Source: an optimization exercise on an open RTL-to-GDS flow (aim: small area). Production flows keep margins and buffers that such runs may drop. Where RTL was checked, it was by simulation tests only, not by an equivalence proof against the original. Not every run is shown, and edits may drop behaviour that the tests do not exercise. Function not checked in runs 3 to 6: the RTL went through the layout flow alone. The flow treats the clock pin as an ideal source. Dropping or thinning the clock tree relies on that and would not hold on a real chip.

Fig. 1: run 1, met2 routing
Scale: 2 px per um.
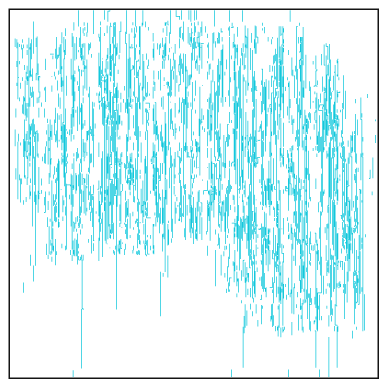
Fig. 2: run 1, metal 1
Scale: 2 px per um. Supply wires on this layer in gray.
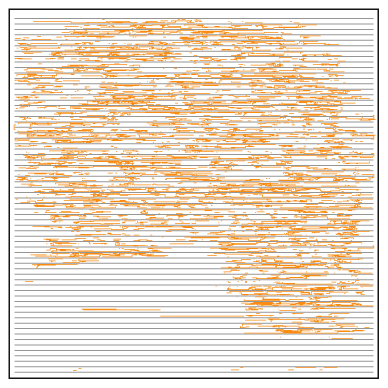
Fig. 3: run 1, M4 wires
Scale: 2 px per um. Supply wires on this layer in gray.
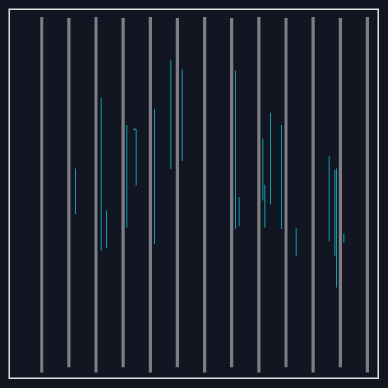
Fig. 4: run 1, M3 wires
Scale: 3 px per um. Cells faint in the background.
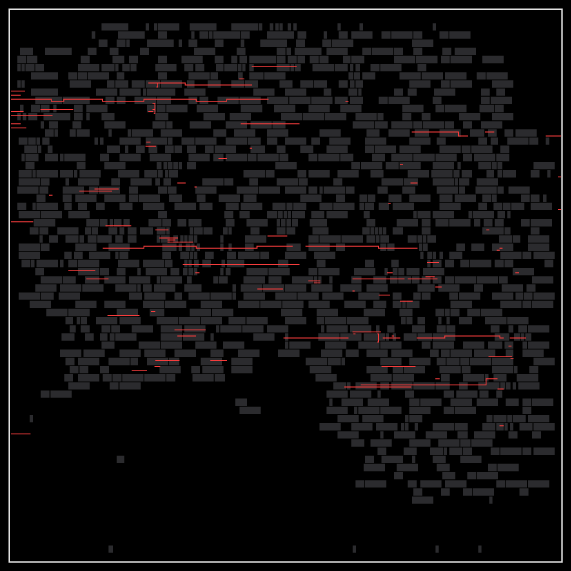
## flow/design.v in outline (module list and top-level ports)
// module FIR: 881 lines
// module fa: 4 lines
// module mx: 3 lines
// module mx1: 3 lines
// module ha: 4 lines
// module aoi21: 3 lines
// module nand2: 3 lines
// module nor2: 3 lines
// module oai21: 3 lines
module FIR(
	input				clk,
	input				rst_n,
	input				clk_en,
	input  [15:0]	filter_in,
	output [15:0]	filter_out
);
  // ...
==> flow/flow/run.sh <==
#!/bin/bash
# Layout: the standard ORFS flow (standard.sh), with two changes passed to ORFS
# through its own variables:
#  - the ports are buffered with the smallest buffer (buf_1) instead of the flow's default;
#  - clock tree synthesis uses clkbuf_8 buffers and inserts no dummy loads.
# The full output of the flow goes to flow.log in this folder; ORFS keeps each step's log
# under orfs/logs/.
set -euo pipefail
export BUFFER_PORTS_ARGS="-buffer_cell sky130_fd_sc_hd__buf_1"
export CTS_ARGS="-sink_clustering_enable -repair_clock_nets -buf_list sky130_fd_sc_hd__clkbuf_8 -dont_use_dummy_load"
bash standard.sh > flow.log 2>&1
==> flow/standard.sh <==
#!/bin/bash
# synth_recipe.tcl (not shown) runs the flow's synth.tcl, then flattens the netlist and writes it again
# the make line also repeats each setting of config.mk as NAME=value (left out here)
make -C /OpenROAD-flow-scripts/flow DESIGN_CONFIG=/design/flow/config.mk WORK_HOME=/design/flow/orfs CLKGATE_MAP_FILE= SYNTH_SCRIPT=/design/flow/synth_recipe.tcl "${@:-finish}"
==> flow/config.mk <==
export PLATFORM = sky130hd
export DESIGN_NAME = FIR
export DESIGN_NICKNAME = FIR
export VERILOG_FILES = /design/flow/design.v
export SDC_FILE = /design/flow/constraint.sdc
export NUM_CORES = 4
export LEC_CHECK = 0
export CAP_MARGIN = 20
export CORE_MARGIN = 2
export CORE_UTILIZATION = 40
export SLEW_MARGIN = 20
export SYNTH_HIERARCHICAL = 1
==> flow/constraint.sdc <==
create_clock -name core_clock -period 6.0 [get_ports {clk}]
set_input_delay 1.2000 -clock core_clock [delete_from_list [all_inputs] [get_ports {clk}]]
set_output_delay 1.2000 -clock core_clock [all_outputs]
set_load 0.01 [all_outputs]
==> results_dict.tcl, run 1 <==
set metrics [dict create \
    grt.overflow.total 0 \
    htree_num_levels 4 \
    std_cell_rows 65 \
    crit_path_max_fanout 4 \
    fin_nets 1399 \
    dp.cells 1454 \
    synth_xor_area_share_pct 3.66 \
    drc 0 \
    cp_slowest_cell "fa_1" \
    grt_max_degree 180 \
    setup_viol 0 \
    skew_ns 0.0287 \
    top_layer_used "met4" \
    worst-path-buf-inv 1 \
    rrSetupSlack_ns 0.34 \
    initial_core_util_pct 40.8 \
    cp.depth 17 \
    final_core_util_pct 44.2 \
    antenna_found_initial 0 \
    synth-main-ff-cell "dfxtp_1" \
    synth_edf_count 0 \
    period_minus_slack_ns 5.66 \
    cts_tree "built" \
    die_h_um 184 \
    synth_top_area_share_pct 31.9 \
    cts_buffers 17 \
    clkTransAtPathRegs_ns 0.10 \
    grt_busiest_layer "met2" \
    multiInputGateArea_sq_um 8730 \
    fin_tns_setup_ns 0 \
    fin_ws_ns 0.342 \
    syn_area_sq_um 12900 \
    grt_usage_pct 19.1 \
    max_slew_margin_pct 33.5 \
    outcome "finished clean" \
    rsz0062_at_grt "false" \
    whs_ns 0.474 \
    start_kind "register" \
    die_x_um 184 \
    wl_met1_mm 13.4 \
    drtPass1Iterations 5 \
    grt_pass1_vias 8615 \
    cts_buffer_depth 2 \
    cp_data_required_time_ns 6.35 \
    async_flop_share_pct 8.67 \
    synth_mux_area_share_pct 0 \
    ys_ff_latch 196 \
    critPathCaptureType "register" \
    grt_pass1_wl_mm 48.6 \
    antenna_cells 0 \
    avgSynthCellArea_sq_um 13.0 \
    insertion_delay_ns 0.49 \
    hold_viol_final 0 \
    fill_cells 2911 \
    critPathMaxStageDelay_ns 0.54 \
    wl_met2_mm 15.0 \
    viasPerCell 5.50 \
    synth_seq_area_share_pct 31.0 \
    regArea_sq_um 4010 \
    finalCritPeriodShare_pct 94.3 \
    yosys_warnings 7 \
    drive_gt1_share_pct 7.39 \
    largest_reg_flops 35 \
    synth_fp_nets 1326 \
    design_area_sq_um 14000 \
    routedWlPerCell_um 20.3 \
    hold_class "register to register" \
    synthDistinctLibCells 46 \
    layoutNonFillerInstCount 1471 \
    postRouteAntennaNets 0 \
    io_pins 35 \
    min_path_cells 1 \
    core_sq_um 31700 \
    synth.most_common_cell "fa_1" \
    io_buffers 34 \
    maxSlewViolCount 0 \
    cts.sinks 196 \
    syn_inst 998 \
    areaGrowthSynthToFinish_pct 8.50 \
    cpMostUsedCell "fa_1" \
    met1_usage_pct 25.3 \
    maxCapViolations 0 \
    synth_top_area_cell "fa_1" \
    crit_arrival_ns 6.01 \
    crit_chain "ha_1, ha_1, o211ai_1, nand2_1, a21o_1, a21o_1, a21oi_1, xnor2_1, inv_1, fa_1, fa_1, fa_1, fa_1, ha_1, fa_1, fa_1, a221o_1" \
    dr_wl_met3_um 755 \
]
About Fig. 1:
- share of all routed wire: 50%
- longest straight run: 87.1 um
total number of vias: 8,096
final wirelength: 29.9 mm
met2 Use GR: 32.3%

About Fig. 2:
- main direction: horizontal
- wire length on this layer: 13,400 um
- share of all routed wire: 45%
- longest straight run: 56.1 um

About Fig. 3:
- main direction: vertical
- wire length on this layer: 769 um
- longest straight run: 78.9 um

About Fig. 4:
- main direction: horizontal
- wire length on this layer: 756 um
- share of all routed wire: 2.5%
- longest straight run: 41.6 um
- nets with wire on the layer: 58
met3 Usage GRT: 2.91%

-- run 1: final cells by class --
| class | count | share of cell area, % |
|---|---|---|
| Sequential cell | 196 | 28.6 |
| Clock buffer | 17 | 1.67 |
| Inverter | 61 | 1.67 |
| Timing Repair Buffer | 55 | 2.22 |
| Multi-Input combinational cell | 740 | 62.3 |
| Tap cell | 402 | 3.59 |
-- run 1: what timing repair did --
action,4_1_cts,5_1_grt
buffers inserted,0,0
endpoints found under the setup margin,0,4
hold buffers,0,0
resized for setup,0,7
endpoints found under the hold margin,0,0
-- run 1: cells in the final DEF, fill, tap and decap left out, types with 4 or more instances in the layout --
cell / count
o21ai_1: 17
a22o_1: 178
a221o_1: 17
clkbuf_8: 17
a21o_1: 14
a21oi_1: 15
nand3_1: 6
or2_2: 8
xor2_1: 18
dfxtp_1: 178
nand2b_1: 4
xnor2_1: 32
a31oi_1: 5
ha_1: 102
o21a_1: 5
nand2_1: 22
dfrtp_1: 16
nor2_1: 27
buf_1: 33
a21oi_2: 20
fa_1: 206
inv_1: 60
buf_4: 19
o21ai_0: 5
--- run 2 (diff from run 1) ---
--- a/flow/flow/run.sh
+++ b/flow/flow/run.sh
@@ -8,4 +8,4 @@
 set -euo pipefail
 export BUFFER_PORTS_ARGS="-buffer_cell sky130_fd_sc_hd__buf_1"
-export CTS_ARGS="-sink_clustering_enable -repair_clock_nets -buf_list sky130_fd_sc_hd__clkbuf_8 -dont_use_dummy_load"
+export CTS_ARGS="-sink_clustering_enable -repair_clock_nets -buf_list sky130_fd_sc_hd__clkbuf_8 -dont_use_dummy_load -sink_clustering_size 24 -sink_clustering_max_diameter 120"
 bash standard.sh > flow.log 2>&1
Fig. 5: run 2, routing congestion
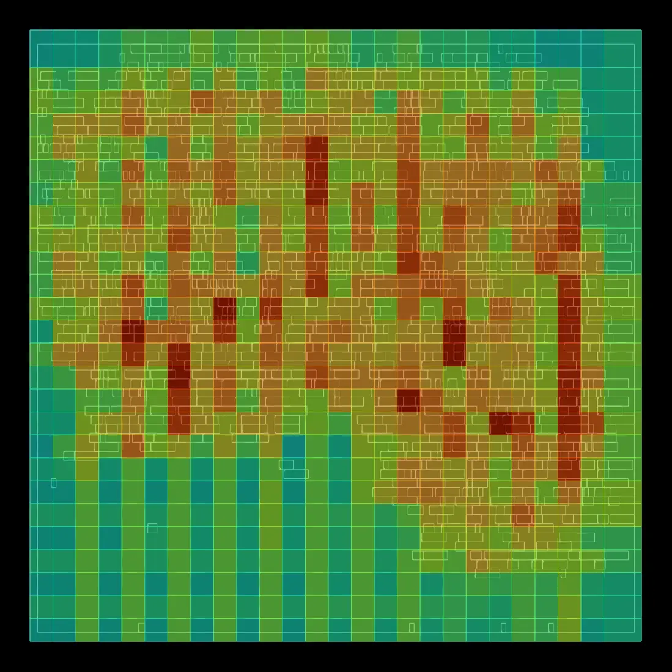
GR Util met1: 25.3%
Tot GR Track Use: 19.1%
gr busiest metal: met2
drt wl/cell: 20.3 um

==> results_dict.tcl, run 2 <==
set metrics [dict create \
    cts.sinks 196 \
    seq_area_share_pct 28.6 \
    htree_num_levels 4 \
    grt.overflow.total 0 \
    synth.most_common_cell "fa_1" \
    ys_ff_latch 196 \
    viasPerCell 5.50 \
    finalCritPeriodShare_pct 94.3 \
    cts_root_buf "clkbuf_8" \
    design.seq.count 196 \
    rrSetupSlack_ns 0.34 \
    synth_top_area_share_pct 31.9 \
    largest_reg_flops 35 \
    synth_fp_nets 1326 \
    period_minus_slack_ns 5.66 \
    design_area_sq_um 14000 \
    syn_inst 998 \
    routed_wl_mm 29.9 \
    synth_top_area_cell "fa_1" \
    rsz0062_at_grt "false" \
    vias 8096 \
    drc 0 \
    grt_max_degree 180 \
    initial_core_util_pct 40.8 \
    clockBufferCount 17 \
    fin_ws_ns 0.342 \
    syn_area_sq_um 12900 \
    fill_cells 2911 \
    hold_viol_final 0 \
    crit_arrival_ns 6.01 \
    outcome "finished clean" \
    path_class "register to register" \
    multi_input_area_share_pct 62.3 \
    crit_path_max_fanout 4 \
    antenna_cells 0 \
    regArea_sq_um 4010 \
    ctsHoldBuffers 0 \
    buffer_area_share_pct 2.22 \
    areaGrowthSynthToFinish_pct 8.50 \
    multiInputGateArea_sq_um 8730 \
    n_tap_cell 402 \
    comb.multi_input.count 740 \
    grt_pass1_wl_mm 48.6 \
    gp_congestion 0.879 \
    n_all_inverters 61 \
    io_buffers 34 \
    grt_pass1_vias 8615 \
    die_h_um 184 \
    start_kind "register" \
    buffers_excl_clock 55 \
    setup_viol 0 \
    clk_share_pct 1.67 \
    skew_ns 0.0287 \
    io_pins 35 \
    cts_tree "built" \
    layoutNonFillerInstCount 1471 \
    std_cell_rows 65 \
    drtPass1Iterations 5 \
    avgSynthCellArea_sq_um 13.0 \
    core_sq_um 31700 \
    drive_gt1_share_pct 7.39 \
    whs_ns 0.474 \
    fin_tns_setup_ns 0 \
    synthDistinctLibCells 46 \
    fmax_ghz 0.177 \
    max_slew_margin_pct 33.5 \
    cts_buffers 17 \
    insertion_delay_ns 0.49 \
    synth-main-ff-cell "dfxtp_1" \
    hold_class "register to register" \
    synth_area_leaders "fa_1 (32%), dfxtp_1 (28%), a22o_1 (12%), ha_1 (10%), dfrtp_1 (3.1%)" \
    synthTopCellsByCount "fa_1 (206), dfxtp_1 (179), a22o_1 (178)" \
    dominant_cells "multi-input gates" \
    critPathCaptureType "register" \
    place_area_sq_um 13800 \
    dp.cells 1454 \
    min_path_cells 1 \
    antenna_found_initial 0 \
    async_flop_share_pct 8.67 \
    yosys_warnings 7 \
    die_x_um 184 \
    dr.first_iter.drc_count 466 \
    cp_data_required_time_ns 6.35 \
    pre_cts_ws_ns 0.276 \
    clkTransAtPathRegs_ns 0.10 \
    fin_nets 1399 \
    synth_edf_count 0 \
    final_core_util_pct 44.2 \
    postRouteAntennaNets 0 \
    place_hpwl_mm 23.5 \
    final_cell_mix "fa_1 (206), dfxtp_1 (178), a22o_1 (178), ha_1 (102), inv_1 (60)" \
    cts_buffer_depth 2 \
    final_common_cell "fa_1" \
    synth_seq_area_share_pct 31.0 \
    tightest_slew_ns 0.997 \
    maxSlewViolCount 0 \
    maxCapViolations 0 \
]
[run 2: critical path: stages (launching register included)]
cell and delay [ns]:
dfxtp_1 0.45, ha_1 0.28, ha_1 0.20, o211ai_1 0.17
nand2_1 0.18, a21o_1 0.23, a21o_1 0.20, a21oi_1 0.18
xnor2_1 0.28, inv_1 0.14, fa_1 0.46, fa_1 0.47
fa_1 0.54, fa_1 0.42, ha_1 0.20, fa_1 0.38
fa_1 0.43, a221o_1 0.31
[run 2: kinds of logic after synthesis]
logic type | Yosys count | share of synthesized area (%)
flip-flops | 196 | 31.0
AO/OA/AOI/OAI | 294 | 18.7
buffers and inverters | 62 | 1.80
AND/OR/NAND/NOR | 79 | 2.80
XOR/XNOR | 54 | 3.66
other | 2 | 0.0581
adder cells (fa/ha/maj) | 311 | 42.0
[run 2: repair_timing]
action,4_1_cts,5_1_grt
resized for setup,0,7
setup buffers,0,0
endpoints found under the setup margin,0,4
[run 2: per-layer routing]
metal	share of wire, %	global-route usage (%)	vias up	routed length (um)
met4	2.6	5.89	0	768
li1	-	-	3753	-
met1	45	25.3	4169	13400
met3	2.5	2.91	41	755
met2	50	32.3	133	15000
met5	0	0	-	0
## Run 3: large edit since run 2, in outline
flow/design.v: 908 -> 907 lines; modules unchanged: 8
  FIR: edited, 881 -> 880 lines
--- a/flow/flow/run.sh
+++ b/flow/flow/run.sh
@@ -8,4 +8,4 @@
 set -euo pipefail
 export BUFFER_PORTS_ARGS="-buffer_cell sky130_fd_sc_hd__buf_1"
-export CTS_ARGS="-sink_clustering_enable -repair_clock_nets -buf_list sky130_fd_sc_hd__clkbuf_8 -dont_use_dummy_load -sink_clustering_size 24 -sink_clustering_max_diameter 120"
+export CTS_ARGS="-sink_clustering_enable -repair_clock_nets -buf_list sky130_fd_sc_hd__clkbuf_8 -dont_use_dummy_load"
 bash standard.sh > flow.log 2>&1
Fig. 6: run 3, M3 wires
Scale: 3 px per um. Cells faint in the background.
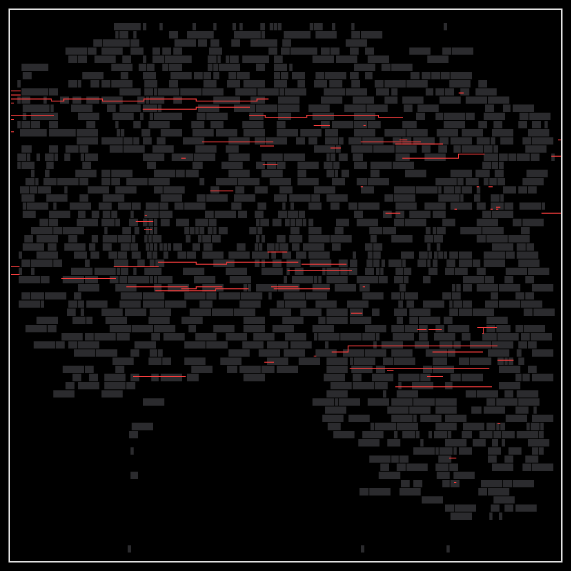
- main direction: horizontal
- longest straight run: 49.7 um
- wire length on this layer: 771 um
- share of all routed wire: 2.6%

Fig. 7: run 3, met2 routing
Scale: 2 px per um.
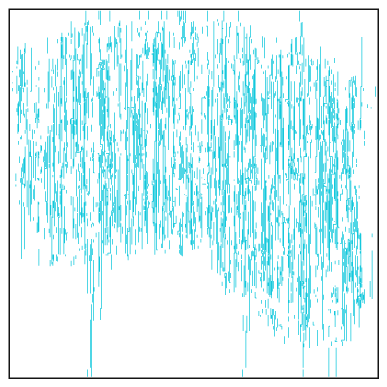
- wire length on this layer: 15,300 um
- nets with wire on the layer: 1,233
- longest straight run: 79.4 um

==> results_dict.tcl, run 3 <==
set metrics [dict create \
    cp_slowest_cell "fa_1" \
    grt_busiest_layer "met2" \
    htree_num_levels 4 \
    yosys_warnings 7 \
    io_pins 35 \
    crit_arrival_ns 6.11 \
    critPathMaxStageDelay_ns 0.54 \
    viasPerCell 5.44 \
    hold_viol_final 0 \
    synthTopCellsByCount "fa_1 (206), dfxtp_1 (179), a22o_1 (178)" \
    syn_inst 997 \
    grt_pass1_wl_mm 48.8 \
    synth_top_area_share_pct 31.9 \
    clkTransAtPathRegs_ns 0.10 \
    routed_wl_mm 30.2 \
    syn_area_sq_um 12900 \
    avgSynthCellArea_sq_um 13.0 \
    synthDistinctLibCells 46 \
    ys_ff_latch 196 \
    finalCritPeriodShare_pct 96.0 \
    dr.first_iter.drc_count 448 \
    final_common_cell "fa_1" \
    hold_class "register to register" \
    cts.sinks 196 \
    grt.overflow.total 0 \
    insertion_delay_ns 0.49 \
    start_kind "register" \
    place_hpwl_mm 23.9 \
    cts_tree "built" \
    synth-main-ff-cell "dfxtp_1" \
    initial_core_util_pct 40.7 \
    max_slew_margin_pct 39.7 \
    maxCapViolations 0 \
    io_buffers 34 \
    outcome "finished clean" \
    drtPass1Iterations 5 \
    largest_reg_flops 35 \
    skew_ns 0.0384 \
    final_cell_mix "fa_1 (206), dfxtp_1 (179), a22o_1 (178), ha_1 (102), inv_1 (60)" \
    drive_gt1_share_pct 8.66 \
    path_class "register to register" \
    synth_seq_area_share_pct 31.0 \
    dr_wl_met3_um 770 \
    cpMostUsedCell "fa_1" \
    place_area_sq_um 13900 \
    async_flop_share_pct 8.67 \
    critPathCaptureType "register" \
    grt_max_degree 180 \
    synth_edf_count 0 \
    die_x_um 184 \
    vias 8093 \
    fmax_ghz 0.174 \
    wl_met1_mm 13.4 \
    synth_fp_nets 1324 \
    rsz0062_at_grt "false" \
    crit_path_max_fanout 7 \
    synth_area_leaders "fa_1 (32%), dfxtp_1 (28%), a22o_1 (12%), ha_1 (9.9%), dfrtp_1 (3.1%)" \
    synth.most_common_cell "fa_1" \
    rr_worst_depth 15 \
    setup_viol 0 \
    top_layer_used "met4" \
    cts_buffer_depth 2 \
    maxSlewViolCount 0 \
    rrSetupSlack_ns 0.24 \
    areaGrowthSynthToFinish_pct 9.37 \
    crit_family "adder cells" \
    wl_met2_mm 15.3 \
    antenna_found_initial 0 \
    cts_buffers 17 \
    min_path_cells 1 \
    cts_root_buf "clkbuf_8" \
    ctsHoldBuffers 0 \
    synth_top_area_cell "fa_1" \
    gp_congestion 0.867 \
    postRouteAntennaNets 0 \
    design_area_sq_um 14100 \
    grt_pass1_vias 8676 \
    fin_tns_setup_ns 0 \
    period_minus_slack_ns 5.76 \
    antenna_cells 0 \
    die_h_um 184 \
    die_area_sq_um 33700 \
    drc 0 \
    core_sq_um 31700 \
    fin_nets 1414 \
    cp.depth 15 \
    tightest_slew_ns 0.905 \
    cp_data_required_time_ns 6.35 \
    worst-path-buf-inv 1 \
    crit_chain "fa_1, ha_1, a21oi_2, o21ai_1, a21oi_2, buf_4, o21ai_1, xor2_1, fa_1, fa_1, fa_1, fa_1, ha_1, fa_1, a221o_1" \
    std_cell_rows 65 \
]
Fig. 8: run 3, routing congestion
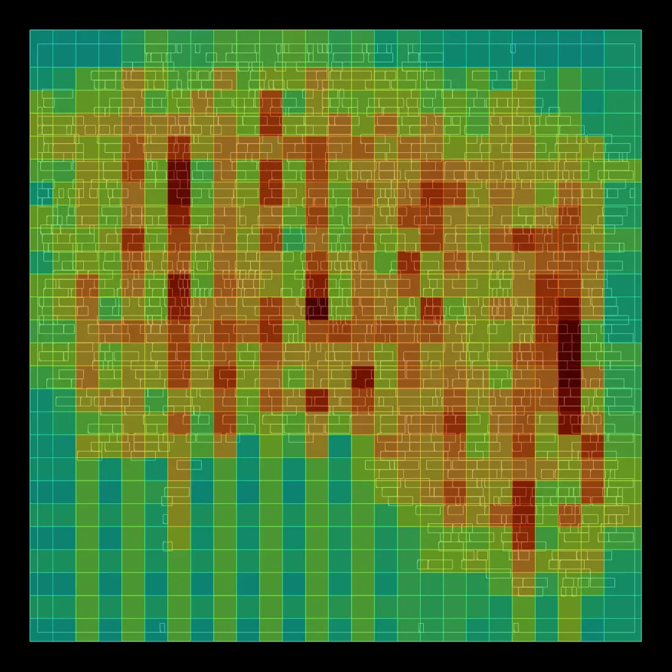
GR Util met1: 24.9%
met2 Use GR: 33.0%
Tot GR Track Use: 19.3%
drt wl/cell: 20.3 um
met3 Usage GRT: 3.27%

==> run 3: cell families after synthesis <==
logic type / share of synthesized area, %
fa+ha+maj: 42.0
compound gates: 18.7
flops: 31.0
simple gates: 2.80
buf+inv: 1.80
xor+xnor: 3.66
other cells: 0.0581
==> run 3: repair_timing <==
action | in CTS | in global routing
endpoints found under the setup margin | 0 | 2
resized for setup | 0 | 4
buffers inserted | 0 | 0
==> run 3: layout make-up <==
cell class | count | area [sq um]
sequential | 196 | 4010
timing repair buffer | 72 | 439
tap | 402 | 503
multi-input combinational | 739 | 8710
fill | 2950 | 17600
inverter | 61 | 234
clock buffer | 17 | 234
==> run 3: stage by stage <==
step	utilization (%)	hold slack, ns	setup slack [ns]	instances
after global placement	43.7	0.453	0.318	1470
after global routing	44.5	0.479	0.00350	1487
final	44.5	0.461	0.241	1487
after detailed placement	43.7	0.453	0.186	1470
after CTS	44.5	0.461	0.175	1487
after floorplan	-	0.439	0.568	997
Fig. 9: run 3, metal 1
Scale: 2 px per um. Supply wires on this layer in gray.
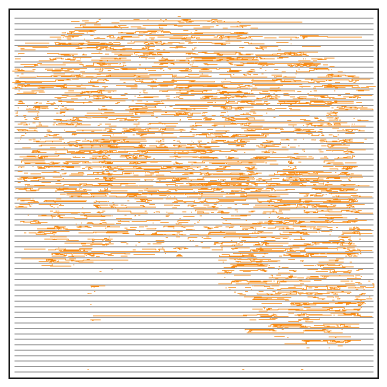

--- run 4: outline of the changes from run 3 ---
flow/design.v: 907 -> 919 lines; modules unchanged: 8
  FIR: edited, 880 -> 892 lines
==> flow/flow/run.sh (replaced) <==
#!/bin/bash
# Layout: the standard ORFS flow (standard.sh), with these changes passed to ORFS
# through its own variables and step hooks:
#  - the ports are buffered with the smallest buffer (buf_1) instead of the flow's default;
#  - clock tree synthesis uses clkbuf_8 buffers and inserts no dummy loads;
#  - useful skew: the output registers out[*] are clocked from the root of the clock tree
#    through a chain of delay cells (flow/skew_cts.tcl, after clock tree synthesis), which
#    gives the paths from the delay line into them more time; before clock tree synthesis
#    the same skew is given to the timing-driven steps as ideal clock latency
#    (flow/skew_pre.tcl).  The paths from out[*] to the ports have ample slack.
# The full output of the flow goes to flow.log in this folder; ORFS keeps each step's log
# under orfs/logs/.
set -euo pipefail
HERE=$(pwd)
export BUFFER_PORTS_ARGS="-buffer_cell sky130_fd_sc_hd__buf_1"
export CTS_ARGS="-sink_clustering_enable -repair_clock_nets -buf_list sky130_fd_sc_hd__clkbuf_8 -dont_use_dummy_load"
export SKEW_NDLY=4
export SKEW_IDEAL_NS=2.35
export PRE_FLOORPLAN_TCL=$HERE/flow/skew_pre.tcl
export POST_CTS_TCL=$HERE/flow/skew_cts.tcl
export SKIP_CTS_REPAIR_TIMING=1
bash standard.sh > flow.log 2>&1
==> flow/flow/skew_cts.tcl (new file) <==
# Hook after clock tree synthesis: clock the output registers out[*] through a chain of delay
# cells from the root of the clock tree, so the long path from the delay line into them gets
# more time (useful skew between registers; the paths from out[*] to the ports have room).
# Then legalize and repair timing as the CTS step would.
set block [ord::get_db_block]
set db [ord::get_db]
set flops {}
foreach inst [$block getInsts] {
  if { [string match "out*" [$inst getName]] && [string match "sky130_fd_sc_hd__df*" [[$inst getMaster] getName]] } {
    lappend flops $inst
  }
}
puts "skew: [llength $flops] output registers"
set pins {}
foreach f $flops { lappend pins [get_pins -of_objects [get_cells [$f getName]] -filter "name == CLK"] }
unset_clock_latency $pins
set root [$block findInst clkbuf_0_clk]
set prev [[$root findITerm X] getNet]
set cx 0
set cy 0
foreach f $flops {
  set loc [$f getLocation]
  set cx [expr {$cx + [lindex $loc 0]}]
  set cy [expr {$cy + [lindex $loc 1]}]
}
set cx [expr {int($cx / [llength $flops])}]
set cy [expr {int($cy / [llength $flops])}]
set chain {}
for {set i 0} {$i < $::env(SKEW_NDLY)} {incr i} { lappend chain sky130_fd_sc_hd__dlygate4sd3_1 }
lappend chain sky130_fd_sc_hd__clkbuf_8
set i 0
foreach mname $chain {
  set inst [odb::dbInst_create $block [$db findMaster $mname] "skew_cell$i"]
  set net [odb::dbNet_create $block "skew_clk$i"]
  $net setSigType CLOCK
  [$inst findITerm A] connect $prev
  [$inst findITerm X] connect $net
  $inst setLocation $cx $cy
  $inst setPlacementStatus PLACED
  set prev $net
  incr i
}
foreach f $flops {
  set it [$f findITerm CLK]
  $it disconnect
  $it connect $prev
}
global_connect
set_placement_padding -global \
  -left $::env(CELL_PAD_IN_SITES_DETAIL_PLACEMENT) \
  -right $::env(CELL_PAD_IN_SITES_DETAIL_PLACEMENT)
detailed_placement
estimate_parasitics -placement
report_clock_skew
report_checks -path_delay min -format end -group_path_count 60 -endpoint_path_count 1
report_checks -path_delay min -through [get_pins -of_objects [get_cells out*] -filter "name == D"] -format full -group_path_count 1
repair_timing_helper
detailed_placement
check_placement -verbose
report_checks -path_delay max -format end -group_path_count 3
report_checks -path_delay min -format end -group_path_count 3
==> flow/flow/skew_pre.tcl (new file) <==
# Hook before floorplanning: the output registers will be clocked late (see skew_cts.tcl);
# tell the timing-driven steps before clock tree synthesis about it as ideal clock latency.
set skew_pins {}
foreach inst [get_cells *] {
  set ref [get_property $inst ref_name]
  if { [string match "out*" [get_property $inst name]] && [string match "sky130_fd_sc_hd__df*" $ref] } {
    lappend skew_pins [get_pins -of_objects $inst -filter "name == CLK"]
  }
}
puts "skew: [llength $skew_pins] output registers get ideal clock latency $::env(SKEW_IDEAL_NS) ns"
set_clock_latency $::env(SKEW_IDEAL_NS) $skew_pins
Fig. 10: run 4, metal 1
Scale: 3 px per um. Supply wires on this layer in gray.
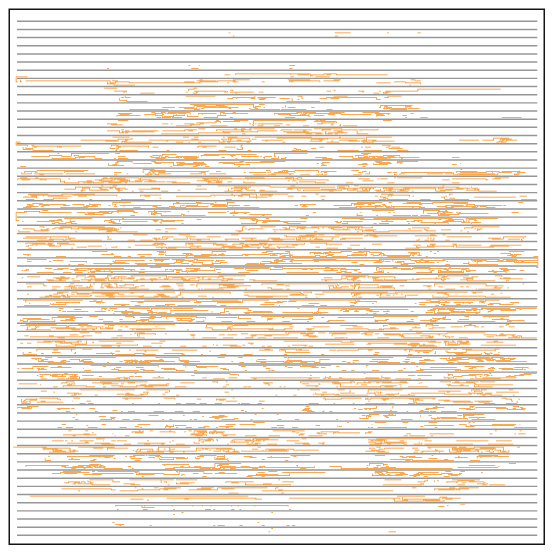
- wire length on this layer: 12,000 um
- nets with wire on the layer: 1,366
- main direction: horizontal
- share of all routed wire: 44%
- longest straight run: 72.7 um

Fig. 11: run 4, met2 routing
Scale: 3 px per um.
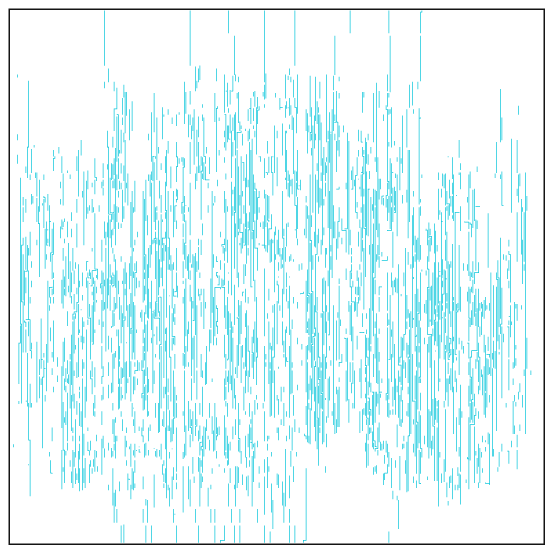
- nets with wire on the layer: 1,311
- longest straight run: 87.0 um
- share of all routed wire: 52%
- main direction: vertical
- wire length on this layer: 14,300 um
met2 Use GR: 31.6%
final wirelength: 27.4 mm
total number of vias: 8,296

Fig. 12: run 4, routing congestion
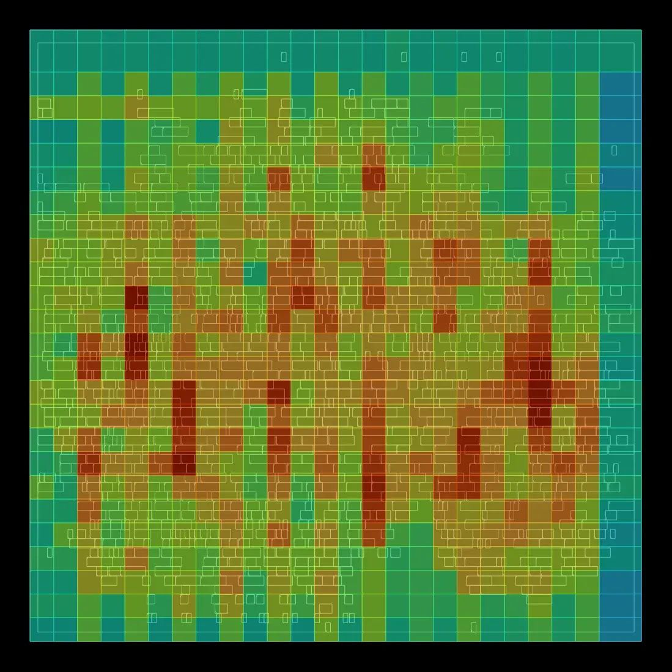
post-layout util: 48.3%
Tot GR Track Use: 18.4%
met3 Usage GRT: 3.02%
drt wl/cell: 17.7 um
GR Util met1: 23.7%

==> results_dict.tcl, run 4 <==
set metrics [dict create \
    outcome "finished clean" \
    place_area_sq_um 12800 \
    die_area_sq_um 31600 \
    period_minus_slack_ns 5.79 \
    pre_cts_ws_ns 0.486 \
    synthDistinctLibCells 47 \
    antenna_cells 0 \
    synth_fp_nets 1292 \
    std_cell_rows 63 \
    final_cell_mix "a22o_1 (176), fa_1 (172), dfxtp_1 (171), ha_1 (106), dlygate4sd3_1 (98)" \
    final_common_cell "a22o_1" \
    start_kind "register" \
    setup_viol 0 \
    path_class "register to register" \
    postRouteAntennaNets 0 \
    drc 0 \
    grt_max_degree 177 \
    critPathCaptureType "register" \
    dp.cells 1425 \
    critPathMaxStageDelay_ns 0.55 \
    cp_data_required_time_ns 8.60 \
    crit_arrival_ns 8.39 \
    antenna_found_initial 0 \
    viasPerCell 5.35 \
    io_pins 35 \
    areaGrowthSynthToFinish_pct 18.8 \
    insertion_delay_ns 2.70 \
    synth_top_area_share_pct 29.1 \
    dr.first_iter.drc_count 380 \
    min_path_cells 11 \
    layoutNonFillerInstCount 1552 \
    cp.depth 28 \
    synth-main-ff-cell "dfxtp_1" \
    maxSlewViolCount 0 \
    die_x_um 178 \
    top_layer_used "met4" \
    wl_met2_mm 14.3 \
    synthTopCellsByCount "a22o_1 (176), dfxtp_1 (176), fa_1 (173)" \
    clkTransAtPathRegs_ns 0.10 \
    grt.overflow.total 0 \
    maxCapViolations 0 \
    synth_area_leaders "dfxtp_1 (29%), fa_1 (29%), a22o_1 (13%), ha_1 (11%), xnor2_1 (2.6%)" \
    place_hpwl_mm 20.6 \
    drtPass1Iterations 4 \
    wl_met1_mm 12.0 \
    crit_path_max_fanout 3 \
    grt_busiest_layer "met2" \
    grt_pass1_wl_mm 45.0 \
    ys_ff_latch 177 \
    synth_seq_area_share_pct 29.4 \
    tightest_slew_ns 0.998 \
    cpMostUsedCell "ha_1" \
    grt_pass1_vias 8610 \
    hold_viol_final 0 \
    cts.sinks 177 \
    syn_area_sq_um 12100 \
    design_area_sq_um 14400 \
    fmax_ghz 0.173 \
    rrSetupSlack_ns 0.21 \
    initial_core_util_pct 40.7 \
    cts_tree "built" \
    core_sq_um 29700 \
    fin_nets 1467 \
    io_buffers 34 \
    synth_top_area_cell "dfxtp_1" \
    drive_gt1_share_pct 9.21 \
    async_flop_share_pct 0.565 \
    hold_class "register to register" \
    worst-path-buf-inv 2 \
    avgSynthCellArea_sq_um 12.2 \
    fin_ws_ns 0.208 \
    yosys_warnings 7 \
    cp_slowest_cell "dlygate4sd3_1" \
    finalCritPeriodShare_pct 96.5 \
    dr_wl_met3_um 641 \
    fin_tns_setup_ns 0 \
    rr_worst_depth 28 \
    gp_congestion 0.863 \
    skew_ns 2.26 \
    max_slew_margin_pct 33.4 \
    syn_inst 989 \
    synth_edf_count 0 \
    whs_ns 0.0813 \
    rsz0062_at_grt "true" \
    die_h_um 178 \
    crit_family "adder cells" \
]
[run 4: cell count changes after synthesis, sizes merged, moves of 4 or more]
| cell | delta |
|---|---|
| ha | +9 |
| a21oi | +5 |
| o31ai | +4 |
| nor2 | -4 |
| nand2 | +10 |
| dfrtp | -16 |
| fa | -33 |
| a221o | -16 |
| xor2 | +8 |
| nor2b | +15 |
[run 4: logic make-up (layout without fill, tap and decap cells)]
| logic type | after synthesis | after routing | share of synthesized area, % |
|---|---|---|---|
| AO/OA/AOI/OAI | 299 | 299 | 19.8 |
| XOR/XNOR | 64 | 64 | 4.64 |
| flip-flops | 177 | 177 | 29.4 |
| buffers and inverters | 64 | 237 | 1.99 |
| other | 2 | 2 | 0.0621 |
| adder cells (fa/ha/maj) | 287 | 287 | 40.4 |
| AND/OR/NAND/NOR | 96 | 96 | 3.74 |
[run 4: cell type report, without the clock buffers]
cell class | count | area [sq um]
well taps | 390 | 488
flip-flops and latches | 177 | 3560
repair buffers | 152 | 1260
plain buffers | 5 | 53.8
fillers | 2653 | 15400
inverters | 63 | 236
multi-input cells | 748 | 8530
--- run 5 (diff from run 4) ---
--- a/flow/design.v
+++ b/flow/design.v
@@ -860,21 +860,22 @@
 mx md0_n14 (.s1(clk_en), .a(filter_in[14]), .s0(hold), .b(d0[14]), .y(d0_n[14]));
 mx md0_n15 (.s1(clk_en), .a(filter_in[15]), .s0(hold), .b(d0[15]), .y(d0_n[15]));
+wire ld_o, hold_o; ctl u_ctl_o (.en(clk_en), .clr(clr), .ld(ld_o), .hold(hold_o));
 wire [15:0] out_n;
-mx mout_n0 (.s1(ld), .a(S[0]), .s0(hold), .b(out[0]), .y(out_n[0]));
-mx mout_n1 (.s1(ld), .a(S[1]), .s0(hold), .b(out[1]), .y(out_n[1]));
-mx mout_n2 (.s1(ld), .a(S[2]), .s0(hold), .b(out[2]), .y(out_n[2]));
-mx mout_n3 (.s1(ld), .a(S[3]), .s0(hold), .b(out[3]), .y(out_n[3]));
-mx mout_n4 (.s1(ld), .a(S[4]), .s0(hold), .b(out[4]), .y(out_n[4]));
-mx mout_n5 (.s1(ld), .a(S[5]), .s0(hold), .b(out[5]), .y(out_n[5]));
-mx mout_n6 (.s1(ld), .a(S[6]), .s0(hold), .b(out[6]), .y(out_n[6]));
-mx mout_n7 (.s1(ld), .a(S[7]), .s0(hold), .b(out[7]), .y(out_n[7]));
-mx mout_n8 (.s1(ld), .a(S[8]), .s0(hold), .b(out[8]), .y(out_n[8]));
-mx mout_n9 (.s1(ld), .a(S[9]), .s0(hold), .b(out[9]), .y(out_n[9]));
-mx mout_n10 (.s1(ld), .a(S[10]), .s0(hold), .b(out[10]), .y(out_n[10]));
-mx mout_n11 (.s1(ld), .a(S[11]), .s0(hold), .b(out[11]), .y(out_n[11]));
-mx mout_n12 (.s1(ld), .a(S[12]), .s0(hold), .b(out[12]), .y(out_n[12]));
-mx mout_n13 (.s1(ld), .a(S[13]), .s0(hold), .b(out[13]), .y(out_n[13]));
-mx mout_n14 (.s1(ld), .a(S[14]), .s0(hold), .b(out[14]), .y(out_n[14]));
-mx mout_n15 (.s1(ld), .a(S[15]), .s0(hold), .b(out[15]), .y(out_n[15]));
+mx mout_n0 (.s1(ld_o), .a(S[0]), .s0(hold_o), .b(out[0]), .y(out_n[0]));
+mx mout_n1 (.s1(ld_o), .a(S[1]), .s0(hold_o), .b(out[1]), .y(out_n[1]));
+mx mout_n2 (.s1(ld_o), .a(S[2]), .s0(hold_o), .b(out[2]), .y(out_n[2]));
+mx mout_n3 (.s1(ld_o), .a(S[3]), .s0(hold_o), .b(out[3]), .y(out_n[3]));
+mx mout_n4 (.s1(ld_o), .a(S[4]), .s0(hold_o), .b(out[4]), .y(out_n[4]));
+mx mout_n5 (.s1(ld_o), .a(S[5]), .s0(hold_o), .b(out[5]), .y(out_n[5]));
+mx mout_n6 (.s1(ld_o), .a(S[6]), .s0(hold_o), .b(out[6]), .y(out_n[6]));
+mx mout_n7 (.s1(ld_o), .a(S[7]), .s0(hold_o), .b(out[7]), .y(out_n[7]));
+mx mout_n8 (.s1(ld_o), .a(S[8]), .s0(hold_o), .b(out[8]), .y(out_n[8]));
+mx mout_n9 (.s1(ld_o), .a(S[9]), .s0(hold_o), .b(out[9]), .y(out_n[9]));
+mx mout_n10 (.s1(ld_o), .a(S[10]), .s0(hold_o), .b(out[10]), .y(out_n[10]));
+mx mout_n11 (.s1(ld_o), .a(S[11]), .s0(hold_o), .b(out[11]), .y(out_n[11]));
+mx mout_n12 (.s1(ld_o), .a(S[12]), .s0(hold_o), .b(out[12]), .y(out_n[12]));
+mx mout_n13 (.s1(ld_o), .a(S[13]), .s0(hold_o), .b(out[13]), .y(out_n[13]));
+mx mout_n14 (.s1(ld_o), .a(S[14]), .s0(hold_o), .b(out[14]), .y(out_n[14]));
+mx mout_n15 (.s1(ld_o), .a(S[15]), .s0(hold_o), .b(out[15]), .y(out_n[15]));
 always @(posedge clk) out <= out_n;
 always @(posedge clk) begin
@@ -902,4 +903,8 @@
 assign y = (s1 & a) | (s0 & b) | c;
 endmodule
+module ctl(input en, input clr, output ld, output hold);
+assign ld = en & ~clr;
+assign hold = ~en & ~clr;
+endmodule
 module ha(input a, input b, output s, output co);
 assign s = a ^ b;
--- a/flow/flow/run.sh
+++ b/flow/flow/run.sh
@@ -15,6 +15,7 @@
 export BUFFER_PORTS_ARGS="-buffer_cell sky130_fd_sc_hd__buf_1"
 export CTS_ARGS="-sink_clustering_enable -repair_clock_nets -buf_list sky130_fd_sc_hd__clkbuf_8 -dont_use_dummy_load"
-export SKEW_NDLY=4
-export SKEW_IDEAL_NS=2.35
+export SKEW_CHAIN="dlygate4sd3_1 dlygate4sd3_1 dlygate4sd3_1 dlygate4sd1_1 clkbuf_8"
+export SKEW_SEL_NDLY=2
+export SKEW_IDEAL_NS=2.0
 export PRE_FLOORPLAN_TCL=$HERE/flow/skew_pre.tcl
 export POST_CTS_TCL=$HERE/flow/skew_cts.tcl
--- a/flow/flow/skew_cts.tcl
+++ b/flow/flow/skew_cts.tcl
@@ -27,6 +27,5 @@
 set cy [expr {int($cy / [llength $flops])}]
 set chain {}
-for {set i 0} {$i < $::env(SKEW_NDLY)} {incr i} { lappend chain sky130_fd_sc_hd__dlygate4sd3_1 }
-lappend chain sky130_fd_sc_hd__clkbuf_8
+foreach c $::env(SKEW_CHAIN) { lappend chain sky130_fd_sc_hd__$c }
 set i 0
 foreach mname $chain {
@@ -41,8 +40,53 @@
   incr i
 }
+set oldnets {}
 foreach f $flops {
   set it [$f findITerm CLK]
+  lappend oldnets [$it getNet]
   $it disconnect
   $it connect $prev
+}
+# clock buffers left without loads are removed
+foreach n [lsort -unique $oldnets] {
+  set nloads 0
+  foreach it [$n getITerms] {
+    if { [$it isInputSignal] } { incr nloads }
+  }
+  if { $nloads == 0 } {
+    set drv [$n getFirstOutput]
+    if { $drv != "NULL" } {
+      set bi [$drv getInst]
+      puts "skew: removing clock buffer [$bi getName] left without loads"
+      odb::dbInst_destroy $bi
+    }
+    odb::dbNet_destroy $n
+  }
+}
+# The select signals of the output registers' multiplexers (ld_o, hold_o) come from the
+# clk_en input and the clr register, which are timed on the normal clock: delay each of
+# them once, at its driver, instead of leaving the hold repair to pad every load.
+foreach nname {ld_o hold_o} {
+  set net [$block findNet $nname]
+  if { $net == "NULL" } { continue }
+  set loads {}
+  foreach it [$net getITerms] {
+    if { [$it isInputSignal] } { lappend loads $it }
+  }
+  set prev $net
+  for {set k 0} {$k < $::env(SKEW_SEL_NDLY)} {incr k} {
+    set inst [odb::dbInst_create $block [$db findMaster sky130_fd_sc_hd__dlygate4sd3_1] "skewsel_${nname}_c$k"]
+    set n2 [odb::dbNet_create $block "skewsel_${nname}_n$k"]
+    [$inst findITerm A] connect $prev
+    [$inst findITerm X] connect $n2
+    set drv [$net getFirstOutput]
+    set loc [[$drv getInst] getLocation]
+    $inst setLocation [lindex $loc 0] [lindex $loc 1]
+    $inst setPlacementStatus PLACED
+    set prev $n2
+  }
+  foreach it $loads {
+    $it disconnect
+    $it connect $prev
+  }
 }
 global_connect
Fig. 13: run 5, M4 wires
Scale: 3 px per um. Supply wires on this layer in gray.
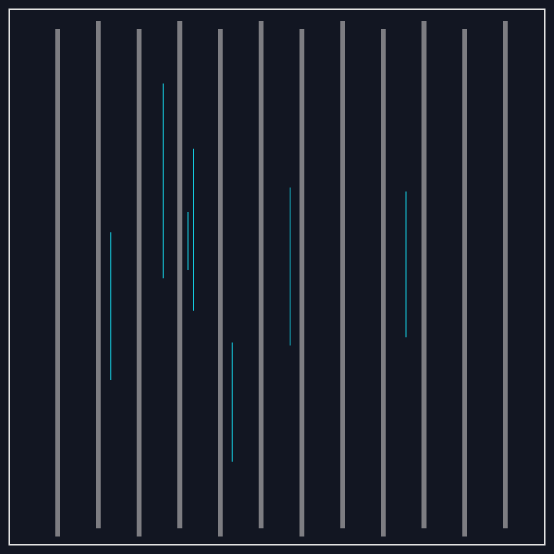
- wire length on this layer: 326 um
- nets with wire on the layer: 6

Fig. 14: run 5, M3 wires
Scale: 3 px per um. Cells faint in the background.
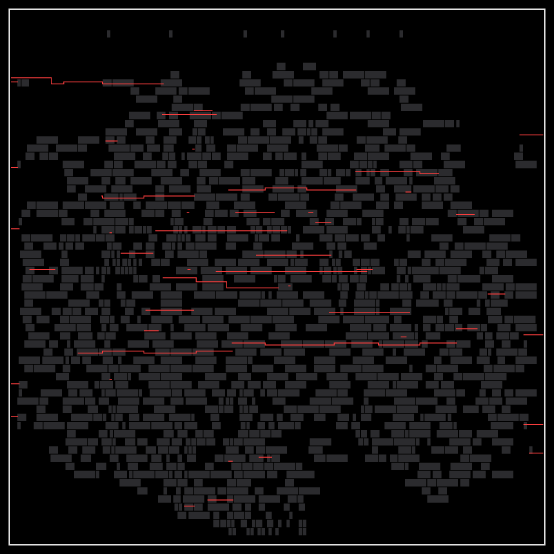
- wire length on this layer: 643 um
- share of all routed wire: 2.4%
- main direction: horizontal
- nets with wire on the layer: 27
met3 Usage GRT: 3.68%
total number of vias: 7,957

==> results_dict.tcl, run 5 <==
set metrics [dict create \
    rr_worst_depth 25 \
    layoutNonFillerInstCount 1499 \
    async_flop_share_pct 0.565 \
    design_area_sq_um 13700 \
    synth_area_leaders "dfxtp_1 (29%), fa_1 (29%), a22o_1 (13%), ha_1 (11%), xnor2_1 (2.6%)" \
    skew_ns 1.92 \
    synth_seq_area_share_pct 29.3 \
    std_cell_rows 63 \
    met1_usage_pct 23.4 \
    gp_congestion 0.831 \
    critPathCaptureType "register" \
    grt_busiest_layer "met2" \
    critPathMaxStageDelay_ns 0.56 \
    die_x_um 178 \
    maxCapViolations 0 \
    crit_arrival_ns 7.92 \
    dr.first_iter.drc_count 439 \
    cpMostUsedCell "ha_1" \
    antenna_cells 0 \
    viasPerCell 5.31 \
    routed_wl_mm 26.5 \
    fmax_ghz 0.176 \
    drive_gt1_share_pct 7.84 \
    place_area_sq_um 12900 \
    avgSynthCellArea_sq_um 12.2 \
    insertion_delay_ns 2.34 \
    path_class "register to register" \
    crit_family "adder cells" \
    grt_pass1_wl_mm 44.0 \
    fin_tns_setup_ns 0 \
    cts.sinks 177 \
    hold_viol_final 2 \
    whs_ns -0.101 \
    clkTransAtPathRegs_ns 0.10 \
    so_faults "negative hold slack" \
    cp_data_required_time_ns 8.24 \
    place_hpwl_mm 20.5 \
    initial_core_util_pct 40.7 \
    die_area_sq_um 31700 \
    setup_viol 0 \
    finalCritPeriodShare_pct 94.6 \
    areaGrowthSynthToFinish_pct 13.1 \
    grt_max_degree 161 \
    postRouteAntennaNets 0 \
    maxSlewViolCount 0 \
    use_met2_pct 31.0 \
    period_minus_slack_ns 5.67 \
    fin_ws_ns 0.326 \
    top_layer_used "met4" \
    cp.depth 25 \
    final_core_util_pct 46.1 \
    io_pins 35 \
    synth_edf_count 0 \
    synth_top_area_share_pct 29.1 \
    final_common_cell "a22o_1" \
    rrSetupSlack_ns 0.33 \
    ys_ff_latch 177 \
    io_buffers 34 \
    syn_inst 991 \
    synth-main-ff-cell "dfxtp_1" \
    wl_met2_mm 13.7 \
    fin_nets 1414 \
    hold_class "register to register" \
    crit_path_max_fanout 3 \
    worst-path-buf-inv 2 \
    start_kind "register" \
    pre_cts_ws_ns 0.328 \
    dp.cells 1431 \
    drc 0 \
    core_sq_um 29700 \
    max_slew_margin_pct 44.0 \
    min_path_cells 8 \
    routedWlPerCell_um 17.7 \
    grt_usage_pct 18.1 \
    outcome "failed layout checks" \
    tightest_slew_ns 0.841 \
    grt_pass1_vias 8351 \
    dr_wl_met3_um 643 \
    synthDistinctLibCells 48 \
    final_cell_mix "a22o_1 (176), dfxtp_1 (173), fa_1 (172), ha_1 (108), inv_1 (63)" \
    multiInputGateArea_sq_um 8400 \
    wl_met1_mm 11.8 \
    cp_slowest_cell "dlygate4sd3_1" \
    die_h_um 178 \
    synth_fp_nets 1294 \
    syn_area_sq_um 12100 \
    yosys_warnings 7 \
    synthTopCellsByCount "a22o_1 (176), dfxtp_1 (176), fa_1 (173)" \
    synth_top_area_cell "dfxtp_1" \
    regArea_sq_um 3550 \
    drtPass1Iterations 4 \
    antenna_found_initial 0 \
    grt.overflow.total 0 \
    fill_cells 2747 \
]
Fig. 15: run 5, metal 1
Scale: 3 px per um. Supply wires on this layer in gray.
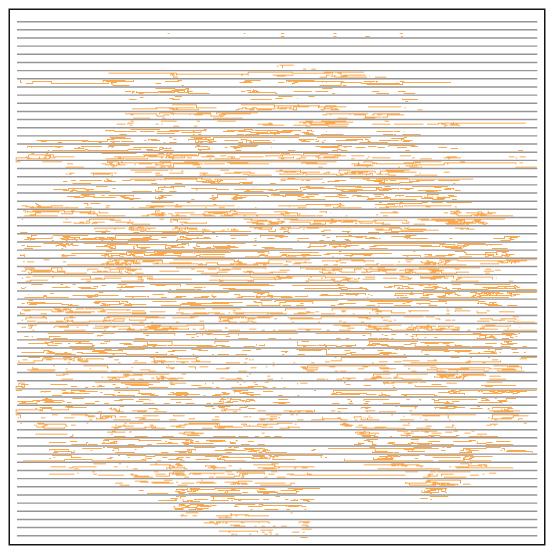
- longest straight run: 50.6 um
- share of all routed wire: 45%
- nets with wire on the layer: 1,323

## run 5: cell types whose count changed in the layout (fill, tap and decap cells not counted), sizes merged
cell / previous run / this run
buf: 58 / 54
clkbuf: 18 / 17
dlygate4sd1: 0 / 1
dlygate4sd3: 98 / 47
nor2: 24 / 25
nor2b: 17 / 18
## run 5: cell type report, without the clock buffers
type,count,share of cell area (%)
Multi-Input combinational cell,750,61.3
Sequential cell,177,26.0
Timing Repair Buffer,94,5.14
Tap cell,390,3.56
Inverter,63,1.73
Buffer,9,0.676
## run 5: cells by family after synthesis
kind of cell,Yosys count,synth area share [%]
compound gates,299,19.8
xor+xnor,64,4.63
fa+ha+maj,287,40.4
buf+inv,64,1.98
flops,177,29.3
other cells,2,0.0620
simple gates,98,3.88
--- run 6 (diff from run 5) ---
--- a/flow/flow/run.sh
+++ b/flow/flow/run.sh
@@ -15,7 +15,7 @@
 export BUFFER_PORTS_ARGS="-buffer_cell sky130_fd_sc_hd__buf_1"
 export CTS_ARGS="-sink_clustering_enable -repair_clock_nets -buf_list sky130_fd_sc_hd__clkbuf_8 -dont_use_dummy_load"
-export SKEW_CHAIN="dlygate4sd3_1 dlygate4sd3_1 dlygate4sd3_1 dlygate4sd1_1 clkbuf_8"
-export SKEW_SEL_NDLY=2
-export SKEW_IDEAL_NS=2.0
+export SKEW_CHAIN="dlygate4sd3_1 dlygate4sd3_1 dlygate4sd1_1 dlygate4sd1_1 clkbuf_8"
+export SKEW_SEL_NDLY=1
+export SKEW_IDEAL_NS=1.65
 export PRE_FLOORPLAN_TCL=$HERE/flow/skew_pre.tcl
 export POST_CTS_TCL=$HERE/flow/skew_cts.tcl
--- a/flow/config.mk
+++ b/flow/config.mk
@@ -8,5 +8,6 @@
 export CAP_MARGIN = 20
 export CORE_MARGIN = 2
-export CORE_UTILIZATION = 40
+export CORE_UTILIZATION = 50
+export HOLD_SLACK_MARGIN = 0.1
 export SLEW_MARGIN = 20
 export SYNTH_HIERARCHICAL = 1
==> results_dict.tcl, run 6 <==
set metrics [dict create \
    outcome "finished clean" \
    crit_arrival_ns 7.61 \
    wl_met2_mm 13.6 \
    rrSetupSlack_ns 0.25 \
    gp_congestion 0.831 \
    crit_path_max_fanout 3 \
    drive_gt1_share_pct 11.3 \
    drc 0 \
    antenna_found_initial 0 \
    fill_cells 2040 \
    hold_viol_final 0 \
    grt_busiest_layer "met2" \
    cp_slowest_cell "fa_1" \
    synth_fp_nets 1294 \
    synth_area_leaders "dfxtp_1 (29%), fa_1 (29%), a22o_1 (13%), ha_1 (11%), xnor2_1 (2.6%)" \
    synthTopCellsByCount "a22o_1 (176), dfxtp_1 (176), fa_1 (173)" \
    yosys_warnings 7 \
    tightest_slew_ns 1.06 \
    critPathMaxStageDelay_ns 0.52 \
    areaGrowthSynthToFinish_pct 12.1 \
    initial_core_util_pct 51.3 \
    ys_ff_latch 177 \
    wl_met1_mm 11.8 \
    whs_ns 0.192 \
    dr.first_iter.drc_count 392 \
    cpMostUsedCell "fa_1" \
    grt_max_degree 101 \
    synth_top_area_cell "dfxtp_1" \
    critPathCaptureType "register" \
    grt_pass1_vias 8419 \
    regArea_sq_um 3560 \
    die_area_sq_um 25500 \
    fmax_ghz 0.174 \
    maxCapViolations 0 \
    maxSlewViolCount 0 \
    grt_pass1_wl_mm 44.0 \
    synthDistinctLibCells 48 \
    viasPerCell 5.58 \
    crit_family "adder cells" \
    top_layer_used "met4" \
    min_path_cells 7 \
    skew_ns 1.52 \
    io_pins 35 \
    setup_viol 0 \
    final_cell_mix "a22o_1 (176), fa_1 (171), dfxtp_1 (169), ha_1 (101), inv_1 (63)" \
    fin_nets 1403 \
    postRouteAntennaNets 0 \
    synth-main-ff-cell "dfxtp_1" \
    synth_edf_count 0 \
    period_minus_slack_ns 5.75 \
    die_h_um 160 \
    std_cell_rows 56 \
    multiInputGateArea_sq_um 8550 \
    path_class "register to register" \
    async_flop_share_pct 0.565 \
    cp.depth 27 \
    syn_inst 991 \
    insertion_delay_ns 1.96 \
    avgSynthCellArea_sq_um 12.2 \
    final_common_cell "a22o_1" \
    core_sq_um 23600 \
    clkTransAtPathRegs_ns 0.10 \
    die_x_um 160 \
    start_kind "register" \
    finalCritPeriodShare_pct 95.8 \
    dr_wl_met3_um 682 \
    rr_worst_depth 27 \
    cp_data_required_time_ns 7.86 \
    max_slew_margin_pct 29.0 \
]
[run 6: cell counts after synthesis]
Identical to the previous run, type by type.
[run 6: cell families (layout without fill, tap and decap cells)]
kind of cell,Yosys count,after routing,share of synthesized area (%)
AND/OR/NAND/NOR,98,98,3.88
adder cells (fa/ha/maj),287,287,40.4
buffers and inverters,64,171,1.98
AO/OA/AOI/OAI,299,299,19.8
other,2,2,0.0620
flip-flops,177,177,29.3
XOR/XNOR,64,64,4.63
[run 6: cell type report, without the clock buffers]
cell class                 count  area share [%]
inverter                      63            1.74
buffer                         7           0.525
tap                          319            2.94
timing repair buffer          85            3.96
sequential                   177            26.2
multi-input combinational    750            63.0
[run 6: metrics by stage]
stage                     setup TNS, ns  setup WS [ns]  std cells
final                                 0          0.252       1417
after global routing           -0.00550       -0.00550       1417
after global placement                0         0.0743       1374
after floorplan                       0          0.198        991
after detailed placement              0         0.0356       1374
Fig. 16: run 6, metal 1
Scale: 3 px per um. Supply wires on this layer in gray.
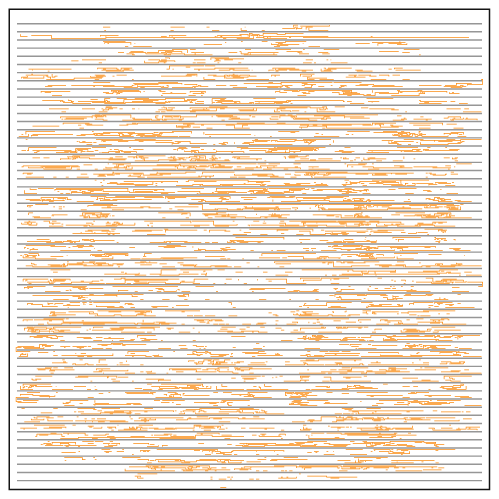
- nets with wire on the layer: 1,320
- wire length on this layer: 11,800 um
- share of all routed wire: 44%
- main direction: horizontal
- longest straight run: 62.6 um

Fig. 17: run 6, M4 wires
Scale: 3 px per um. Supply wires on this layer in gray.
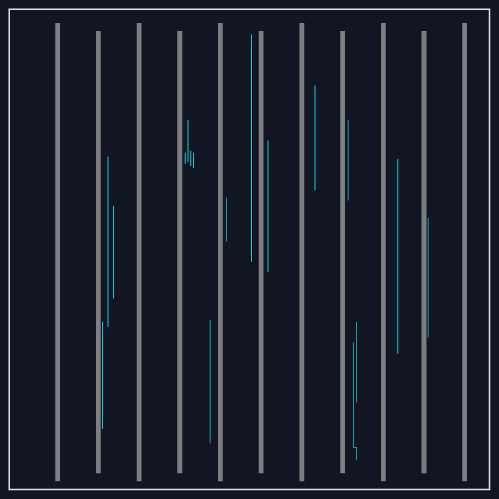
- wire length on this layer: 554 um
- main direction: vertical
final wirelength: 26.7 mm
total number of vias: 7,903

Fig. 18: run 6, routing congestion
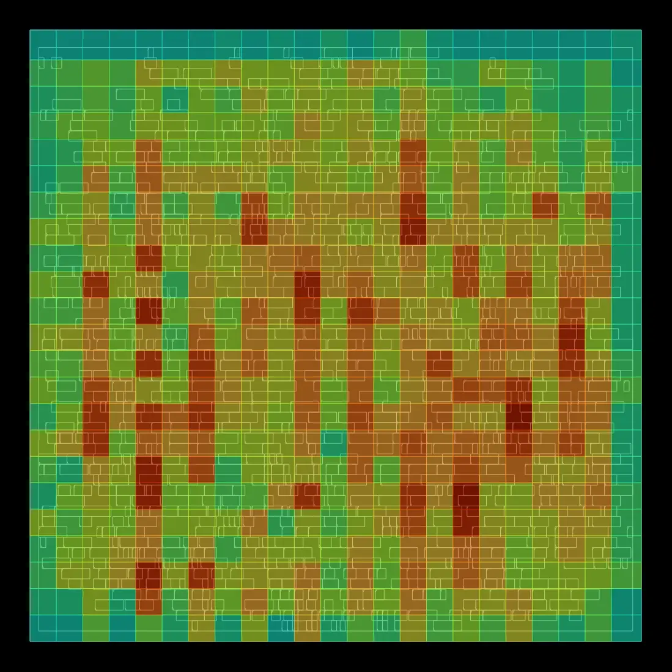
drt wl/cell: 18.8 um
met3 Usage GRT: 3.44%
post-layout util: 57.5%
GR Util met1: 29.2%
met2 Use GR: 37.5%

Fig. 19: run 6, met2 routing
Scale: 3 px per um.
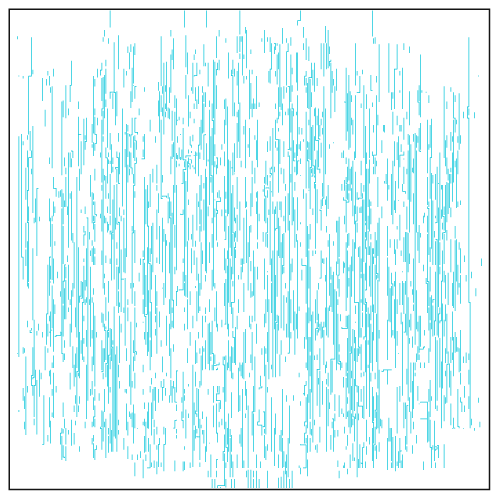

--- run 7 (diff from run 6) ---
--- a/flow/design.v
+++ b/flow/design.v
@@ -623,71 +623,85 @@
 wire s864, c865; ha us864 (.a(c824), .b(s825), .s(s864), .co(c865));
 wire s866, c867; ha us866 (.a(c826), .b(1'b1), .s(s866), .co(c867));
-wire Sag868 = c839 | (s838 & k837);
-wire Sag869 = c841 | (s840 & Sag868);
-wire Sag870 = c845 | (s844 & c843);
-wire Sap871 = s844 & s842;
-wire Sag872 = c849 | (s848 & c847);
-wire Sap873 = s848 & s846;
-wire Sag874 = c853 | (s852 & c851);
-wire Sap875 = s852 & s850;
-wire Sag876 = c857 | (s856 & c855);
-wire Sap877 = s856 & s854;
-wire Sag878 = c861 | (s860 & c859);
-wire Sap879 = s860 & s858;
-wire Sag880 = c865 | (s864 & c863);
-wire Sap881 = s864 & s862;
-wire Sag882 = 1'b0 | (1'b1 & c867);
-wire Sap883 = 1'b1 & s866;
-wire Sag884 = c843 | (s842 & Sag869);
-wire Sag885 = Sag870 | (Sap871 & Sag869);
-wire Sag886 = c851 | (s850 & Sag872);
-wire Sap887 = s850 & Sap873;
-wire Sag888 = Sag874 | (Sap875 & Sag872);
-wire Sap889 = Sap875 & Sap873;
-wire Sag890 = c859 | (s858 & Sag876);
-wire Sap891 = s858 & Sap877;
-wire Sag892 = Sag878 | (Sap879 & Sag876);
-wire Sap893 = Sap879 & Sap877;
-wire Sag894 = c867 | (s866 & Sag880);
-wire Sap895 = s866 & Sap881;
-wire Sag896 = Sag882 | (Sap883 & Sag880);
-wire Sap897 = Sap883 & Sap881;
-wire Sag898 = c847 | (s846 & Sag885);
-wire Sag899 = Sag872 | (Sap873 & Sag885);
-wire Sag900 = Sag886 | (Sap887 & Sag885);
-wire Sag901 = Sag888 | (Sap889 & Sag885);
-wire Sag902 = c863 | (s862 & Sag892);
-wire Sap903 = s862 & Sap893;
-wire Sag904 = Sag880 | (Sap881 & Sag892);
-wire Sap905 = Sap881 & Sap893;
-wire Sag906 = Sag894 | (Sap895 & Sag892);
-wire Sap907 = Sap895 & Sap893;
-wire Sag908 = Sag896 | (Sap897 & Sag892);
-wire Sap909 = Sap897 & Sap893;
-wire Sag910 = c855 | (s854 & Sag901);
-wire Sag911 = Sag876 | (Sap877 & Sag901);
-wire Sag912 = Sag890 | (Sap891 & Sag901);
-wire Sag913 = Sag892 | (Sap893 & Sag901);
-wire Sag914 = Sag902 | (Sap903 & Sag901);
-wire Sag915 = Sag904 | (Sap905 & Sag901);
-wire Sag916 = Sag906 | (Sap907 & Sag901);
-wire Sag917 = Sag908 | (Sap909 & Sag901);
-wire Sax918 = s838 ^ k837;
-wire Sax919 = s840 ^ Sag868;
-wire Sax920 = s842 ^ Sag869;
-wire Sax921 = s844 ^ Sag884;
-wire Sax922 = s846 ^ Sag885;
-wire Sax923 = s848 ^ Sag898;
-wire Sax924 = s850 ^ Sag899;
-wire Sax925 = s852 ^ Sag900;
-wire Sax926 = s854 ^ Sag901;
-wire Sax927 = s856 ^ Sag910;
-wire Sax928 = s858 ^ Sag911;
-wire Sax929 = s860 ^ Sag912;
-wire Sax930 = s862 ^ Sag913;
-wire Sax931 = s864 ^ Sag914;
-wire Sax932 = s866 ^ Sag915;
-wire Sax933 = 1'b1 ^ Sag916;
-wire [15:0] S = {Sax933, Sax932, Sax931, Sax930, Sax929, Sax928, Sax927, Sax926, Sax925, Sax924, Sax923, Sax922, Sax921, Sax920, Sax919, Sax918};
+wire g868; aoi21 ug868 (.a(c839), .b(s838), .c(k837), .y(g868));
+wire g869; aoi21 ug869 (.a(c843), .b(s842), .c(c841), .y(g869));
+wire g870; nand2 ug870 (.a(s842), .b(s840), .y(g870));
+wire g871; aoi21 ug871 (.a(c847), .b(s846), .c(c845), .y(g871));
+wire g872; nand2 ug872 (.a(s846), .b(s844), .y(g872));
+wire g873; aoi21 ug873 (.a(c851), .b(s850), .c(c849), .y(g873));
+wire g874; nand2 ug874 (.a(s850), .b(s848), .y(g874));
+wire g875; aoi21 ug875 (.a(c855), .b(s854), .c(c853), .y(g875));
+wire g876; nand2 ug876 (.a(s854), .b(s852), .y(g876));
+wire g877; aoi21 ug877 (.a(c859), .b(s858), .c(c857), .y(g877));
+wire g878; nand2 ug878 (.a(s858), .b(s856), .y(g878));
+wire g879; aoi21 ug879 (.a(c863), .b(s862), .c(c861), .y(g879));
+wire g880; nand2 ug880 (.a(s862), .b(s860), .y(g880));
+wire g881; aoi21 ug881 (.a(c867), .b(s866), .c(c865), .y(g881));
+wire g882; nand2 ug882 (.a(s866), .b(s864), .y(g882));
+wire i883 = ~g868;
+wire g884; aoi21 ug884 (.a(c841), .b(s840), .c(i883), .y(g884));
+wire g885; oai21 ug885 (.a(g870), .b(g868), .c(g869), .y(g885));
+wire i886 = ~g871;
+wire g887; aoi21 ug887 (.a(c849), .b(s848), .c(i886), .y(g887));
+wire i888 = ~g872;
+wire g889; nand2 ug889 (.a(s848), .b(i888), .y(g889));
+wire g890; oai21 ug890 (.a(g874), .b(g871), .c(g873), .y(g890));
+wire g891; nor2 ug891 (.a(g874), .b(g872), .y(g891));
+wire i892 = ~g875;
+wire g893; aoi21 ug893 (.a(c857), .b(s856), .c(i892), .y(g893));
+wire i894 = ~g876;
+wire g895; nand2 ug895 (.a(s856), .b(i894), .y(g895));
+wire g896; oai21 ug896 (.a(g878), .b(g875), .c(g877), .y(g896));
+wire g897; nor2 ug897 (.a(g878), .b(g876), .y(g897));
+wire i898 = ~g879;
+wire g899; aoi21 ug899 (.a(c865), .b(s864), .c(i898), .y(g899));
+wire i900 = ~g880;
+wire g901; nand2 ug901 (.a(s864), .b(i900), .y(g901));
+wire g902; oai21 ug902 (.a(g882), .b(g879), .c(g881), .y(g902));
+wire g903; nor2 ug903 (.a(g882), .b(g880), .y(g903));
+wire g904; aoi21 ug904 (.a(c845), .b(s844), .c(g885), .y(g904));
+wire i905 = ~g885;
+wire g906; oai21 ug906 (.a(g872), .b(i905), .c(g871), .y(g906));
+wire g907; oai21 ug907 (.a(g889), .b(i905), .c(g887), .y(g907));
+wire g908; aoi21 ug908 (.a(g890), .b(g891), .c(g885), .y(g908));
+wire g909; aoi21 ug909 (.a(c861), .b(s860), .c(g896), .y(g909));
+wire g910; nand2 ug910 (.a(s860), .b(g897), .y(g910));
+wire i911 = ~g896;
+wire g912; oai21 ug912 (.a(g880), .b(i911), .c(g879), .y(g912));
+wire g913; nand2 ug913 (.a(i900), .b(g897), .y(g913));
+wire g914; oai21 ug914 (.a(g901), .b(i911), .c(g899), .y(g914));
+wire i915 = ~g901;
+wire g916; nand2 ug916 (.a(i915), .b(g897), .y(g916));
+wire g917; aoi21 ug917 (.a(g902), .b(g903), .c(g896), .y(g917));
+wire g918; nand2 ug918 (.a(g903), .b(g897), .y(g918));
+wire i919 = ~g908;
+wire g920; aoi21 ug920 (.a(c853), .b(s852), .c(i919), .y(g920));
+wire g921; oai21 ug921 (.a(g876), .b(g908), .c(g875), .y(g921));
+wire g922; oai21 ug922 (.a(g895), .b(g908), .c(g893), .y(g922));
+wire g923; aoi21 ug923 (.a(g896), .b(g897), .c(i919), .y(g923));
+wire g924; oai21 ug924 (.a(g910), .b(g908), .c(g909), .y(g924));
+wire i925 = ~g912;
+wire g926; oai21 ug926 (.a(g913), .b(g908), .c(i925), .y(g926));
+wire i927 = ~g914;
+wire g928; oai21 ug928 (.a(g916), .b(g908), .c(i927), .y(g928));
+wire g929; oai21 ug929 (.a(g918), .b(g908), .c(g917), .y(g929));
+wire g930; nand2 ug930 (.a(1'b1), .b(g929), .y(g930));
+wire Sax931 = s838 ^ k837;
+wire Sax932 = ~(s840 ^ g868);
+wire Sax933 = ~(s842 ^ g884);
+wire Sax934 = s844 ^ g885;
+wire Sax935 = ~(s846 ^ g904);
+wire Sax936 = s848 ^ g906;
+wire Sax937 = s850 ^ g907;
+wire Sax938 = ~(s852 ^ g908);
+wire Sax939 = ~(s854 ^ g920);
+wire Sax940 = s856 ^ g921;
+wire Sax941 = s858 ^ g922;
+wire Sax942 = ~(s860 ^ g923);
+wire Sax943 = s862 ^ g924;
+wire Sax944 = s864 ^ g926;
+wire Sax945 = s866 ^ g928;
+wire Sax946 = 1'b1 ^ g929;
+wire i947 = ~g930;
+wire [15:0] S = {Sax946, Sax945, Sax944, Sax943, Sax942, Sax941, Sax940, Sax939, Sax938, Sax937, Sax936, Sax935, Sax934, Sax933, Sax932, Sax931};
 wire [15:0] d1_n;
 mx md1_n0 (.s1(ld), .a(d0[0]), .s0(hold), .b(d1[0]), .y(d1_n[0]));
--- a/flow/flow/run.sh
+++ b/flow/flow/run.sh
@@ -15,7 +15,6 @@
 export BUFFER_PORTS_ARGS="-buffer_cell sky130_fd_sc_hd__buf_1"
 export CTS_ARGS="-sink_clustering_enable -repair_clock_nets -buf_list sky130_fd_sc_hd__clkbuf_8 -dont_use_dummy_load"
-export SKEW_CHAIN="dlygate4sd3_1 dlygate4sd3_1 dlygate4sd1_1 dlygate4sd1_1 clkbuf_8"
-export SKEW_SEL_NDLY=1
-export SKEW_IDEAL_NS=1.65
+export SKEW_NDLY=2
+export SKEW_IDEAL_NS=1.15
 export PRE_FLOORPLAN_TCL=$HERE/flow/skew_pre.tcl
 export POST_CTS_TCL=$HERE/flow/skew_cts.tcl
--- a/flow/flow/skew_cts.tcl
+++ b/flow/flow/skew_cts.tcl
@@ -27,5 +27,6 @@
 set cy [expr {int($cy / [llength $flops])}]
 set chain {}
-foreach c $::env(SKEW_CHAIN) { lappend chain sky130_fd_sc_hd__$c }
+for {set i 0} {$i < $::env(SKEW_NDLY)} {incr i} { lappend chain sky130_fd_sc_hd__dlygate4sd3_1 }
+lappend chain sky130_fd_sc_hd__clkbuf_8
 set i 0
 foreach mname $chain {
@@ -40,53 +41,8 @@
   incr i
 }
-set oldnets {}
 foreach f $flops {
   set it [$f findITerm CLK]
-  lappend oldnets [$it getNet]
   $it disconnect
   $it connect $prev
-}
-# clock buffers left without loads are removed
-foreach n [lsort -unique $oldnets] {
-  set nloads 0
-  foreach it [$n getITerms] {
-    if { [$it isInputSignal] } { incr nloads }
-  }
-  if { $nloads == 0 } {
-    set drv [$n getFirstOutput]
-    if { $drv != "NULL" } {
-      set bi [$drv getInst]
-      puts "skew: removing clock buffer [$bi getName] left without loads"
-      odb::dbInst_destroy $bi
-    }
-    odb::dbNet_destroy $n
-  }
-}
-# The select signals of the output registers' multiplexers (ld_o, hold_o) come from the
-# clk_en input and the clr register, which are timed on the normal clock: delay each of
-# them once, at its driver, instead of leaving the hold repair to pad every load.
-foreach nname {ld_o hold_o} {
-  set net [$block findNet $nname]
-  if { $net == "NULL" } { continue }
-  set loads {}
-  foreach it [$net getITerms] {
-    if { [$it isInputSignal] } { lappend loads $it }
-  }
-  set prev $net
-  for {set k 0} {$k < $::env(SKEW_SEL_NDLY)} {incr k} {
-    set inst [odb::dbInst_create $block [$db findMaster sky130_fd_sc_hd__dlygate4sd3_1] "skewsel_${nname}_c$k"]
-    set n2 [odb::dbNet_create $block "skewsel_${nname}_n$k"]
-    [$inst findITerm A] connect $prev
-    [$inst findITerm X] connect $n2
-    set drv [$net getFirstOutput]
-    set loc [[$drv getInst] getLocation]
-    $inst setLocation [lindex $loc 0] [lindex $loc 1]
-    $inst setPlacementStatus PLACED
-    set prev $n2
-  }
-  foreach it $loads {
-    $it disconnect
-    $it connect $prev
-  }
 }
 global_connect
--- a/flow/config.mk
+++ b/flow/config.mk
@@ -8,6 +8,5 @@
 export CAP_MARGIN = 20
 export CORE_MARGIN = 2
-export CORE_UTILIZATION = 50
-export HOLD_SLACK_MARGIN = 0.1
+export CORE_UTILIZATION = 40
 export SLEW_MARGIN = 20
 export SYNTH_HIERARCHICAL = 1
Fig. 20: run 7, met2 routing
Scale: 3 px per um.
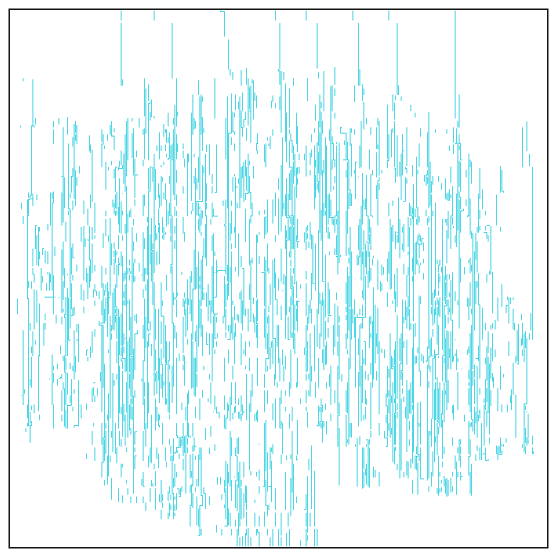
- wire length on this layer: 13,000 um
- share of all routed wire: 51%
- longest straight run: 61.5 um
total number of vias: 7,878
final wirelength: 25.7 mm
met2 Use GR: 29.1%

Fig. 21: run 7, routing congestion
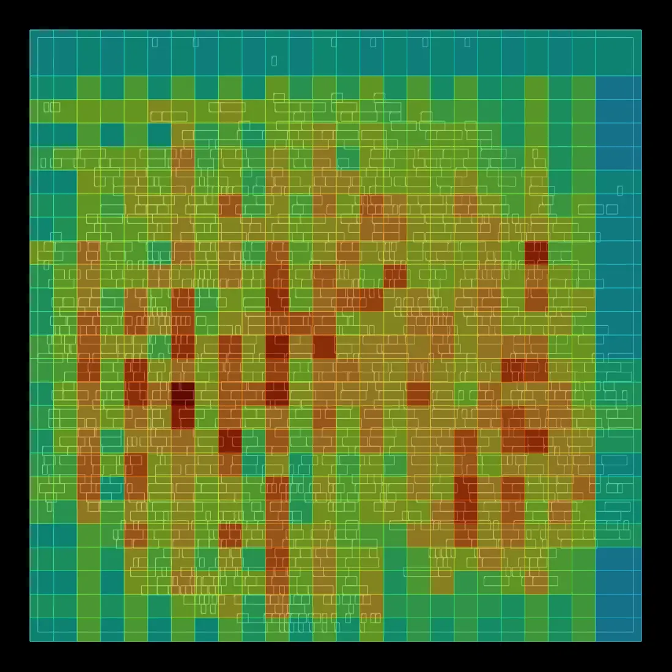
GR Util met1: 22.3%
drt wl/cell: 17.0 um
post-layout util: 44.1%

Fig. 22: run 7, M4 wires
Scale: 3 px per um. Supply wires on this layer in gray.
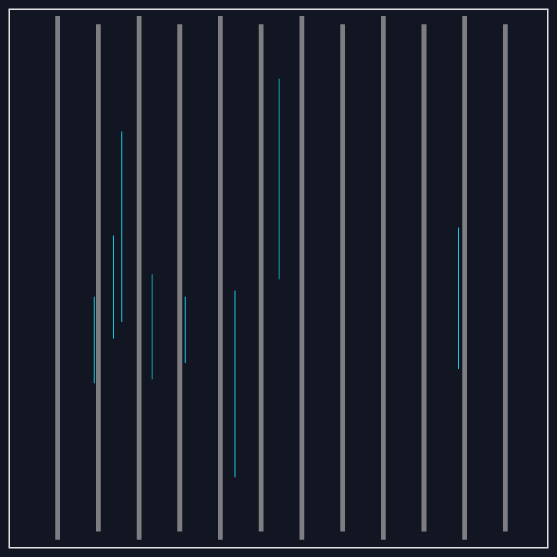
- longest straight run: 66.6 um
- nets with wire on the layer: 7
- wire length on this layer: 358 um

==> results_dict.tcl, run 7 <==
set metrics [dict create \
    outcome "finished clean" \
    avgSynthCellArea_sq_um 11.9 \
    synth_area_leaders "dfxtp_1 (29%), fa_1 (28%), a22o_1 (13%), ha_1 (11%), a21oi_2 (2.6%)" \
    cp_slowest_cell "fa_1" \
    critPathMaxStageDelay_ns 0.54 \
    start_kind "register" \
    drc 0 \
    top_layer_used "met4" \
    max_slew_margin_pct 28.8 \
    dr.first_iter.drc_count 384 \
    postRouteAntennaNets 0 \
    cts.sinks 177 \
    antenna_found_initial 0 \
    finalCritPeriodShare_pct 94.8 \
    syn_inst 1031 \
    fin_nets 1411 \
    grt_pass1_wl_mm 42.3 \
    syn_area_sq_um 12300 \
    synth_seq_area_share_pct 29.0 \
    crit_family "adder cells" \
    design_area_sq_um 13400 \
    synth_fp_nets 1329 \
    dr_wl_met3_um 672 \
    regArea_sq_um 3550 \
    setup_viol 0 \
    rrSetupSlack_ns 0.31 \
    wl_met1_mm 11.6 \
    comb.multi_input.count 775 \
    grt_pass1_vias 8148 \
    std_cell_rows 64 \
    synthTopCellsByCount "a22o_1 (176), dfxtp_1 (176), fa_1 (173)" \
    fmax_ghz 0.176 \
    areaGrowthSynthToFinish_pct 9.32 \
    path_class "register to register" \
    synthDistinctLibCells 43 \
    io_pins 35 \
    hold_viol_final 0 \
    fill_cells 2819 \
    synth-main-ff-cell "dfxtp_1" \
    initial_core_util_pct 40.4 \
    layoutNonFillerInstCount 1507 \
    insertion_delay_ns 1.59 \
    wl_met2_mm 13.0 \
    maxSlewViolCount 0 \
    cp_data_required_time_ns 7.49 \
    die_h_um 179 \
    multiInputGateArea_sq_um 8460 \
    viasPerCell 5.23 \
    dominant_cells "multi-input gates" \
    die_area_sq_um 32100 \
    crit_arrival_ns 7.18 \
    ys_ff_latch 177 \
    skew_ns 1.14 \
    cts_tree "built" \
    async_flop_share_pct 0.565 \
    maxCapViolations 0 \
    critPathCaptureType "register" \
    hold_class "register to register" \
    n_all_inverters 78 \
    worst-path-buf-inv 3 \
    antenna_cells 0 \
    period_minus_slack_ns 5.69 \
    multi_input_area_share_pct 63.1 \
    cp.depth 25 \
    synth_top_area_share_pct 28.8 \
    synth_top_area_cell "dfxtp_1" \
    io_buffers 34 \
    drive_gt1_share_pct 9.27 \
    place_area_sq_um 13100 \
    grtUsageMet3_pct 3.16 \
    grt_max_degree 101 \
    drtPass1Iterations 4 \
    grt_busiest_layer "met2" \
    n_tap_cell 396 \
    core_sq_um 30300 \
    gp_congestion 0.796 \
    tightest_slew_ns 1.07 \
    cpMostUsedCell "fa_1" \
    die_x_um 179 \
    place_hpwl_mm 20.4 \
    rr_worst_depth 25 \
    yosys_warnings 7 \
    seq_area_share_pct 26.5 \
    grt_usage_pct 17.2 \
    clkTransAtPathRegs_ns 0.09 \
    grt.overflow.total 0 \
    fin_tns_setup_ns 0 \
    final_cell_mix "a22o_1 (176), dfxtp_1 (176), fa_1 (173), ha_1 (106), inv_1 (78)" \
    min_path_cells 5 \
    dp.cells 1485 \
    design.seq.count 177 \
    synth_edf_count 0 \
    crit_path_max_fanout 8 \
]
-- run 7: cell types whose count changed after synthesis, sizes merged, moves of 8 or more --
cell,change
a21o,-8
a21oi,+8
inv,+15
nand2,+8
nor2,+13
o21ai,+20
-- run 7: stage by stage --
step           worst slack (ns)  hold WS (ns)
3_3_place_gp              0.237       -0.0570
3_5_place_dp              0.177       -0.0667
2_1_floorplan             0.778        -0.277
6_report                  0.312         0.204
5_1_grt                -0.00588         0.278
-- run 7: cell families (layout without fill, tap and decap cells) --
| family | count (synthesis) | after routing | synth area share, % |
|---|---|---|---|
| buf+inv | 79 | 159 | 2.42 |
| xor+xnor | 66 | 66 | 4.72 |
| flops | 177 | 177 | 29.0 |
| compound gates | 306 | 306 | 20.1 |
| other cells | 2 | 2 | 0.0613 |
| fa+ha+maj | 279 | 279 | 39.1 |
| simple gates | 122 | 122 | 4.64 |
--- run 8 (diff from run 7) ---
--- a/flow/flow/run.sh
+++ b/flow/flow/run.sh
@@ -15,6 +15,6 @@
 export BUFFER_PORTS_ARGS="-buffer_cell sky130_fd_sc_hd__buf_1"
 export CTS_ARGS="-sink_clustering_enable -repair_clock_nets -buf_list sky130_fd_sc_hd__clkbuf_8 -dont_use_dummy_load"
-export SKEW_NDLY=2
-export SKEW_IDEAL_NS=1.15
+export SKEW_NDLY=3
+export SKEW_IDEAL_NS=1.75
 export PRE_FLOORPLAN_TCL=$HERE/flow/skew_pre.tcl
 export POST_CTS_TCL=$HERE/flow/skew_cts.tcl
==> results_dict.tcl, run 8 <==
set metrics [dict create \
    min_path_cells 7 \
    hold_viol_final 0 \
    place_hpwl_mm 20.3 \
    die_h_um 179 \
    io_buffers 34 \
    antenna_found_initial 0 \
    design_area_sq_um 13400 \
    grt_max_degree 111 \
    crit_arrival_ns 7.76 \
    avgSynthCellArea_sq_um 11.9 \
    tightest_slew_ns 1.02 \
    grt_busiest_layer "met2" \
    path_class "register to register" \
    routedWlPerCell_um 17.1 \
    cts_tree "built" \
    fin_tns_setup_ns 0 \
    layoutNonFillerInstCount 1505 \
    die_area_sq_um 32100 \
    postRouteAntennaNets 0 \
    fin_nets 1409 \
    regArea_sq_um 3550 \
    synth_fp_nets 1329 \
    syn_area_sq_um 12300 \
    grt_pass1_vias 8205 \
    io_pins 35 \
    synthDistinctLibCells 43 \
    pre_cts_ws_ns 0.711 \
    drtPass1Iterations 5 \
    dp.cells 1467 \
    synth_top_area_share_pct 28.8 \
    maxSlewViolCount 0 \
    synth_edf_count 0 \
    grt_pass1_wl_mm 42.2 \
    die_x_um 179 \
    fin_ws_ns 0.304 \
    fmax_ghz 0.176 \
    async_flop_share_pct 0.565 \
    critPathCaptureType "register" \
    critPathMaxStageDelay_ns 0.54 \
    multiInputGateArea_sq_um 8440 \
    wl_met1_mm 11.5 \
    cp_slowest_cell "dlygate4sd3_1" \
    grt.overflow.total 0 \
    drc 0 \
    outcome "finished clean" \
    setup_viol 0 \
    std_cell_rows 64 \
    ys_ff_latch 177 \
    place_area_sq_um 13000 \
    hold_class "register to register" \
    grtUsageMet3_pct 3.39 \
    crit_path_max_fanout 5 \
    cts.sinks 177 \
    dr_wl_met3_um 655 \
    skew_ns 1.73 \
    dr.first_iter.drc_count 411 \
    core_sq_um 30300 \
    top_layer_used "met4" \
    rrSetupSlack_ns 0.30 \
    period_minus_slack_ns 5.70 \
    viasPerCell 5.26 \
    drive_gt1_share_pct 7.48 \
    fill_cells 2855 \
    start_kind "register" \
    synth-main-ff-cell "dfxtp_1" \
    synth_area_leaders "dfxtp_1 (29%), fa_1 (28%), a22o_1 (13%), ha_1 (11%), a21oi_2 (2.6%)" \
    yosys_warnings 7 \
    final_core_util_pct 44.2 \
    rsz0062_at_grt "false" \
    gp_congestion 0.782 \
    wl_met2_mm 13.0 \
    cp_data_required_time_ns 8.07 \
    cpMostUsedCell "fa_1" \
    max_slew_margin_pct 32.0 \
    finalCritPeriodShare_pct 94.9 \
    syn_inst 1031 \
    grt_usage_pct 17.2 \
    initial_core_util_pct 40.4 \
    synth_seq_area_share_pct 29.0 \
    maxCapViolations 0 \
    insertion_delay_ns 2.17 \
    antenna_cells 0 \
    clkTransAtPathRegs_ns 0.10 \
    synth_top_area_cell "dfxtp_1" \
    areaGrowthSynthToFinish_pct 9.57 \
    whs_ns 0.0642 \
    rr_worst_depth 29 \
    synthTopCellsByCount "a22o_1 (176), dfxtp_1 (176), fa_1 (173)" \
    final_cell_mix "a22o_1 (176), dfxtp_1 (176), fa_1 (173), ha_1 (106), inv_1 (78)" \
]
## run 8: final cells by class, without the clock buffers
| class | count | area share [%] |
|---|---|---|
| multi-input combinational | 775 | 62.9 |
| sequential | 177 | 26.4 |
| tap | 396 | 3.69 |
| timing repair buffer | 58 | 2.76 |
| inverter | 78 | 2.18 |
| buffer | 4 | 0.326 |
## run 8: cell families (layout without fill, tap and decap cells)
family / Yosys count / after routing / share of synthesized area, %
AO/OA/AOI/OAI: 306 / 306 / 20.1
buffers and inverters: 79 / 157 / 2.42
flip-flops: 177 / 177 / 29.0
XOR/XNOR: 66 / 66 / 4.72
AND/OR/NAND/NOR: 122 / 122 / 4.64
adder cells (fa/ha/maj): 279 / 279 / 39.1
other: 2 / 2 / 0.0613
## run 8: worst max-delay path, delay by kind of cell, from the launching register on
kind	cells	cell delay, ns
AO/OA/AOI/OAI	12	2.32
XOR/XNOR	2	0.28
flip-flops	1	0.33
buffers and inverters	3	0.76
AND/OR/NAND/NOR	4	0.64
adder cells (fa/ha/maj)	8	2.96
Fig. 23: run 8, metal 1
Scale: 3 px per um. Supply wires on this layer in gray.
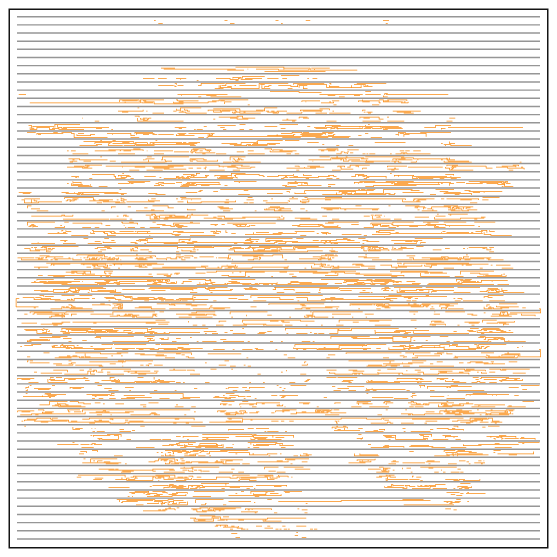
- longest straight run: 47.4 um
- nets with wire on the layer: 1,315
GR Util met1: 22.1%
final wirelength: 25.7 mm
total number of vias: 7,923

Fig. 24: run 8, met2 routing
Scale: 3 px per um.
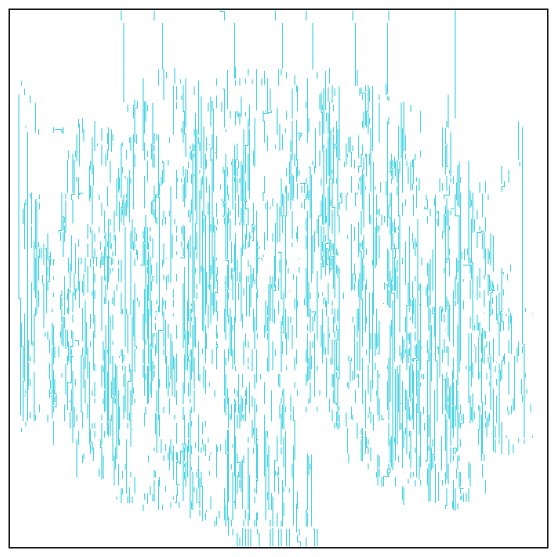
- longest straight run: 96.2 um
- main direction: vertical
met2 Use GR: 29.1%

Fig. 25: run 8, M4 wires
Scale: 3 px per um. Supply wires on this layer in gray.
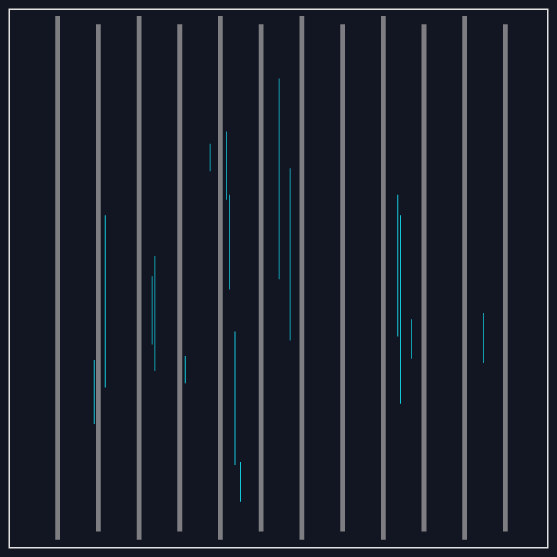
- wire length on this layer: 530 um
- longest straight run: 66.6 um
- main direction: vertical

--- run 9 (diff from run 8) ---
--- a/flow/flow/run.sh
+++ b/flow/flow/run.sh
@@ -15,6 +15,6 @@
 export BUFFER_PORTS_ARGS="-buffer_cell sky130_fd_sc_hd__buf_1"
 export CTS_ARGS="-sink_clustering_enable -repair_clock_nets -buf_list sky130_fd_sc_hd__clkbuf_8 -dont_use_dummy_load"
-export SKEW_NDLY=3
-export SKEW_IDEAL_NS=1.75
+export SKEW_CHAIN="dlygate4sd3_1 dlygate4sd3_1 dlygate4sd1_1 dlygate4sd1_1 clkbuf_8"
+export SKEW_IDEAL_NS=1.65
 export PRE_FLOORPLAN_TCL=$HERE/flow/skew_pre.tcl
 export POST_CTS_TCL=$HERE/flow/skew_cts.tcl
--- a/flow/flow/skew_cts.tcl
+++ b/flow/flow/skew_cts.tcl
@@ -27,6 +27,5 @@
 set cy [expr {int($cy / [llength $flops])}]
 set chain {}
-for {set i 0} {$i < $::env(SKEW_NDLY)} {incr i} { lappend chain sky130_fd_sc_hd__dlygate4sd3_1 }
-lappend chain sky130_fd_sc_hd__clkbuf_8
+foreach c $::env(SKEW_CHAIN) { lappend chain sky130_fd_sc_hd__$c }
 set i 0
 foreach mname $chain {
@@ -41,8 +40,26 @@
   incr i
 }
+set oldnets {}
 foreach f $flops {
   set it [$f findITerm CLK]
+  lappend oldnets [$it getNet]
   $it disconnect
   $it connect $prev
+}
+# clock buffers left without loads are removed
+foreach n [lsort -unique $oldnets] {
+  set nloads 0
+  foreach it [$n getITerms] {
+    if { [$it isInputSignal] } { incr nloads }
+  }
+  if { $nloads == 0 } {
+    set drv [$n getFirstOutput]
+    if { $drv != "NULL" } {
+      set bi [$drv getInst]
+      puts "skew: removing clock buffer [$bi getName] left without loads"
+      odb::dbInst_destroy $bi
+    }
+    odb::dbNet_destroy $n
+  }
 }
 global_connect
--- a/flow/config.mk
+++ b/flow/config.mk
@@ -9,4 +9,5 @@
 export CORE_MARGIN = 2
 export CORE_UTILIZATION = 40
+export HOLD_SLACK_MARGIN = 0.1
 export SLEW_MARGIN = 20
 export SYNTH_HIERARCHICAL = 1
Fig. 26: run 9, met2 routing
Scale: 3 px per um.
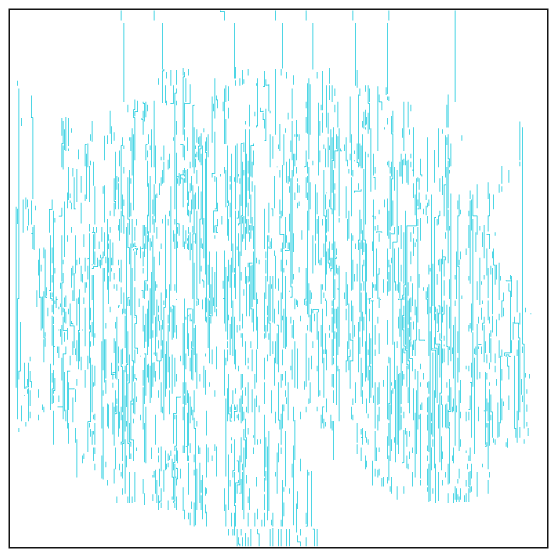
- longest straight run: 72.2 um
- nets with wire on the layer: 1,229
- share of all routed wire: 51%

Fig. 27: run 9, routing congestion
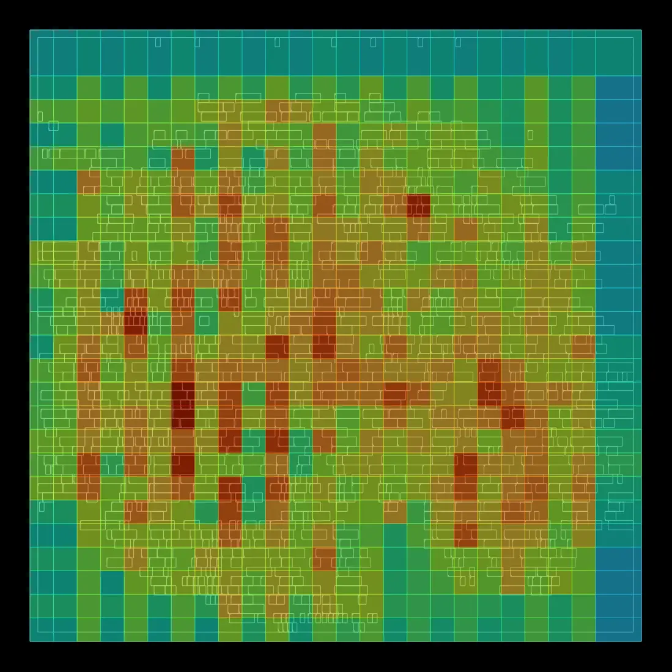
met3 Usage GRT: 3.27%
GR Util met1: 21.8%
Tot GR Track Use: 17.1%
post-layout util: 44.0%
drt wl/cell: 17.2 um

Fig. 28: run 9, M4 wires
Scale: 3 px per um. Supply wires on this layer in gray.
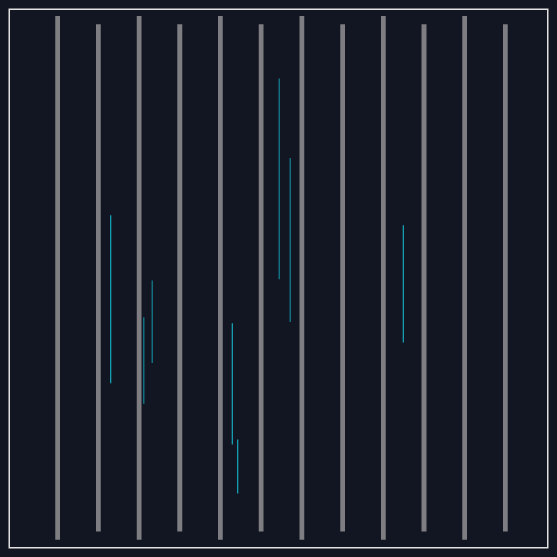
- main direction: vertical
- nets with wire on the layer: 7
- wire length on this layer: 329 um

==> results_dict.tcl, run 9 <==
set metrics [dict create \
    gp_congestion 0.782 \
    rsz0062_at_grt "false" \
    maxCapViolations 0 \
    async_flop_share_pct 0.565 \
    syn_area_sq_um 12300 \
    yosys_warnings 7 \
    final_cell_mix "a22o_1 (176), dfxtp_1 (176), fa_1 (173), ha_1 (106), inv_1 (78)" \
    core_sq_um 30300 \
    antenna_found_initial 0 \
    synth_edf_count 0 \
    crit_path_max_fanout 8 \
    synthDistinctLibCells 43 \
    crit_family "adder cells" \
    critPathCaptureType "register" \
    setup_viol 0 \
    ys_ff_latch 177 \
    std_cell_rows 64 \
    outcome "finished clean" \
    hold_viol_final 0 \
    rrSetupSlack_ns 0.49 \
    finalCritPeriodShare_pct 91.8 \
    io_buffers 34 \
    cp_slowest_cell "fa_1" \
    cts_tree "built" \
    worst-path-buf-inv 2 \
    die_h_um 179 \
    vias 7877 \
    fin_tns_setup_ns 0 \
    critPathMaxStageDelay_ns 0.54 \
    synth_top_area_cell "dfxtp_1" \
    synth_top_area_share_pct 28.8 \
    io_pins 35 \
    drc 0 \
    synth_mux_area_share_pct 0 \
    period_minus_slack_ns 5.51 \
    grt_pass1_vias 8181 \
    viasPerCell 5.25 \
    pre_cts_ws_ns 0.593 \
    grt.overflow.total 0 \
    path_class "register to register" \
    synth-main-ff-cell "dfxtp_1" \
    hold_class "register to register" \
    synth-simple-area-share_pct 4.64 \
    insertion_delay_ns 2.00 \
    synth_top_family_by_area "adder cells" \
    tightest_slew_ns 1.03 \
    fin_nets 1405 \
    cp.depth 28 \
    clkTransAtPathRegs_ns 0.09 \
    fin_ws_ns 0.491 \
    rr_worst_depth 28 \
    syn_inst 1031 \
    drive_gt1_share_pct 7.33 \
    place_hpwl_mm 20.3 \
    grt_max_degree 111 \
    dr.first_iter.drc_count 476 \
    synth_area_leaders "dfxtp_1 (29%), fa_1 (28%), a22o_1 (13%), ha_1 (11%), a21oi_2 (2.6%)" \
    crit_arrival_ns 7.41 \
    max_slew_margin_pct 31.3 \
    drtPass1Iterations 5 \
    initial_core_util_pct 40.4 \
    synth_compound_area_share_pct 20.1 \
    synth_fp_nets 1329 \
    synth_seq_area_share_pct 29.0 \
    synthAdderAreaFrac_pct 39.1 \
    synth_xor_area_share_pct 4.72 \
    avgSynthCellArea_sq_um 11.9 \
    areaGrowthSynthToFinish_pct 9.08 \
    cp_data_required_time_ns 7.90 \
    grt_pass1_wl_mm 42.1 \
    maxSlewViolCount 0 \
    fmax_ghz 0.182 \
    start_kind "register" \
    cts.sinks 177 \
    cpMostUsedCell "fa_1" \
    synthTopCellsByCount "a22o_1 (176), dfxtp_1 (176), fa_1 (173)" \
    die_area_sq_um 32100 \
    antenna_cells 0 \
    min_path_cells 8 \
    postRouteAntennaNets 0 \
    skew_ns 1.57 \
    routed_wl_mm 25.8 \
    die_x_um 179 \
]
==> run 9: layer usage <==
metal / global-route usage (%) / up-vias / routed length (um)
met3: 3.27 / 18 / 599
met2: 29.7 / 73 / 13200
met1: 21.8 / 3966 / 11600
li1: - / 3820 / -
met4: 4.64 / 0 / 329
met5: 0 / - / 0
==> run 9: per-stage QoR <==
stage                     hold slack, ns  util (%)  cell area [sq um]  cells
final                              0.142      44.0              13400   1501
after detailed placement          -0.534      42.7              13000   1468
after floorplan                   -0.777         -              12300   1031
after global placement            -0.515      42.7              13000   1468
after global routing               0.107      44.0              13400   1501
==> run 9: layout make-up, without the clock buffers <==
cell class	instances	area [sq um]
Fill cell	2830	17000
Inverter	78	293
Sequential cell	177	3550
Multi-Input combinational cell	775	8420
Timing Repair Buffer	53	320
Buffer	5	51.3
Tap cell	396	495
--- run 10 (diff from run 9) ---
--- a/flow/flow/run.sh
+++ b/flow/flow/run.sh
@@ -15,6 +15,6 @@
 export BUFFER_PORTS_ARGS="-buffer_cell sky130_fd_sc_hd__buf_1"
 export CTS_ARGS="-sink_clustering_enable -repair_clock_nets -buf_list sky130_fd_sc_hd__clkbuf_8 -dont_use_dummy_load"
-export SKEW_CHAIN="dlygate4sd3_1 dlygate4sd3_1 dlygate4sd1_1 dlygate4sd1_1 clkbuf_8"
-export SKEW_IDEAL_NS=1.65
+export SKEW_CHAIN="dlygate4sd3_1 dlygate4sd3_1 dlygate4sd1_1 clkbuf_8"
+export SKEW_IDEAL_NS=1.4
 export PRE_FLOORPLAN_TCL=$HERE/flow/skew_pre.tcl
 export POST_CTS_TCL=$HERE/flow/skew_cts.tcl
Fig. 29: run 10, routing congestion
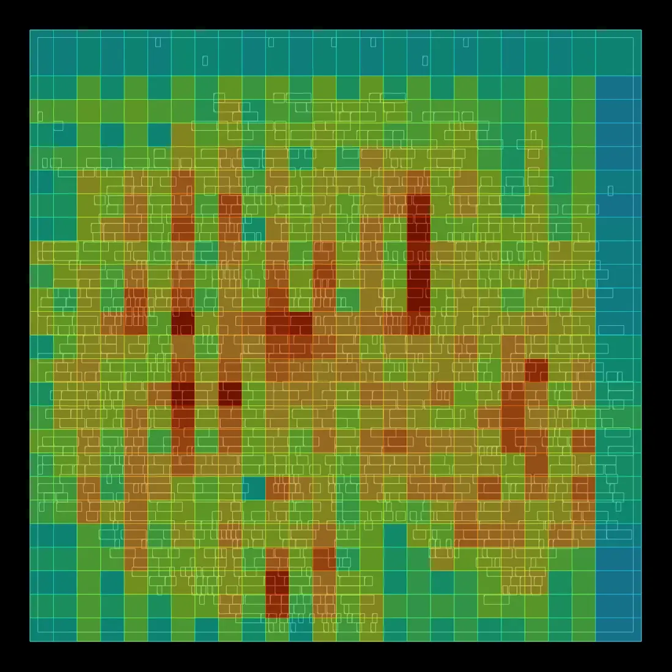
met3 Usage GRT: 2.91%
met2 Use GR: 29.1%
post-layout util: 44.0%

Fig. 30: run 10, M3 wires
Scale: 3 px per um. Cells faint in the background.
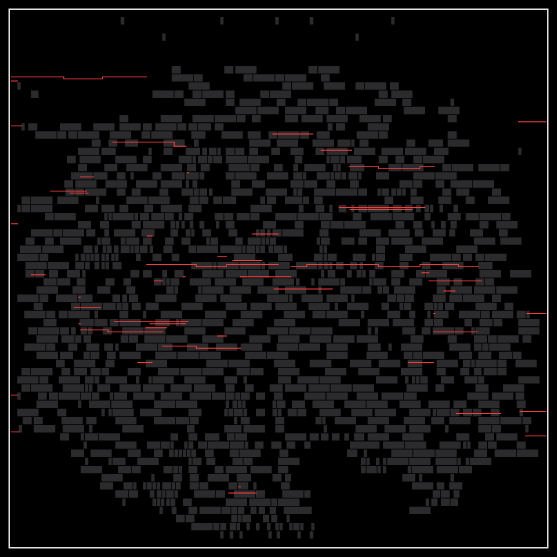
- share of all routed wire: 2.4%
- main direction: horizontal
- nets with wire on the layer: 28

Fig. 31: run 10, met2 routing
Scale: 3 px per um.
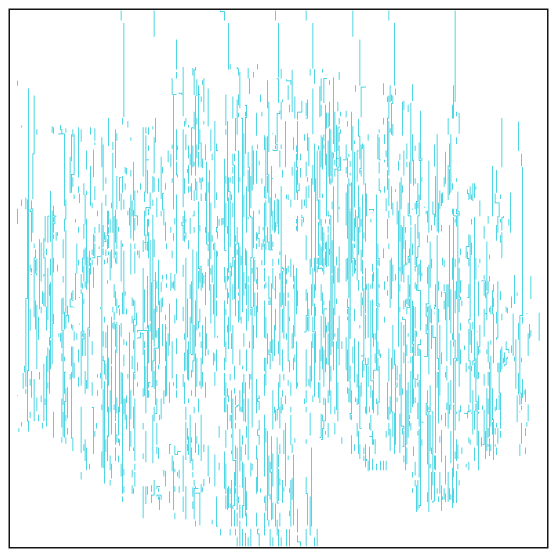
- share of all routed wire: 51%
- main direction: vertical
final wirelength: 25.7 mm
total number of vias: 7,895

==> results_dict.tcl, run 10 <==
set metrics [dict create \
    outcome "finished clean" \
    place_hpwl_mm 20.6 \
    grt_pass1_wl_mm 42.5 \
    synth_top_area_share_pct 28.8 \
    fin_nets 1408 \
    ys_ff_latch 177 \
    synthDistinctLibCells 43 \
    path_class "register to register" \
    gp_congestion 0.793 \
    worst-path-buf-inv 2 \
    rrSetupSlack_ns 0.40 \
    hold_class "register to register" \
    die_x_um 179 \
    yosys_warnings 7 \
    rsz0062_at_grt "false" \
    core_sq_um 30300 \
    syn_inst 1031 \
    period_minus_slack_ns 5.60 \
    cts_tree "built" \
    antenna_cells 0 \
    pre_cts_ws_ns 0.335 \
    rr_worst_depth 28 \
    dp.cells 1477 \
    fmax_ghz 0.179 \
    cpMostUsedCell "fa_1" \
    synth_top_area_cell "dfxtp_1" \
    setup_viol 0 \
    drc 0 \
    final_cell_mix "a22o_1 (176), dfxtp_1 (176), fa_1 (173), ha_1 (106), inv_1 (78)" \
    die_h_um 179 \
    crit_path_max_fanout 7 \
    die_area_sq_um 32100 \
    fin_tns_setup_ns 0 \
    min_path_cells 5 \
    start_kind "register" \
    syn_area_sq_um 12300 \
    cp_slowest_cell "fa_1" \
    fin_ws_ns 0.403 \
    io_buffers 34 \
    grt_max_degree 96 \
    critPathMaxStageDelay_ns 0.56 \
    areaGrowthSynthToFinish_pct 9.01 \
    routedWlPerCell_um 17.1 \
    insertion_delay_ns 1.82 \
    synth_edf_count 0 \
    regArea_sq_um 3550 \
    fill_cells 2871 \
    maxCapViolations 0 \
    place_area_sq_um 13000 \
    max_slew_margin_pct 28.9 \
    whs_ns 0.0999 \
    cp.depth 28 \
    synth_fp_nets 1329 \
    grt_pass1_vias 8229 \
    drive_gt1_share_pct 8.12 \
    maxSlewViolCount 0 \
    finalCritPeriodShare_pct 93.3 \
    cp_data_required_time_ns 7.72 \
    grt.overflow.total 0 \
    cts.sinks 177 \
    synth-main-ff-cell "dfxtp_1" \
    postRouteAntennaNets 0 \
    design_area_sq_um 13400 \
    viasPerCell 5.25 \
    crit_family "adder cells" \
    std_cell_rows 64 \
    multiInputGateArea_sq_um 8430 \
    layoutNonFillerInstCount 1504 \
    antenna_found_initial 0 \
    critPathCaptureType "register" \
    synthTopCellsByCount "a22o_1 (176), dfxtp_1 (176), fa_1 (173)" \
    grt_usage_pct 17.2 \
    io_pins 35 \
    crit_arrival_ns 7.32 \
    drtPass1Iterations 4 \
    synth_seq_area_share_pct 29.0 \
    initial_core_util_pct 40.4 \
    dr.first_iter.drc_count 355 \
    clkTransAtPathRegs_ns 0.10 \
    hold_viol_final 0 \
    skew_ns 1.37 \
    tightest_slew_ns 1.07 \
    synth_area_leaders "dfxtp_1 (29%), fa_1 (28%), a22o_1 (13%), ha_1 (11%), a21oi_2 (2.6%)" \
    avgSynthCellArea_sq_um 11.9 \
    async_flop_share_pct 0.565 \
]
run 10: cell families (layout without fill, tap and decap cells):
family,count (synthesis),count (layout),share of synthesized area [%]
flip-flops,177,177,29.0
AO/OA/AOI/OAI,306,306,20.1
XOR/XNOR,66,66,4.72
other,2,2,0.0613
AND/OR/NAND/NOR,122,122,4.64
buffers and inverters,79,156,2.42
adder cells (fa/ha/maj),279,279,39.1
run 10: area by class of cell, without the clock buffers:
cell class / instances / share of cell area, %
Timing Repair Buffer: 57 / 2.34
Tap cell: 396 / 3.71
Buffer: 4 / 0.318
Sequential cell: 177 / 26.6
Inverter: 78 / 2.19
Multi-Input combinational cell: 775 / 63.1
run 10: metal layers:
metal	track usage (%)	vias to the layer above	share of wire, %
met1	22.6	3969	45
met3	2.91	23	2.4
li1	-	3829	-
met4	5.18	0	1.5
met2	29.1	74	51
met5	0	-	0
run 10: tightest hold or removal path: cells and delay by family (launching register included):
kind,cells,cell delay [ns]
fa+ha+maj,2,0.54
compound gates,2,0.34
flops,1,0.38
xor+xnor,1,0.14
--- run 11 (diff from run 10) ---
--- a/flow/config.mk
+++ b/flow/config.mk
@@ -8,5 +8,5 @@
 export CAP_MARGIN = 20
 export CORE_MARGIN = 2
-export CORE_UTILIZATION = 40
+export CORE_UTILIZATION = 50
 export HOLD_SLACK_MARGIN = 0.1
 export SLEW_MARGIN = 20
Fig. 32: run 11, met2 routing
Scale: 3 px per um.
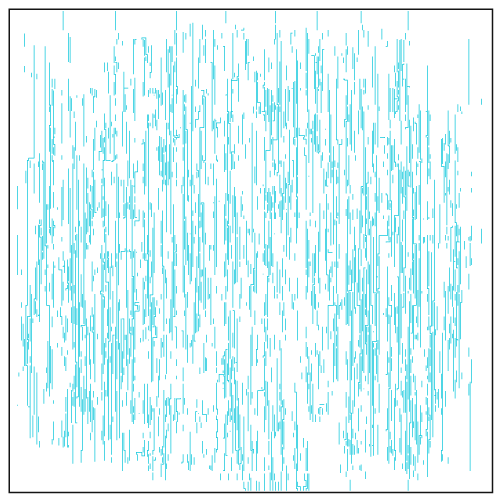
- share of all routed wire: 51%
- wire length on this layer: 13,400 um
- main direction: vertical
- nets with wire on the layer: 1,223

Fig. 33: run 11, routing congestion
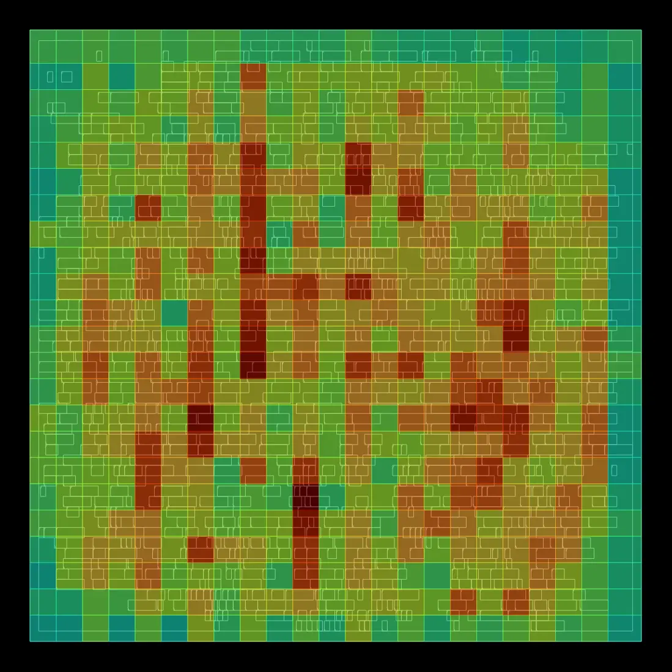
post-layout util: 54.8%
Tot GR Track Use: 21.5%
met3 Usage GRT: 3.62%
met2 Use GR: 37.2%
GR Util met1: 27.6%

==> results_dict.tcl, run 11 <==
set metrics [dict create \
    cp_data_required_time_ns 7.69 \
    antenna_found_initial 0 \
    ys_ff_latch 177 \
    setup_viol 0 \
    finalCritPeriodShare_pct 93.0 \
    postRouteAntennaNets 0 \
    io_pins 35 \
    clkTransAtPathRegs_ns 0.10 \
    cp.depth 27 \
    final_cell_mix "a22o_1 (176), dfxtp_1 (176), fa_1 (173), ha_1 (106), inv_1 (78)" \
    wl_met2_mm 13.4 \
    crit_path_max_fanout 8 \
    synthTopCellsByCount "a22o_1 (176), dfxtp_1 (176), fa_1 (173)" \
    rrSetupSlack_ns 0.42 \
    crit_family "adder cells" \
    design_area_sq_um 13300 \
    place_hpwl_mm 20.7 \
    fill_cells 2159 \
    fin_nets 1405 \
    grt_pass1_wl_mm 43.2 \
    die_x_um 161 \
    crit_arrival_ns 7.27 \
    initial_core_util_pct 50.7 \
    fmax_ghz 0.179 \
    synth_fp_nets 1329 \
    synth_top_area_share_pct 28.8 \
    regArea_sq_um 3550 \
    critPathCaptureType "register" \
    synth_top_area_cell "dfxtp_1" \
    antenna_cells 0 \
    syn_inst 1031 \
    drtPass1Iterations 4 \
    synth-main-ff-cell "dfxtp_1" \
    yosys_warnings 7 \
    insertion_delay_ns 1.79 \
    dr_wl_met3_um 577 \
    cp_slowest_cell "fa_1" \
    cts.sinks 177 \
    multiInputGateArea_sq_um 8430 \
    std_cell_rows 57 \
    cpMostUsedCell "fa_1" \
    skew_ns 1.36 \
    grt_pass1_vias 8325 \
    gp_congestion 0.825 \
    drc 0 \
    top_layer_used "met4" \
    maxSlewViolCount 0 \
    path_class "register to register" \
    critPathMaxStageDelay_ns 0.53 \
    layoutNonFillerInstCount 1429 \
    grt_max_degree 103 \
    synth_area_leaders "dfxtp_1 (29%), fa_1 (28%), a22o_1 (13%), ha_1 (11%), a21oi_2 (2.6%)" \
    synthDistinctLibCells 43 \
    routedWlPerCell_um 18.3 \
    hold_class "register to register" \
    grt_busiest_layer "met2" \
    maxCapViolations 0 \
    dp.cells 1403 \
    io_buffers 34 \
    period_minus_slack_ns 5.58 \
    dr.first_iter.drc_count 318 \
    viasPerCell 5.52 \
    worst-path-buf-inv 1 \
    drive_gt1_share_pct 7.78 \
    fin_tns_setup_ns 0 \
    min_path_cells 5 \
    synth_seq_area_share_pct 29.0 \
    tightest_slew_ns 1.11 \
    hold_viol_final 0 \
    grt.overflow.total 0 \
    whs_ns 0.144 \
    wl_met1_mm 11.6 \
    die_area_sq_um 25800 \
    syn_area_sq_um 12300 \
    place_area_sq_um 12900 \
    async_flop_share_pct 0.565 \
    core_sq_um 24200 \
    max_slew_margin_pct 25.9 \
    die_h_um 161 \
    rr_worst_depth 27 \
    pre_cts_ws_ns 0.401 \
    areaGrowthSynthToFinish_pct 8.16 \
    start_kind "register" \
    outcome "finished clean" \
    avgSynthCellArea_sq_um 11.9 \
    rsz0062_at_grt "false" \
    synth_edf_count 0 \
    fin_ws_ns 0.422 \
]
Fig. 34: run 11, metal 1
Scale: 3 px per um. Supply wires on this layer in gray.
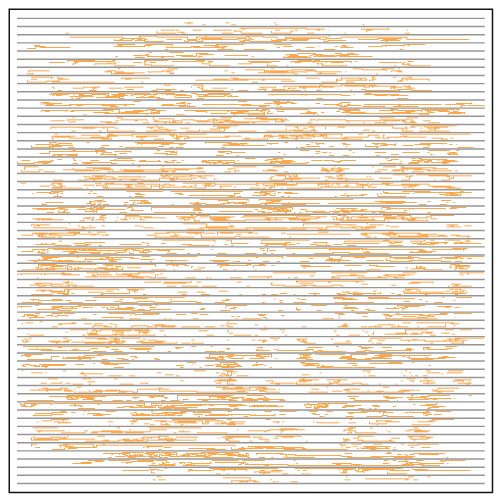
- share of all routed wire: 44%
- nets with wire on the layer: 1,321
- longest straight run: 46.0 um
- wire length on this layer: 11,600 um
- main direction: horizontal
total number of vias: 7,887
final wirelength: 26.1 mm

run 11: kinds of logic after synthesis:
logic type,Yosys count,share of synthesized area (%)
buffers and inverters,79,2.42
AND/OR/NAND/NOR,122,4.64
XOR/XNOR,66,4.72
other,2,0.0613
AO/OA/AOI/OAI,306,20.1
flip-flops,177,29.0
adder cells (fa/ha/maj),279,39.1
run 11: worst register-to-register path: cells and delay by family (launching register included):
kind            cells  cell delay [ns]
fa+ha+maj           8             3.01
flops               1             0.34
buf+inv             1             0.12
xor+xnor            2             0.35
compound gates     12             2.40
simple gates        4             0.60
run 11: final cells by class, without the clock buffers:
cell class                 instances  share of cell area (%)
multi-input combinational        775                    63.6
sequential                       177                    26.8
tap                              324                    3.06
timing repair buffer              55                    2.36
inverter                          78                    2.21
buffer                             4                   0.321
--- run 12 (diff from run 11) ---
--- a/flow/flow/run.sh
+++ b/flow/flow/run.sh
@@ -15,6 +15,7 @@
 export BUFFER_PORTS_ARGS="-buffer_cell sky130_fd_sc_hd__buf_1"
 export CTS_ARGS="-sink_clustering_enable -repair_clock_nets -buf_list sky130_fd_sc_hd__clkbuf_8 -dont_use_dummy_load"
-export SKEW_CHAIN="dlygate4sd3_1 dlygate4sd3_1 dlygate4sd1_1 clkbuf_8"
-export SKEW_IDEAL_NS=1.4
+export SKEW_CHAIN="dlygate4sd3_1 dlygate4sd3_1 dlygate4sd3_1 clkbuf_8"
+export SKEW_SEL_NDLY=1
+export SKEW_IDEAL_NS=1.75
 export PRE_FLOORPLAN_TCL=$HERE/flow/skew_pre.tcl
 export POST_CTS_TCL=$HERE/flow/skew_cts.tcl
--- a/flow/flow/skew_cts.tcl
+++ b/flow/flow/skew_cts.tcl
@@ -63,4 +63,31 @@
   }
 }
+# The select signals of the output registers' multiplexers (ld_o, hold_o) come from the
+# clk_en input and the clr register, which are timed on the normal clock: delay each of
+# them once, at its driver, instead of leaving the hold repair to pad every load.
+foreach nname {ld_o hold_o} {
+  set net [$block findNet $nname]
+  if { $net == "NULL" } { continue }
+  set loads {}
+  foreach it [$net getITerms] {
+    if { [$it isInputSignal] } { lappend loads $it }
+  }
+  set prev $net
+  for {set k 0} {$k < $::env(SKEW_SEL_NDLY)} {incr k} {
+    set inst [odb::dbInst_create $block [$db findMaster sky130_fd_sc_hd__dlygate4sd3_1] "skewsel_${nname}_c$k"]
+    set n2 [odb::dbNet_create $block "skewsel_${nname}_n$k"]
+    [$inst findITerm A] connect $prev
+    [$inst findITerm X] connect $n2
+    set drv [$net getFirstOutput]
+    set loc [[$drv getInst] getLocation]
+    $inst setLocation [lindex $loc 0] [lindex $loc 1]
+    $inst setPlacementStatus PLACED
+    set prev $n2
+  }
+  foreach it $loads {
+    $it disconnect
+    $it connect $prev
+  }
+}
 global_connect
 set_placement_padding -global \
--- a/flow/config.mk
+++ b/flow/config.mk
@@ -8,5 +8,5 @@
 export CAP_MARGIN = 20
 export CORE_MARGIN = 2
-export CORE_UTILIZATION = 50
+export CORE_UTILIZATION = 40
 export HOLD_SLACK_MARGIN = 0.1
 export SLEW_MARGIN = 20
Fig. 35: run 12, metal 1
Scale: 3 px per um. Supply wires on this layer in gray.
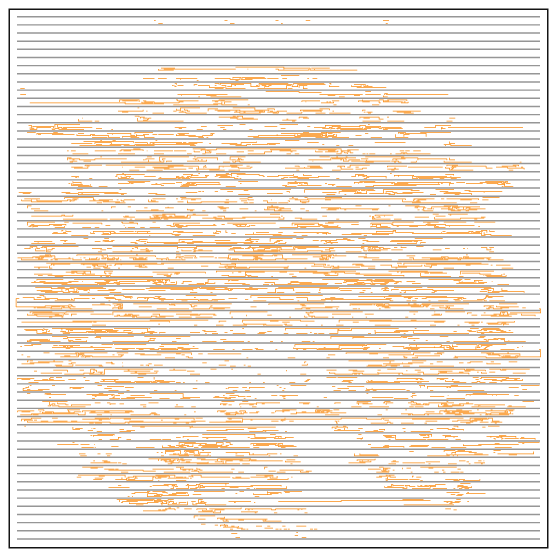
- longest straight run: 41.6 um
- share of all routed wire: 45%
GR Util met1: 22.3%
total number of vias: 7,879
final wirelength: 25.6 mm

Fig. 36: run 12, met2 routing
Scale: 3 px per um.
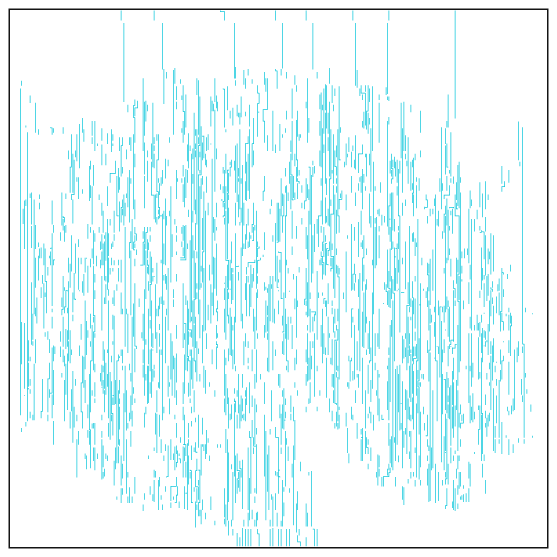
- nets with wire on the layer: 1,223
- wire length on this layer: 12,900 um
- main direction: vertical
- share of all routed wire: 50%
- longest straight run: 109 um

Fig. 37: run 12, routing congestion
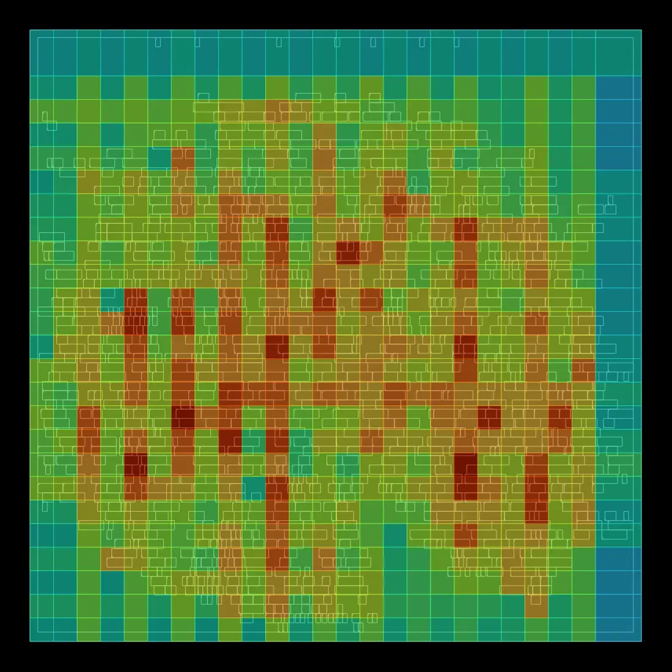
met3 Usage GRT: 3.35%
met2 Use GR: 28.9%

==> results_dict.tcl, run 12 <==
set metrics [dict create \
    top_layer_used "met4" \
    hold_viol_final 0 \
    min_path_cells 10 \
    critPathMaxStageDelay_ns 0.56 \
    worst-path-buf-inv 2 \
    pre_cts_ws_ns 0.711 \
    grt_max_degree 111 \
    grt.overflow.total 0 \
    design_area_sq_um 13500 \
    drive_gt1_share_pct 7.62 \
    maxSlewViolCount 0 \
    crit_family "adder cells" \
    postRouteAntennaNets 0 \
    synthDistinctLibCells 43 \
    crit_arrival_ns 7.66 \
    drc 0 \
    layoutNonFillerInstCount 1511 \
    fmax_ghz 0.179 \
    ys_ff_latch 177 \
    syn_inst 1031 \
    die_x_um 179 \
    rsz0062_at_grt "false" \
    regArea_sq_um 3550 \
    fin_tns_setup_ns 0 \
    crit_path_max_fanout 7 \
    fill_cells 2850 \
    syn_area_sq_um 12300 \
    finalCritPeriodShare_pct 93.4 \
    cp.depth 28 \
    wl_met2_mm 12.9 \
    whs_ns 0.0474 \
    routedWlPerCell_um 17.0 \
    avgSynthCellArea_sq_um 11.9 \
    dp.cells 1467 \
    io_buffers 34 \
    synthAdderAreaFrac_pct 39.1 \
    synthTopCellsByCount "a22o_1 (176), dfxtp_1 (176), fa_1 (173)" \
    synth_top_area_cell "dfxtp_1" \
    gp_congestion 0.782 \
    path_class "register to register" \
    cts.sinks 177 \
    synth_top_family_by_area "adder cells" \
    outcome "finished clean" \
    period_minus_slack_ns 5.60 \
    tightest_slew_ns 1.03 \
    yosys_warnings 7 \
    critPathCaptureType "register" \
    core_sq_um 30300 \
    rrSetupSlack_ns 0.40 \
    fin_ws_ns 0.398 \
    synth_mux_area_share_pct 0 \
    skew_ns 1.72 \
    final_core_util_pct 44.5 \
    die_area_sq_um 32100 \
    place_hpwl_mm 20.3 \
    place_area_sq_um 13000 \
    die_h_um 179 \
    synth_fp_nets 1329 \
    setup_viol 0 \
]
-- run 12: cells by family (layout without fill, tap and decap cells) --
logic type / after synthesis / in the layout
flops: 177 / 177
simple gates: 122 / 122
xor+xnor: 66 / 66
buf+inv: 79 / 163
other cells: 2 / 2
fa+ha+maj: 279 / 279
compound gates: 306 / 306
-- run 12: final cells by class, without the clock buffers --
| class | instances | area share [%] |
|---|---|---|
| well taps | 396 | 3.67 |
| plain buffers | 6 | 0.473 |
| inverters | 78 | 2.17 |
| flip-flops and latches | 177 | 26.3 |
| multi-input cells | 775 | 62.6 |
| repair buffers | 63 | 3.10 |
-- run 12: worst register-to-register path, delay by kind of cell, from the launching register on --
kind	cells	cell delay [ns]
adders and majority gates	8	2.96
AOI/OAI and AO/OA	12	2.23
buffers and inverters	2	0.67
and+or+nand+nor	4	0.64
xor gates and xnor gates	2	0.36
DFF	1	0.33
-- run 12: per-layer routing --
| metal | global-route usage, % | up-vias |
|---|---|---|
| met1 | 22.3 | 3924 |
| met3 | 3.35 | 33 |
| met5 | 0 | - |
| li1 | - | 3837 |
| met2 | 28.9 | 85 |
| met4 | 5.59 | 0 |

## Gallery

M4 wires.
Plate I
Scale: 3 px per um. Supply wires on this layer in gray.
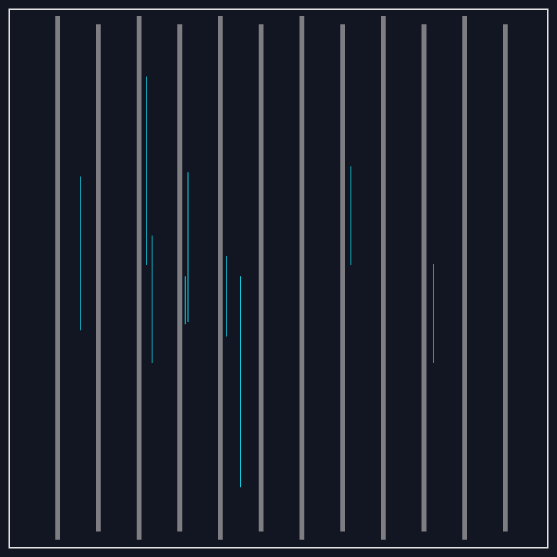
Plate II
Scale: 3 px per um. Supply wires on this layer in gray.
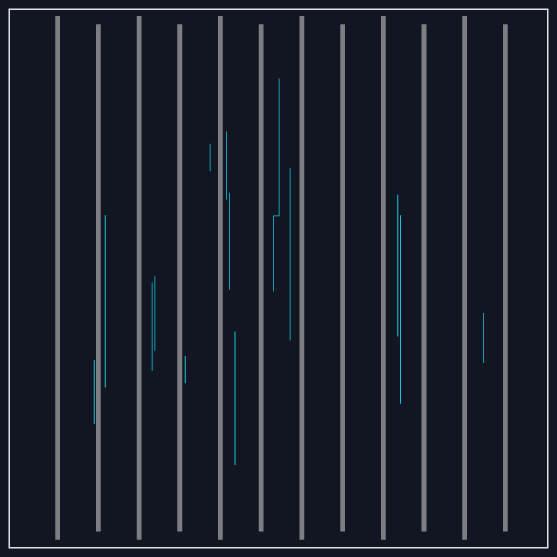
Plate III
Scale: 3 px per um. Supply wires on this layer in gray.
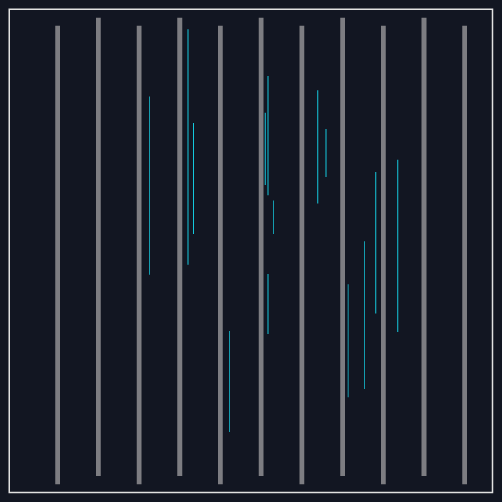
Plate IV
Scale: 2 px per um. Supply wires on this layer in gray.
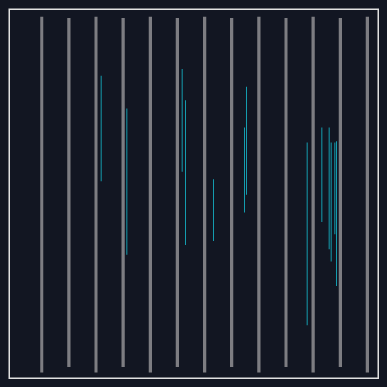
Plate V
Scale: 3 px per um. Supply wires on this layer in gray.
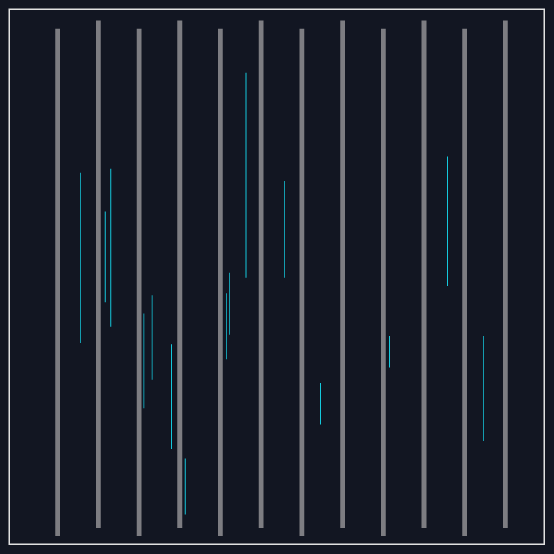
Plate V comes from run 4.
Plate II comes from run 12.
Plate III comes from run 11.
Plate I comes from run 10.
Plate IV comes from run 3.


==> notes/layouts.md <==
Pictures saved along the way, in no particular order.

M3 wires.
panel A
Scale: 3 px per um. Cells faint in the background.
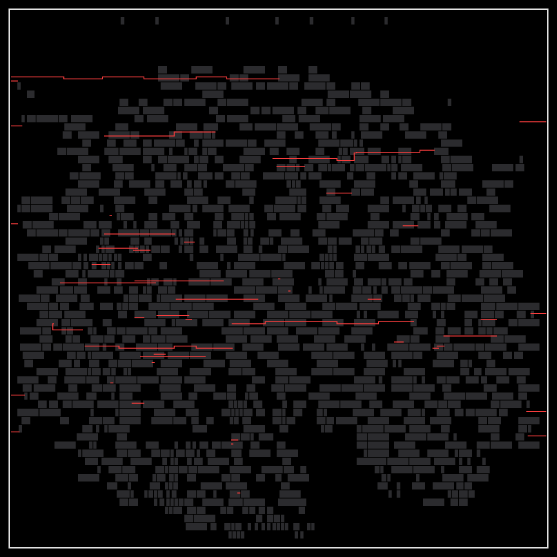
panel B
Scale: 3 px per um. Cells faint in the background.
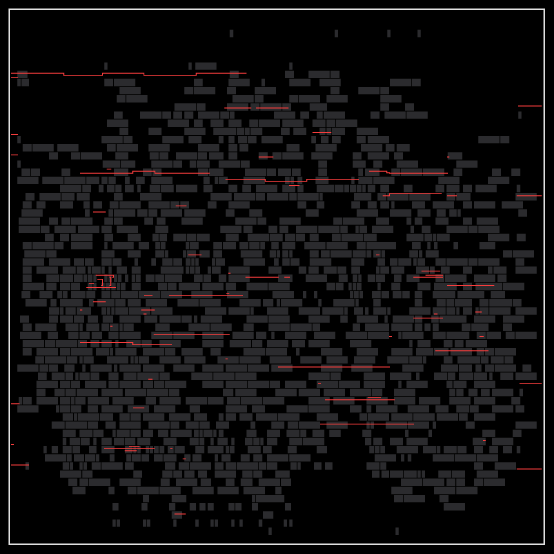
panel C
Scale: 4 px per um. Cells faint in the background.
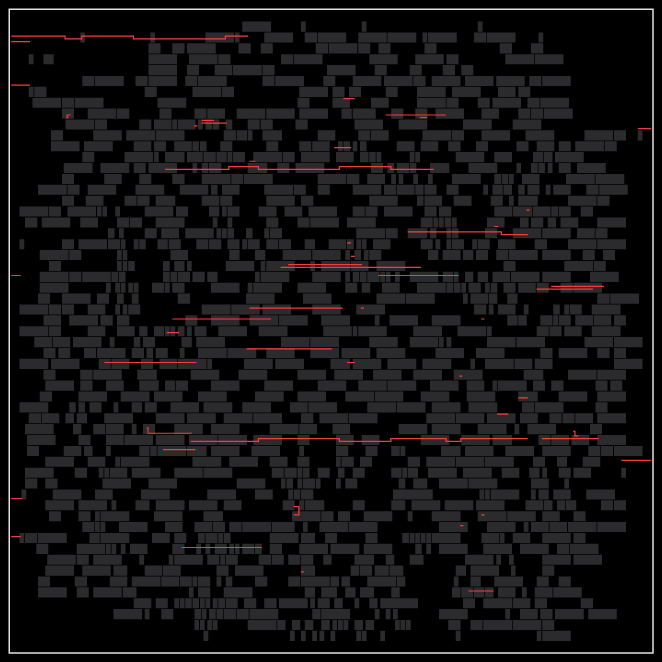
- smallest die: panel C
panel C -> run 11
panel B -> run 4
panel A -> run 9

==> port drivers added, routing unchanged <==
No port has a modelled driver above. Below, the same layouts with a new extraction and two added sets of constraints. Step 1 sets driving cells, clkbuf_16 on the clock port and buf_2 on the other inputs (assumed; they add their load-dependent delay and slew). Step 2, shift: input delay + t, output delay - t, t = (earliest + latest rising clock arrival at the registers) / 2. This alone moves slack from input paths to output paths. Slacks: ideal ports / drivers / drivers and shift; pairs: ideal ports / drivers.
| run | shift t [ns] | setup WS [ns] | hold WS [ns] | worst setup path after step 2 | latest minus earliest clock arrival (ns) |
|---|---|---|---|---|---|
| run 1 | 0.520 | 0.342 / 0.342 / 0.342 | 0.474 / 0.474 / 0.474 | register to register | 0.029 / 0.029 |
| run 2 | 0.520 | 0.342 / 0.342 / 0.342 | 0.474 / 0.474 / 0.474 | register to register | 0.029 / 0.029 |
| run 3 | 0.514 | 0.241 / 0.241 / 0.241 | 0.461 / 0.461 / 0.461 | register to register | 0.039 / 0.039 |
| run 4 | 1.614 | 0.208 / 0.208 / 0.208 | 0.081 / 0.081 / 0.081 | register to register | 2.262 / 2.262 |
| run 5 | 1.426 | 0.326 / 0.326 / 0.326 | -0.101 / -0.101 / -0.101 | register to register | 1.918 / 1.918 |
| run 6 | 1.244 | 0.252 / 0.252 / 0.252 | 0.192 / 0.192 / 0.192 | register to register | 1.516 / 1.516 |
| run 7 | 1.063 | 0.312 / 0.312 / 0.312 | 0.204 / 0.204 / 0.204 | register to register | 1.137 / 1.136 |
| run 8 | 1.347 | 0.304 / 0.304 / 0.304 | 0.064 / 0.064 / 0.064 | register to register | 1.726 / 1.725 |
| run 9 | 1.256 | 0.491 / 0.491 / 0.491 | 0.142 / 0.142 / 0.142 | register to register | 1.574 / 1.574 |
| run 10 | 1.177 | 0.403 / 0.403 / 0.403 | 0.100 / 0.100 / 0.100 | register to register | 1.371 / 1.372 |
| run 11 | 1.151 | 0.422 / 0.422 / 0.422 | 0.144 / 0.144 / 0.144 | register to register | 1.362 / 1.361 |
| run 12 | 1.337 | 0.398 / 0.398 / 0.398 | 0.047 / 0.047 / 0.047 | register to register | 1.718 / 1.718 |
Clock arrivals are far apart in 9 of these runs, so t is only a midpoint there and step 2 fits no single register.
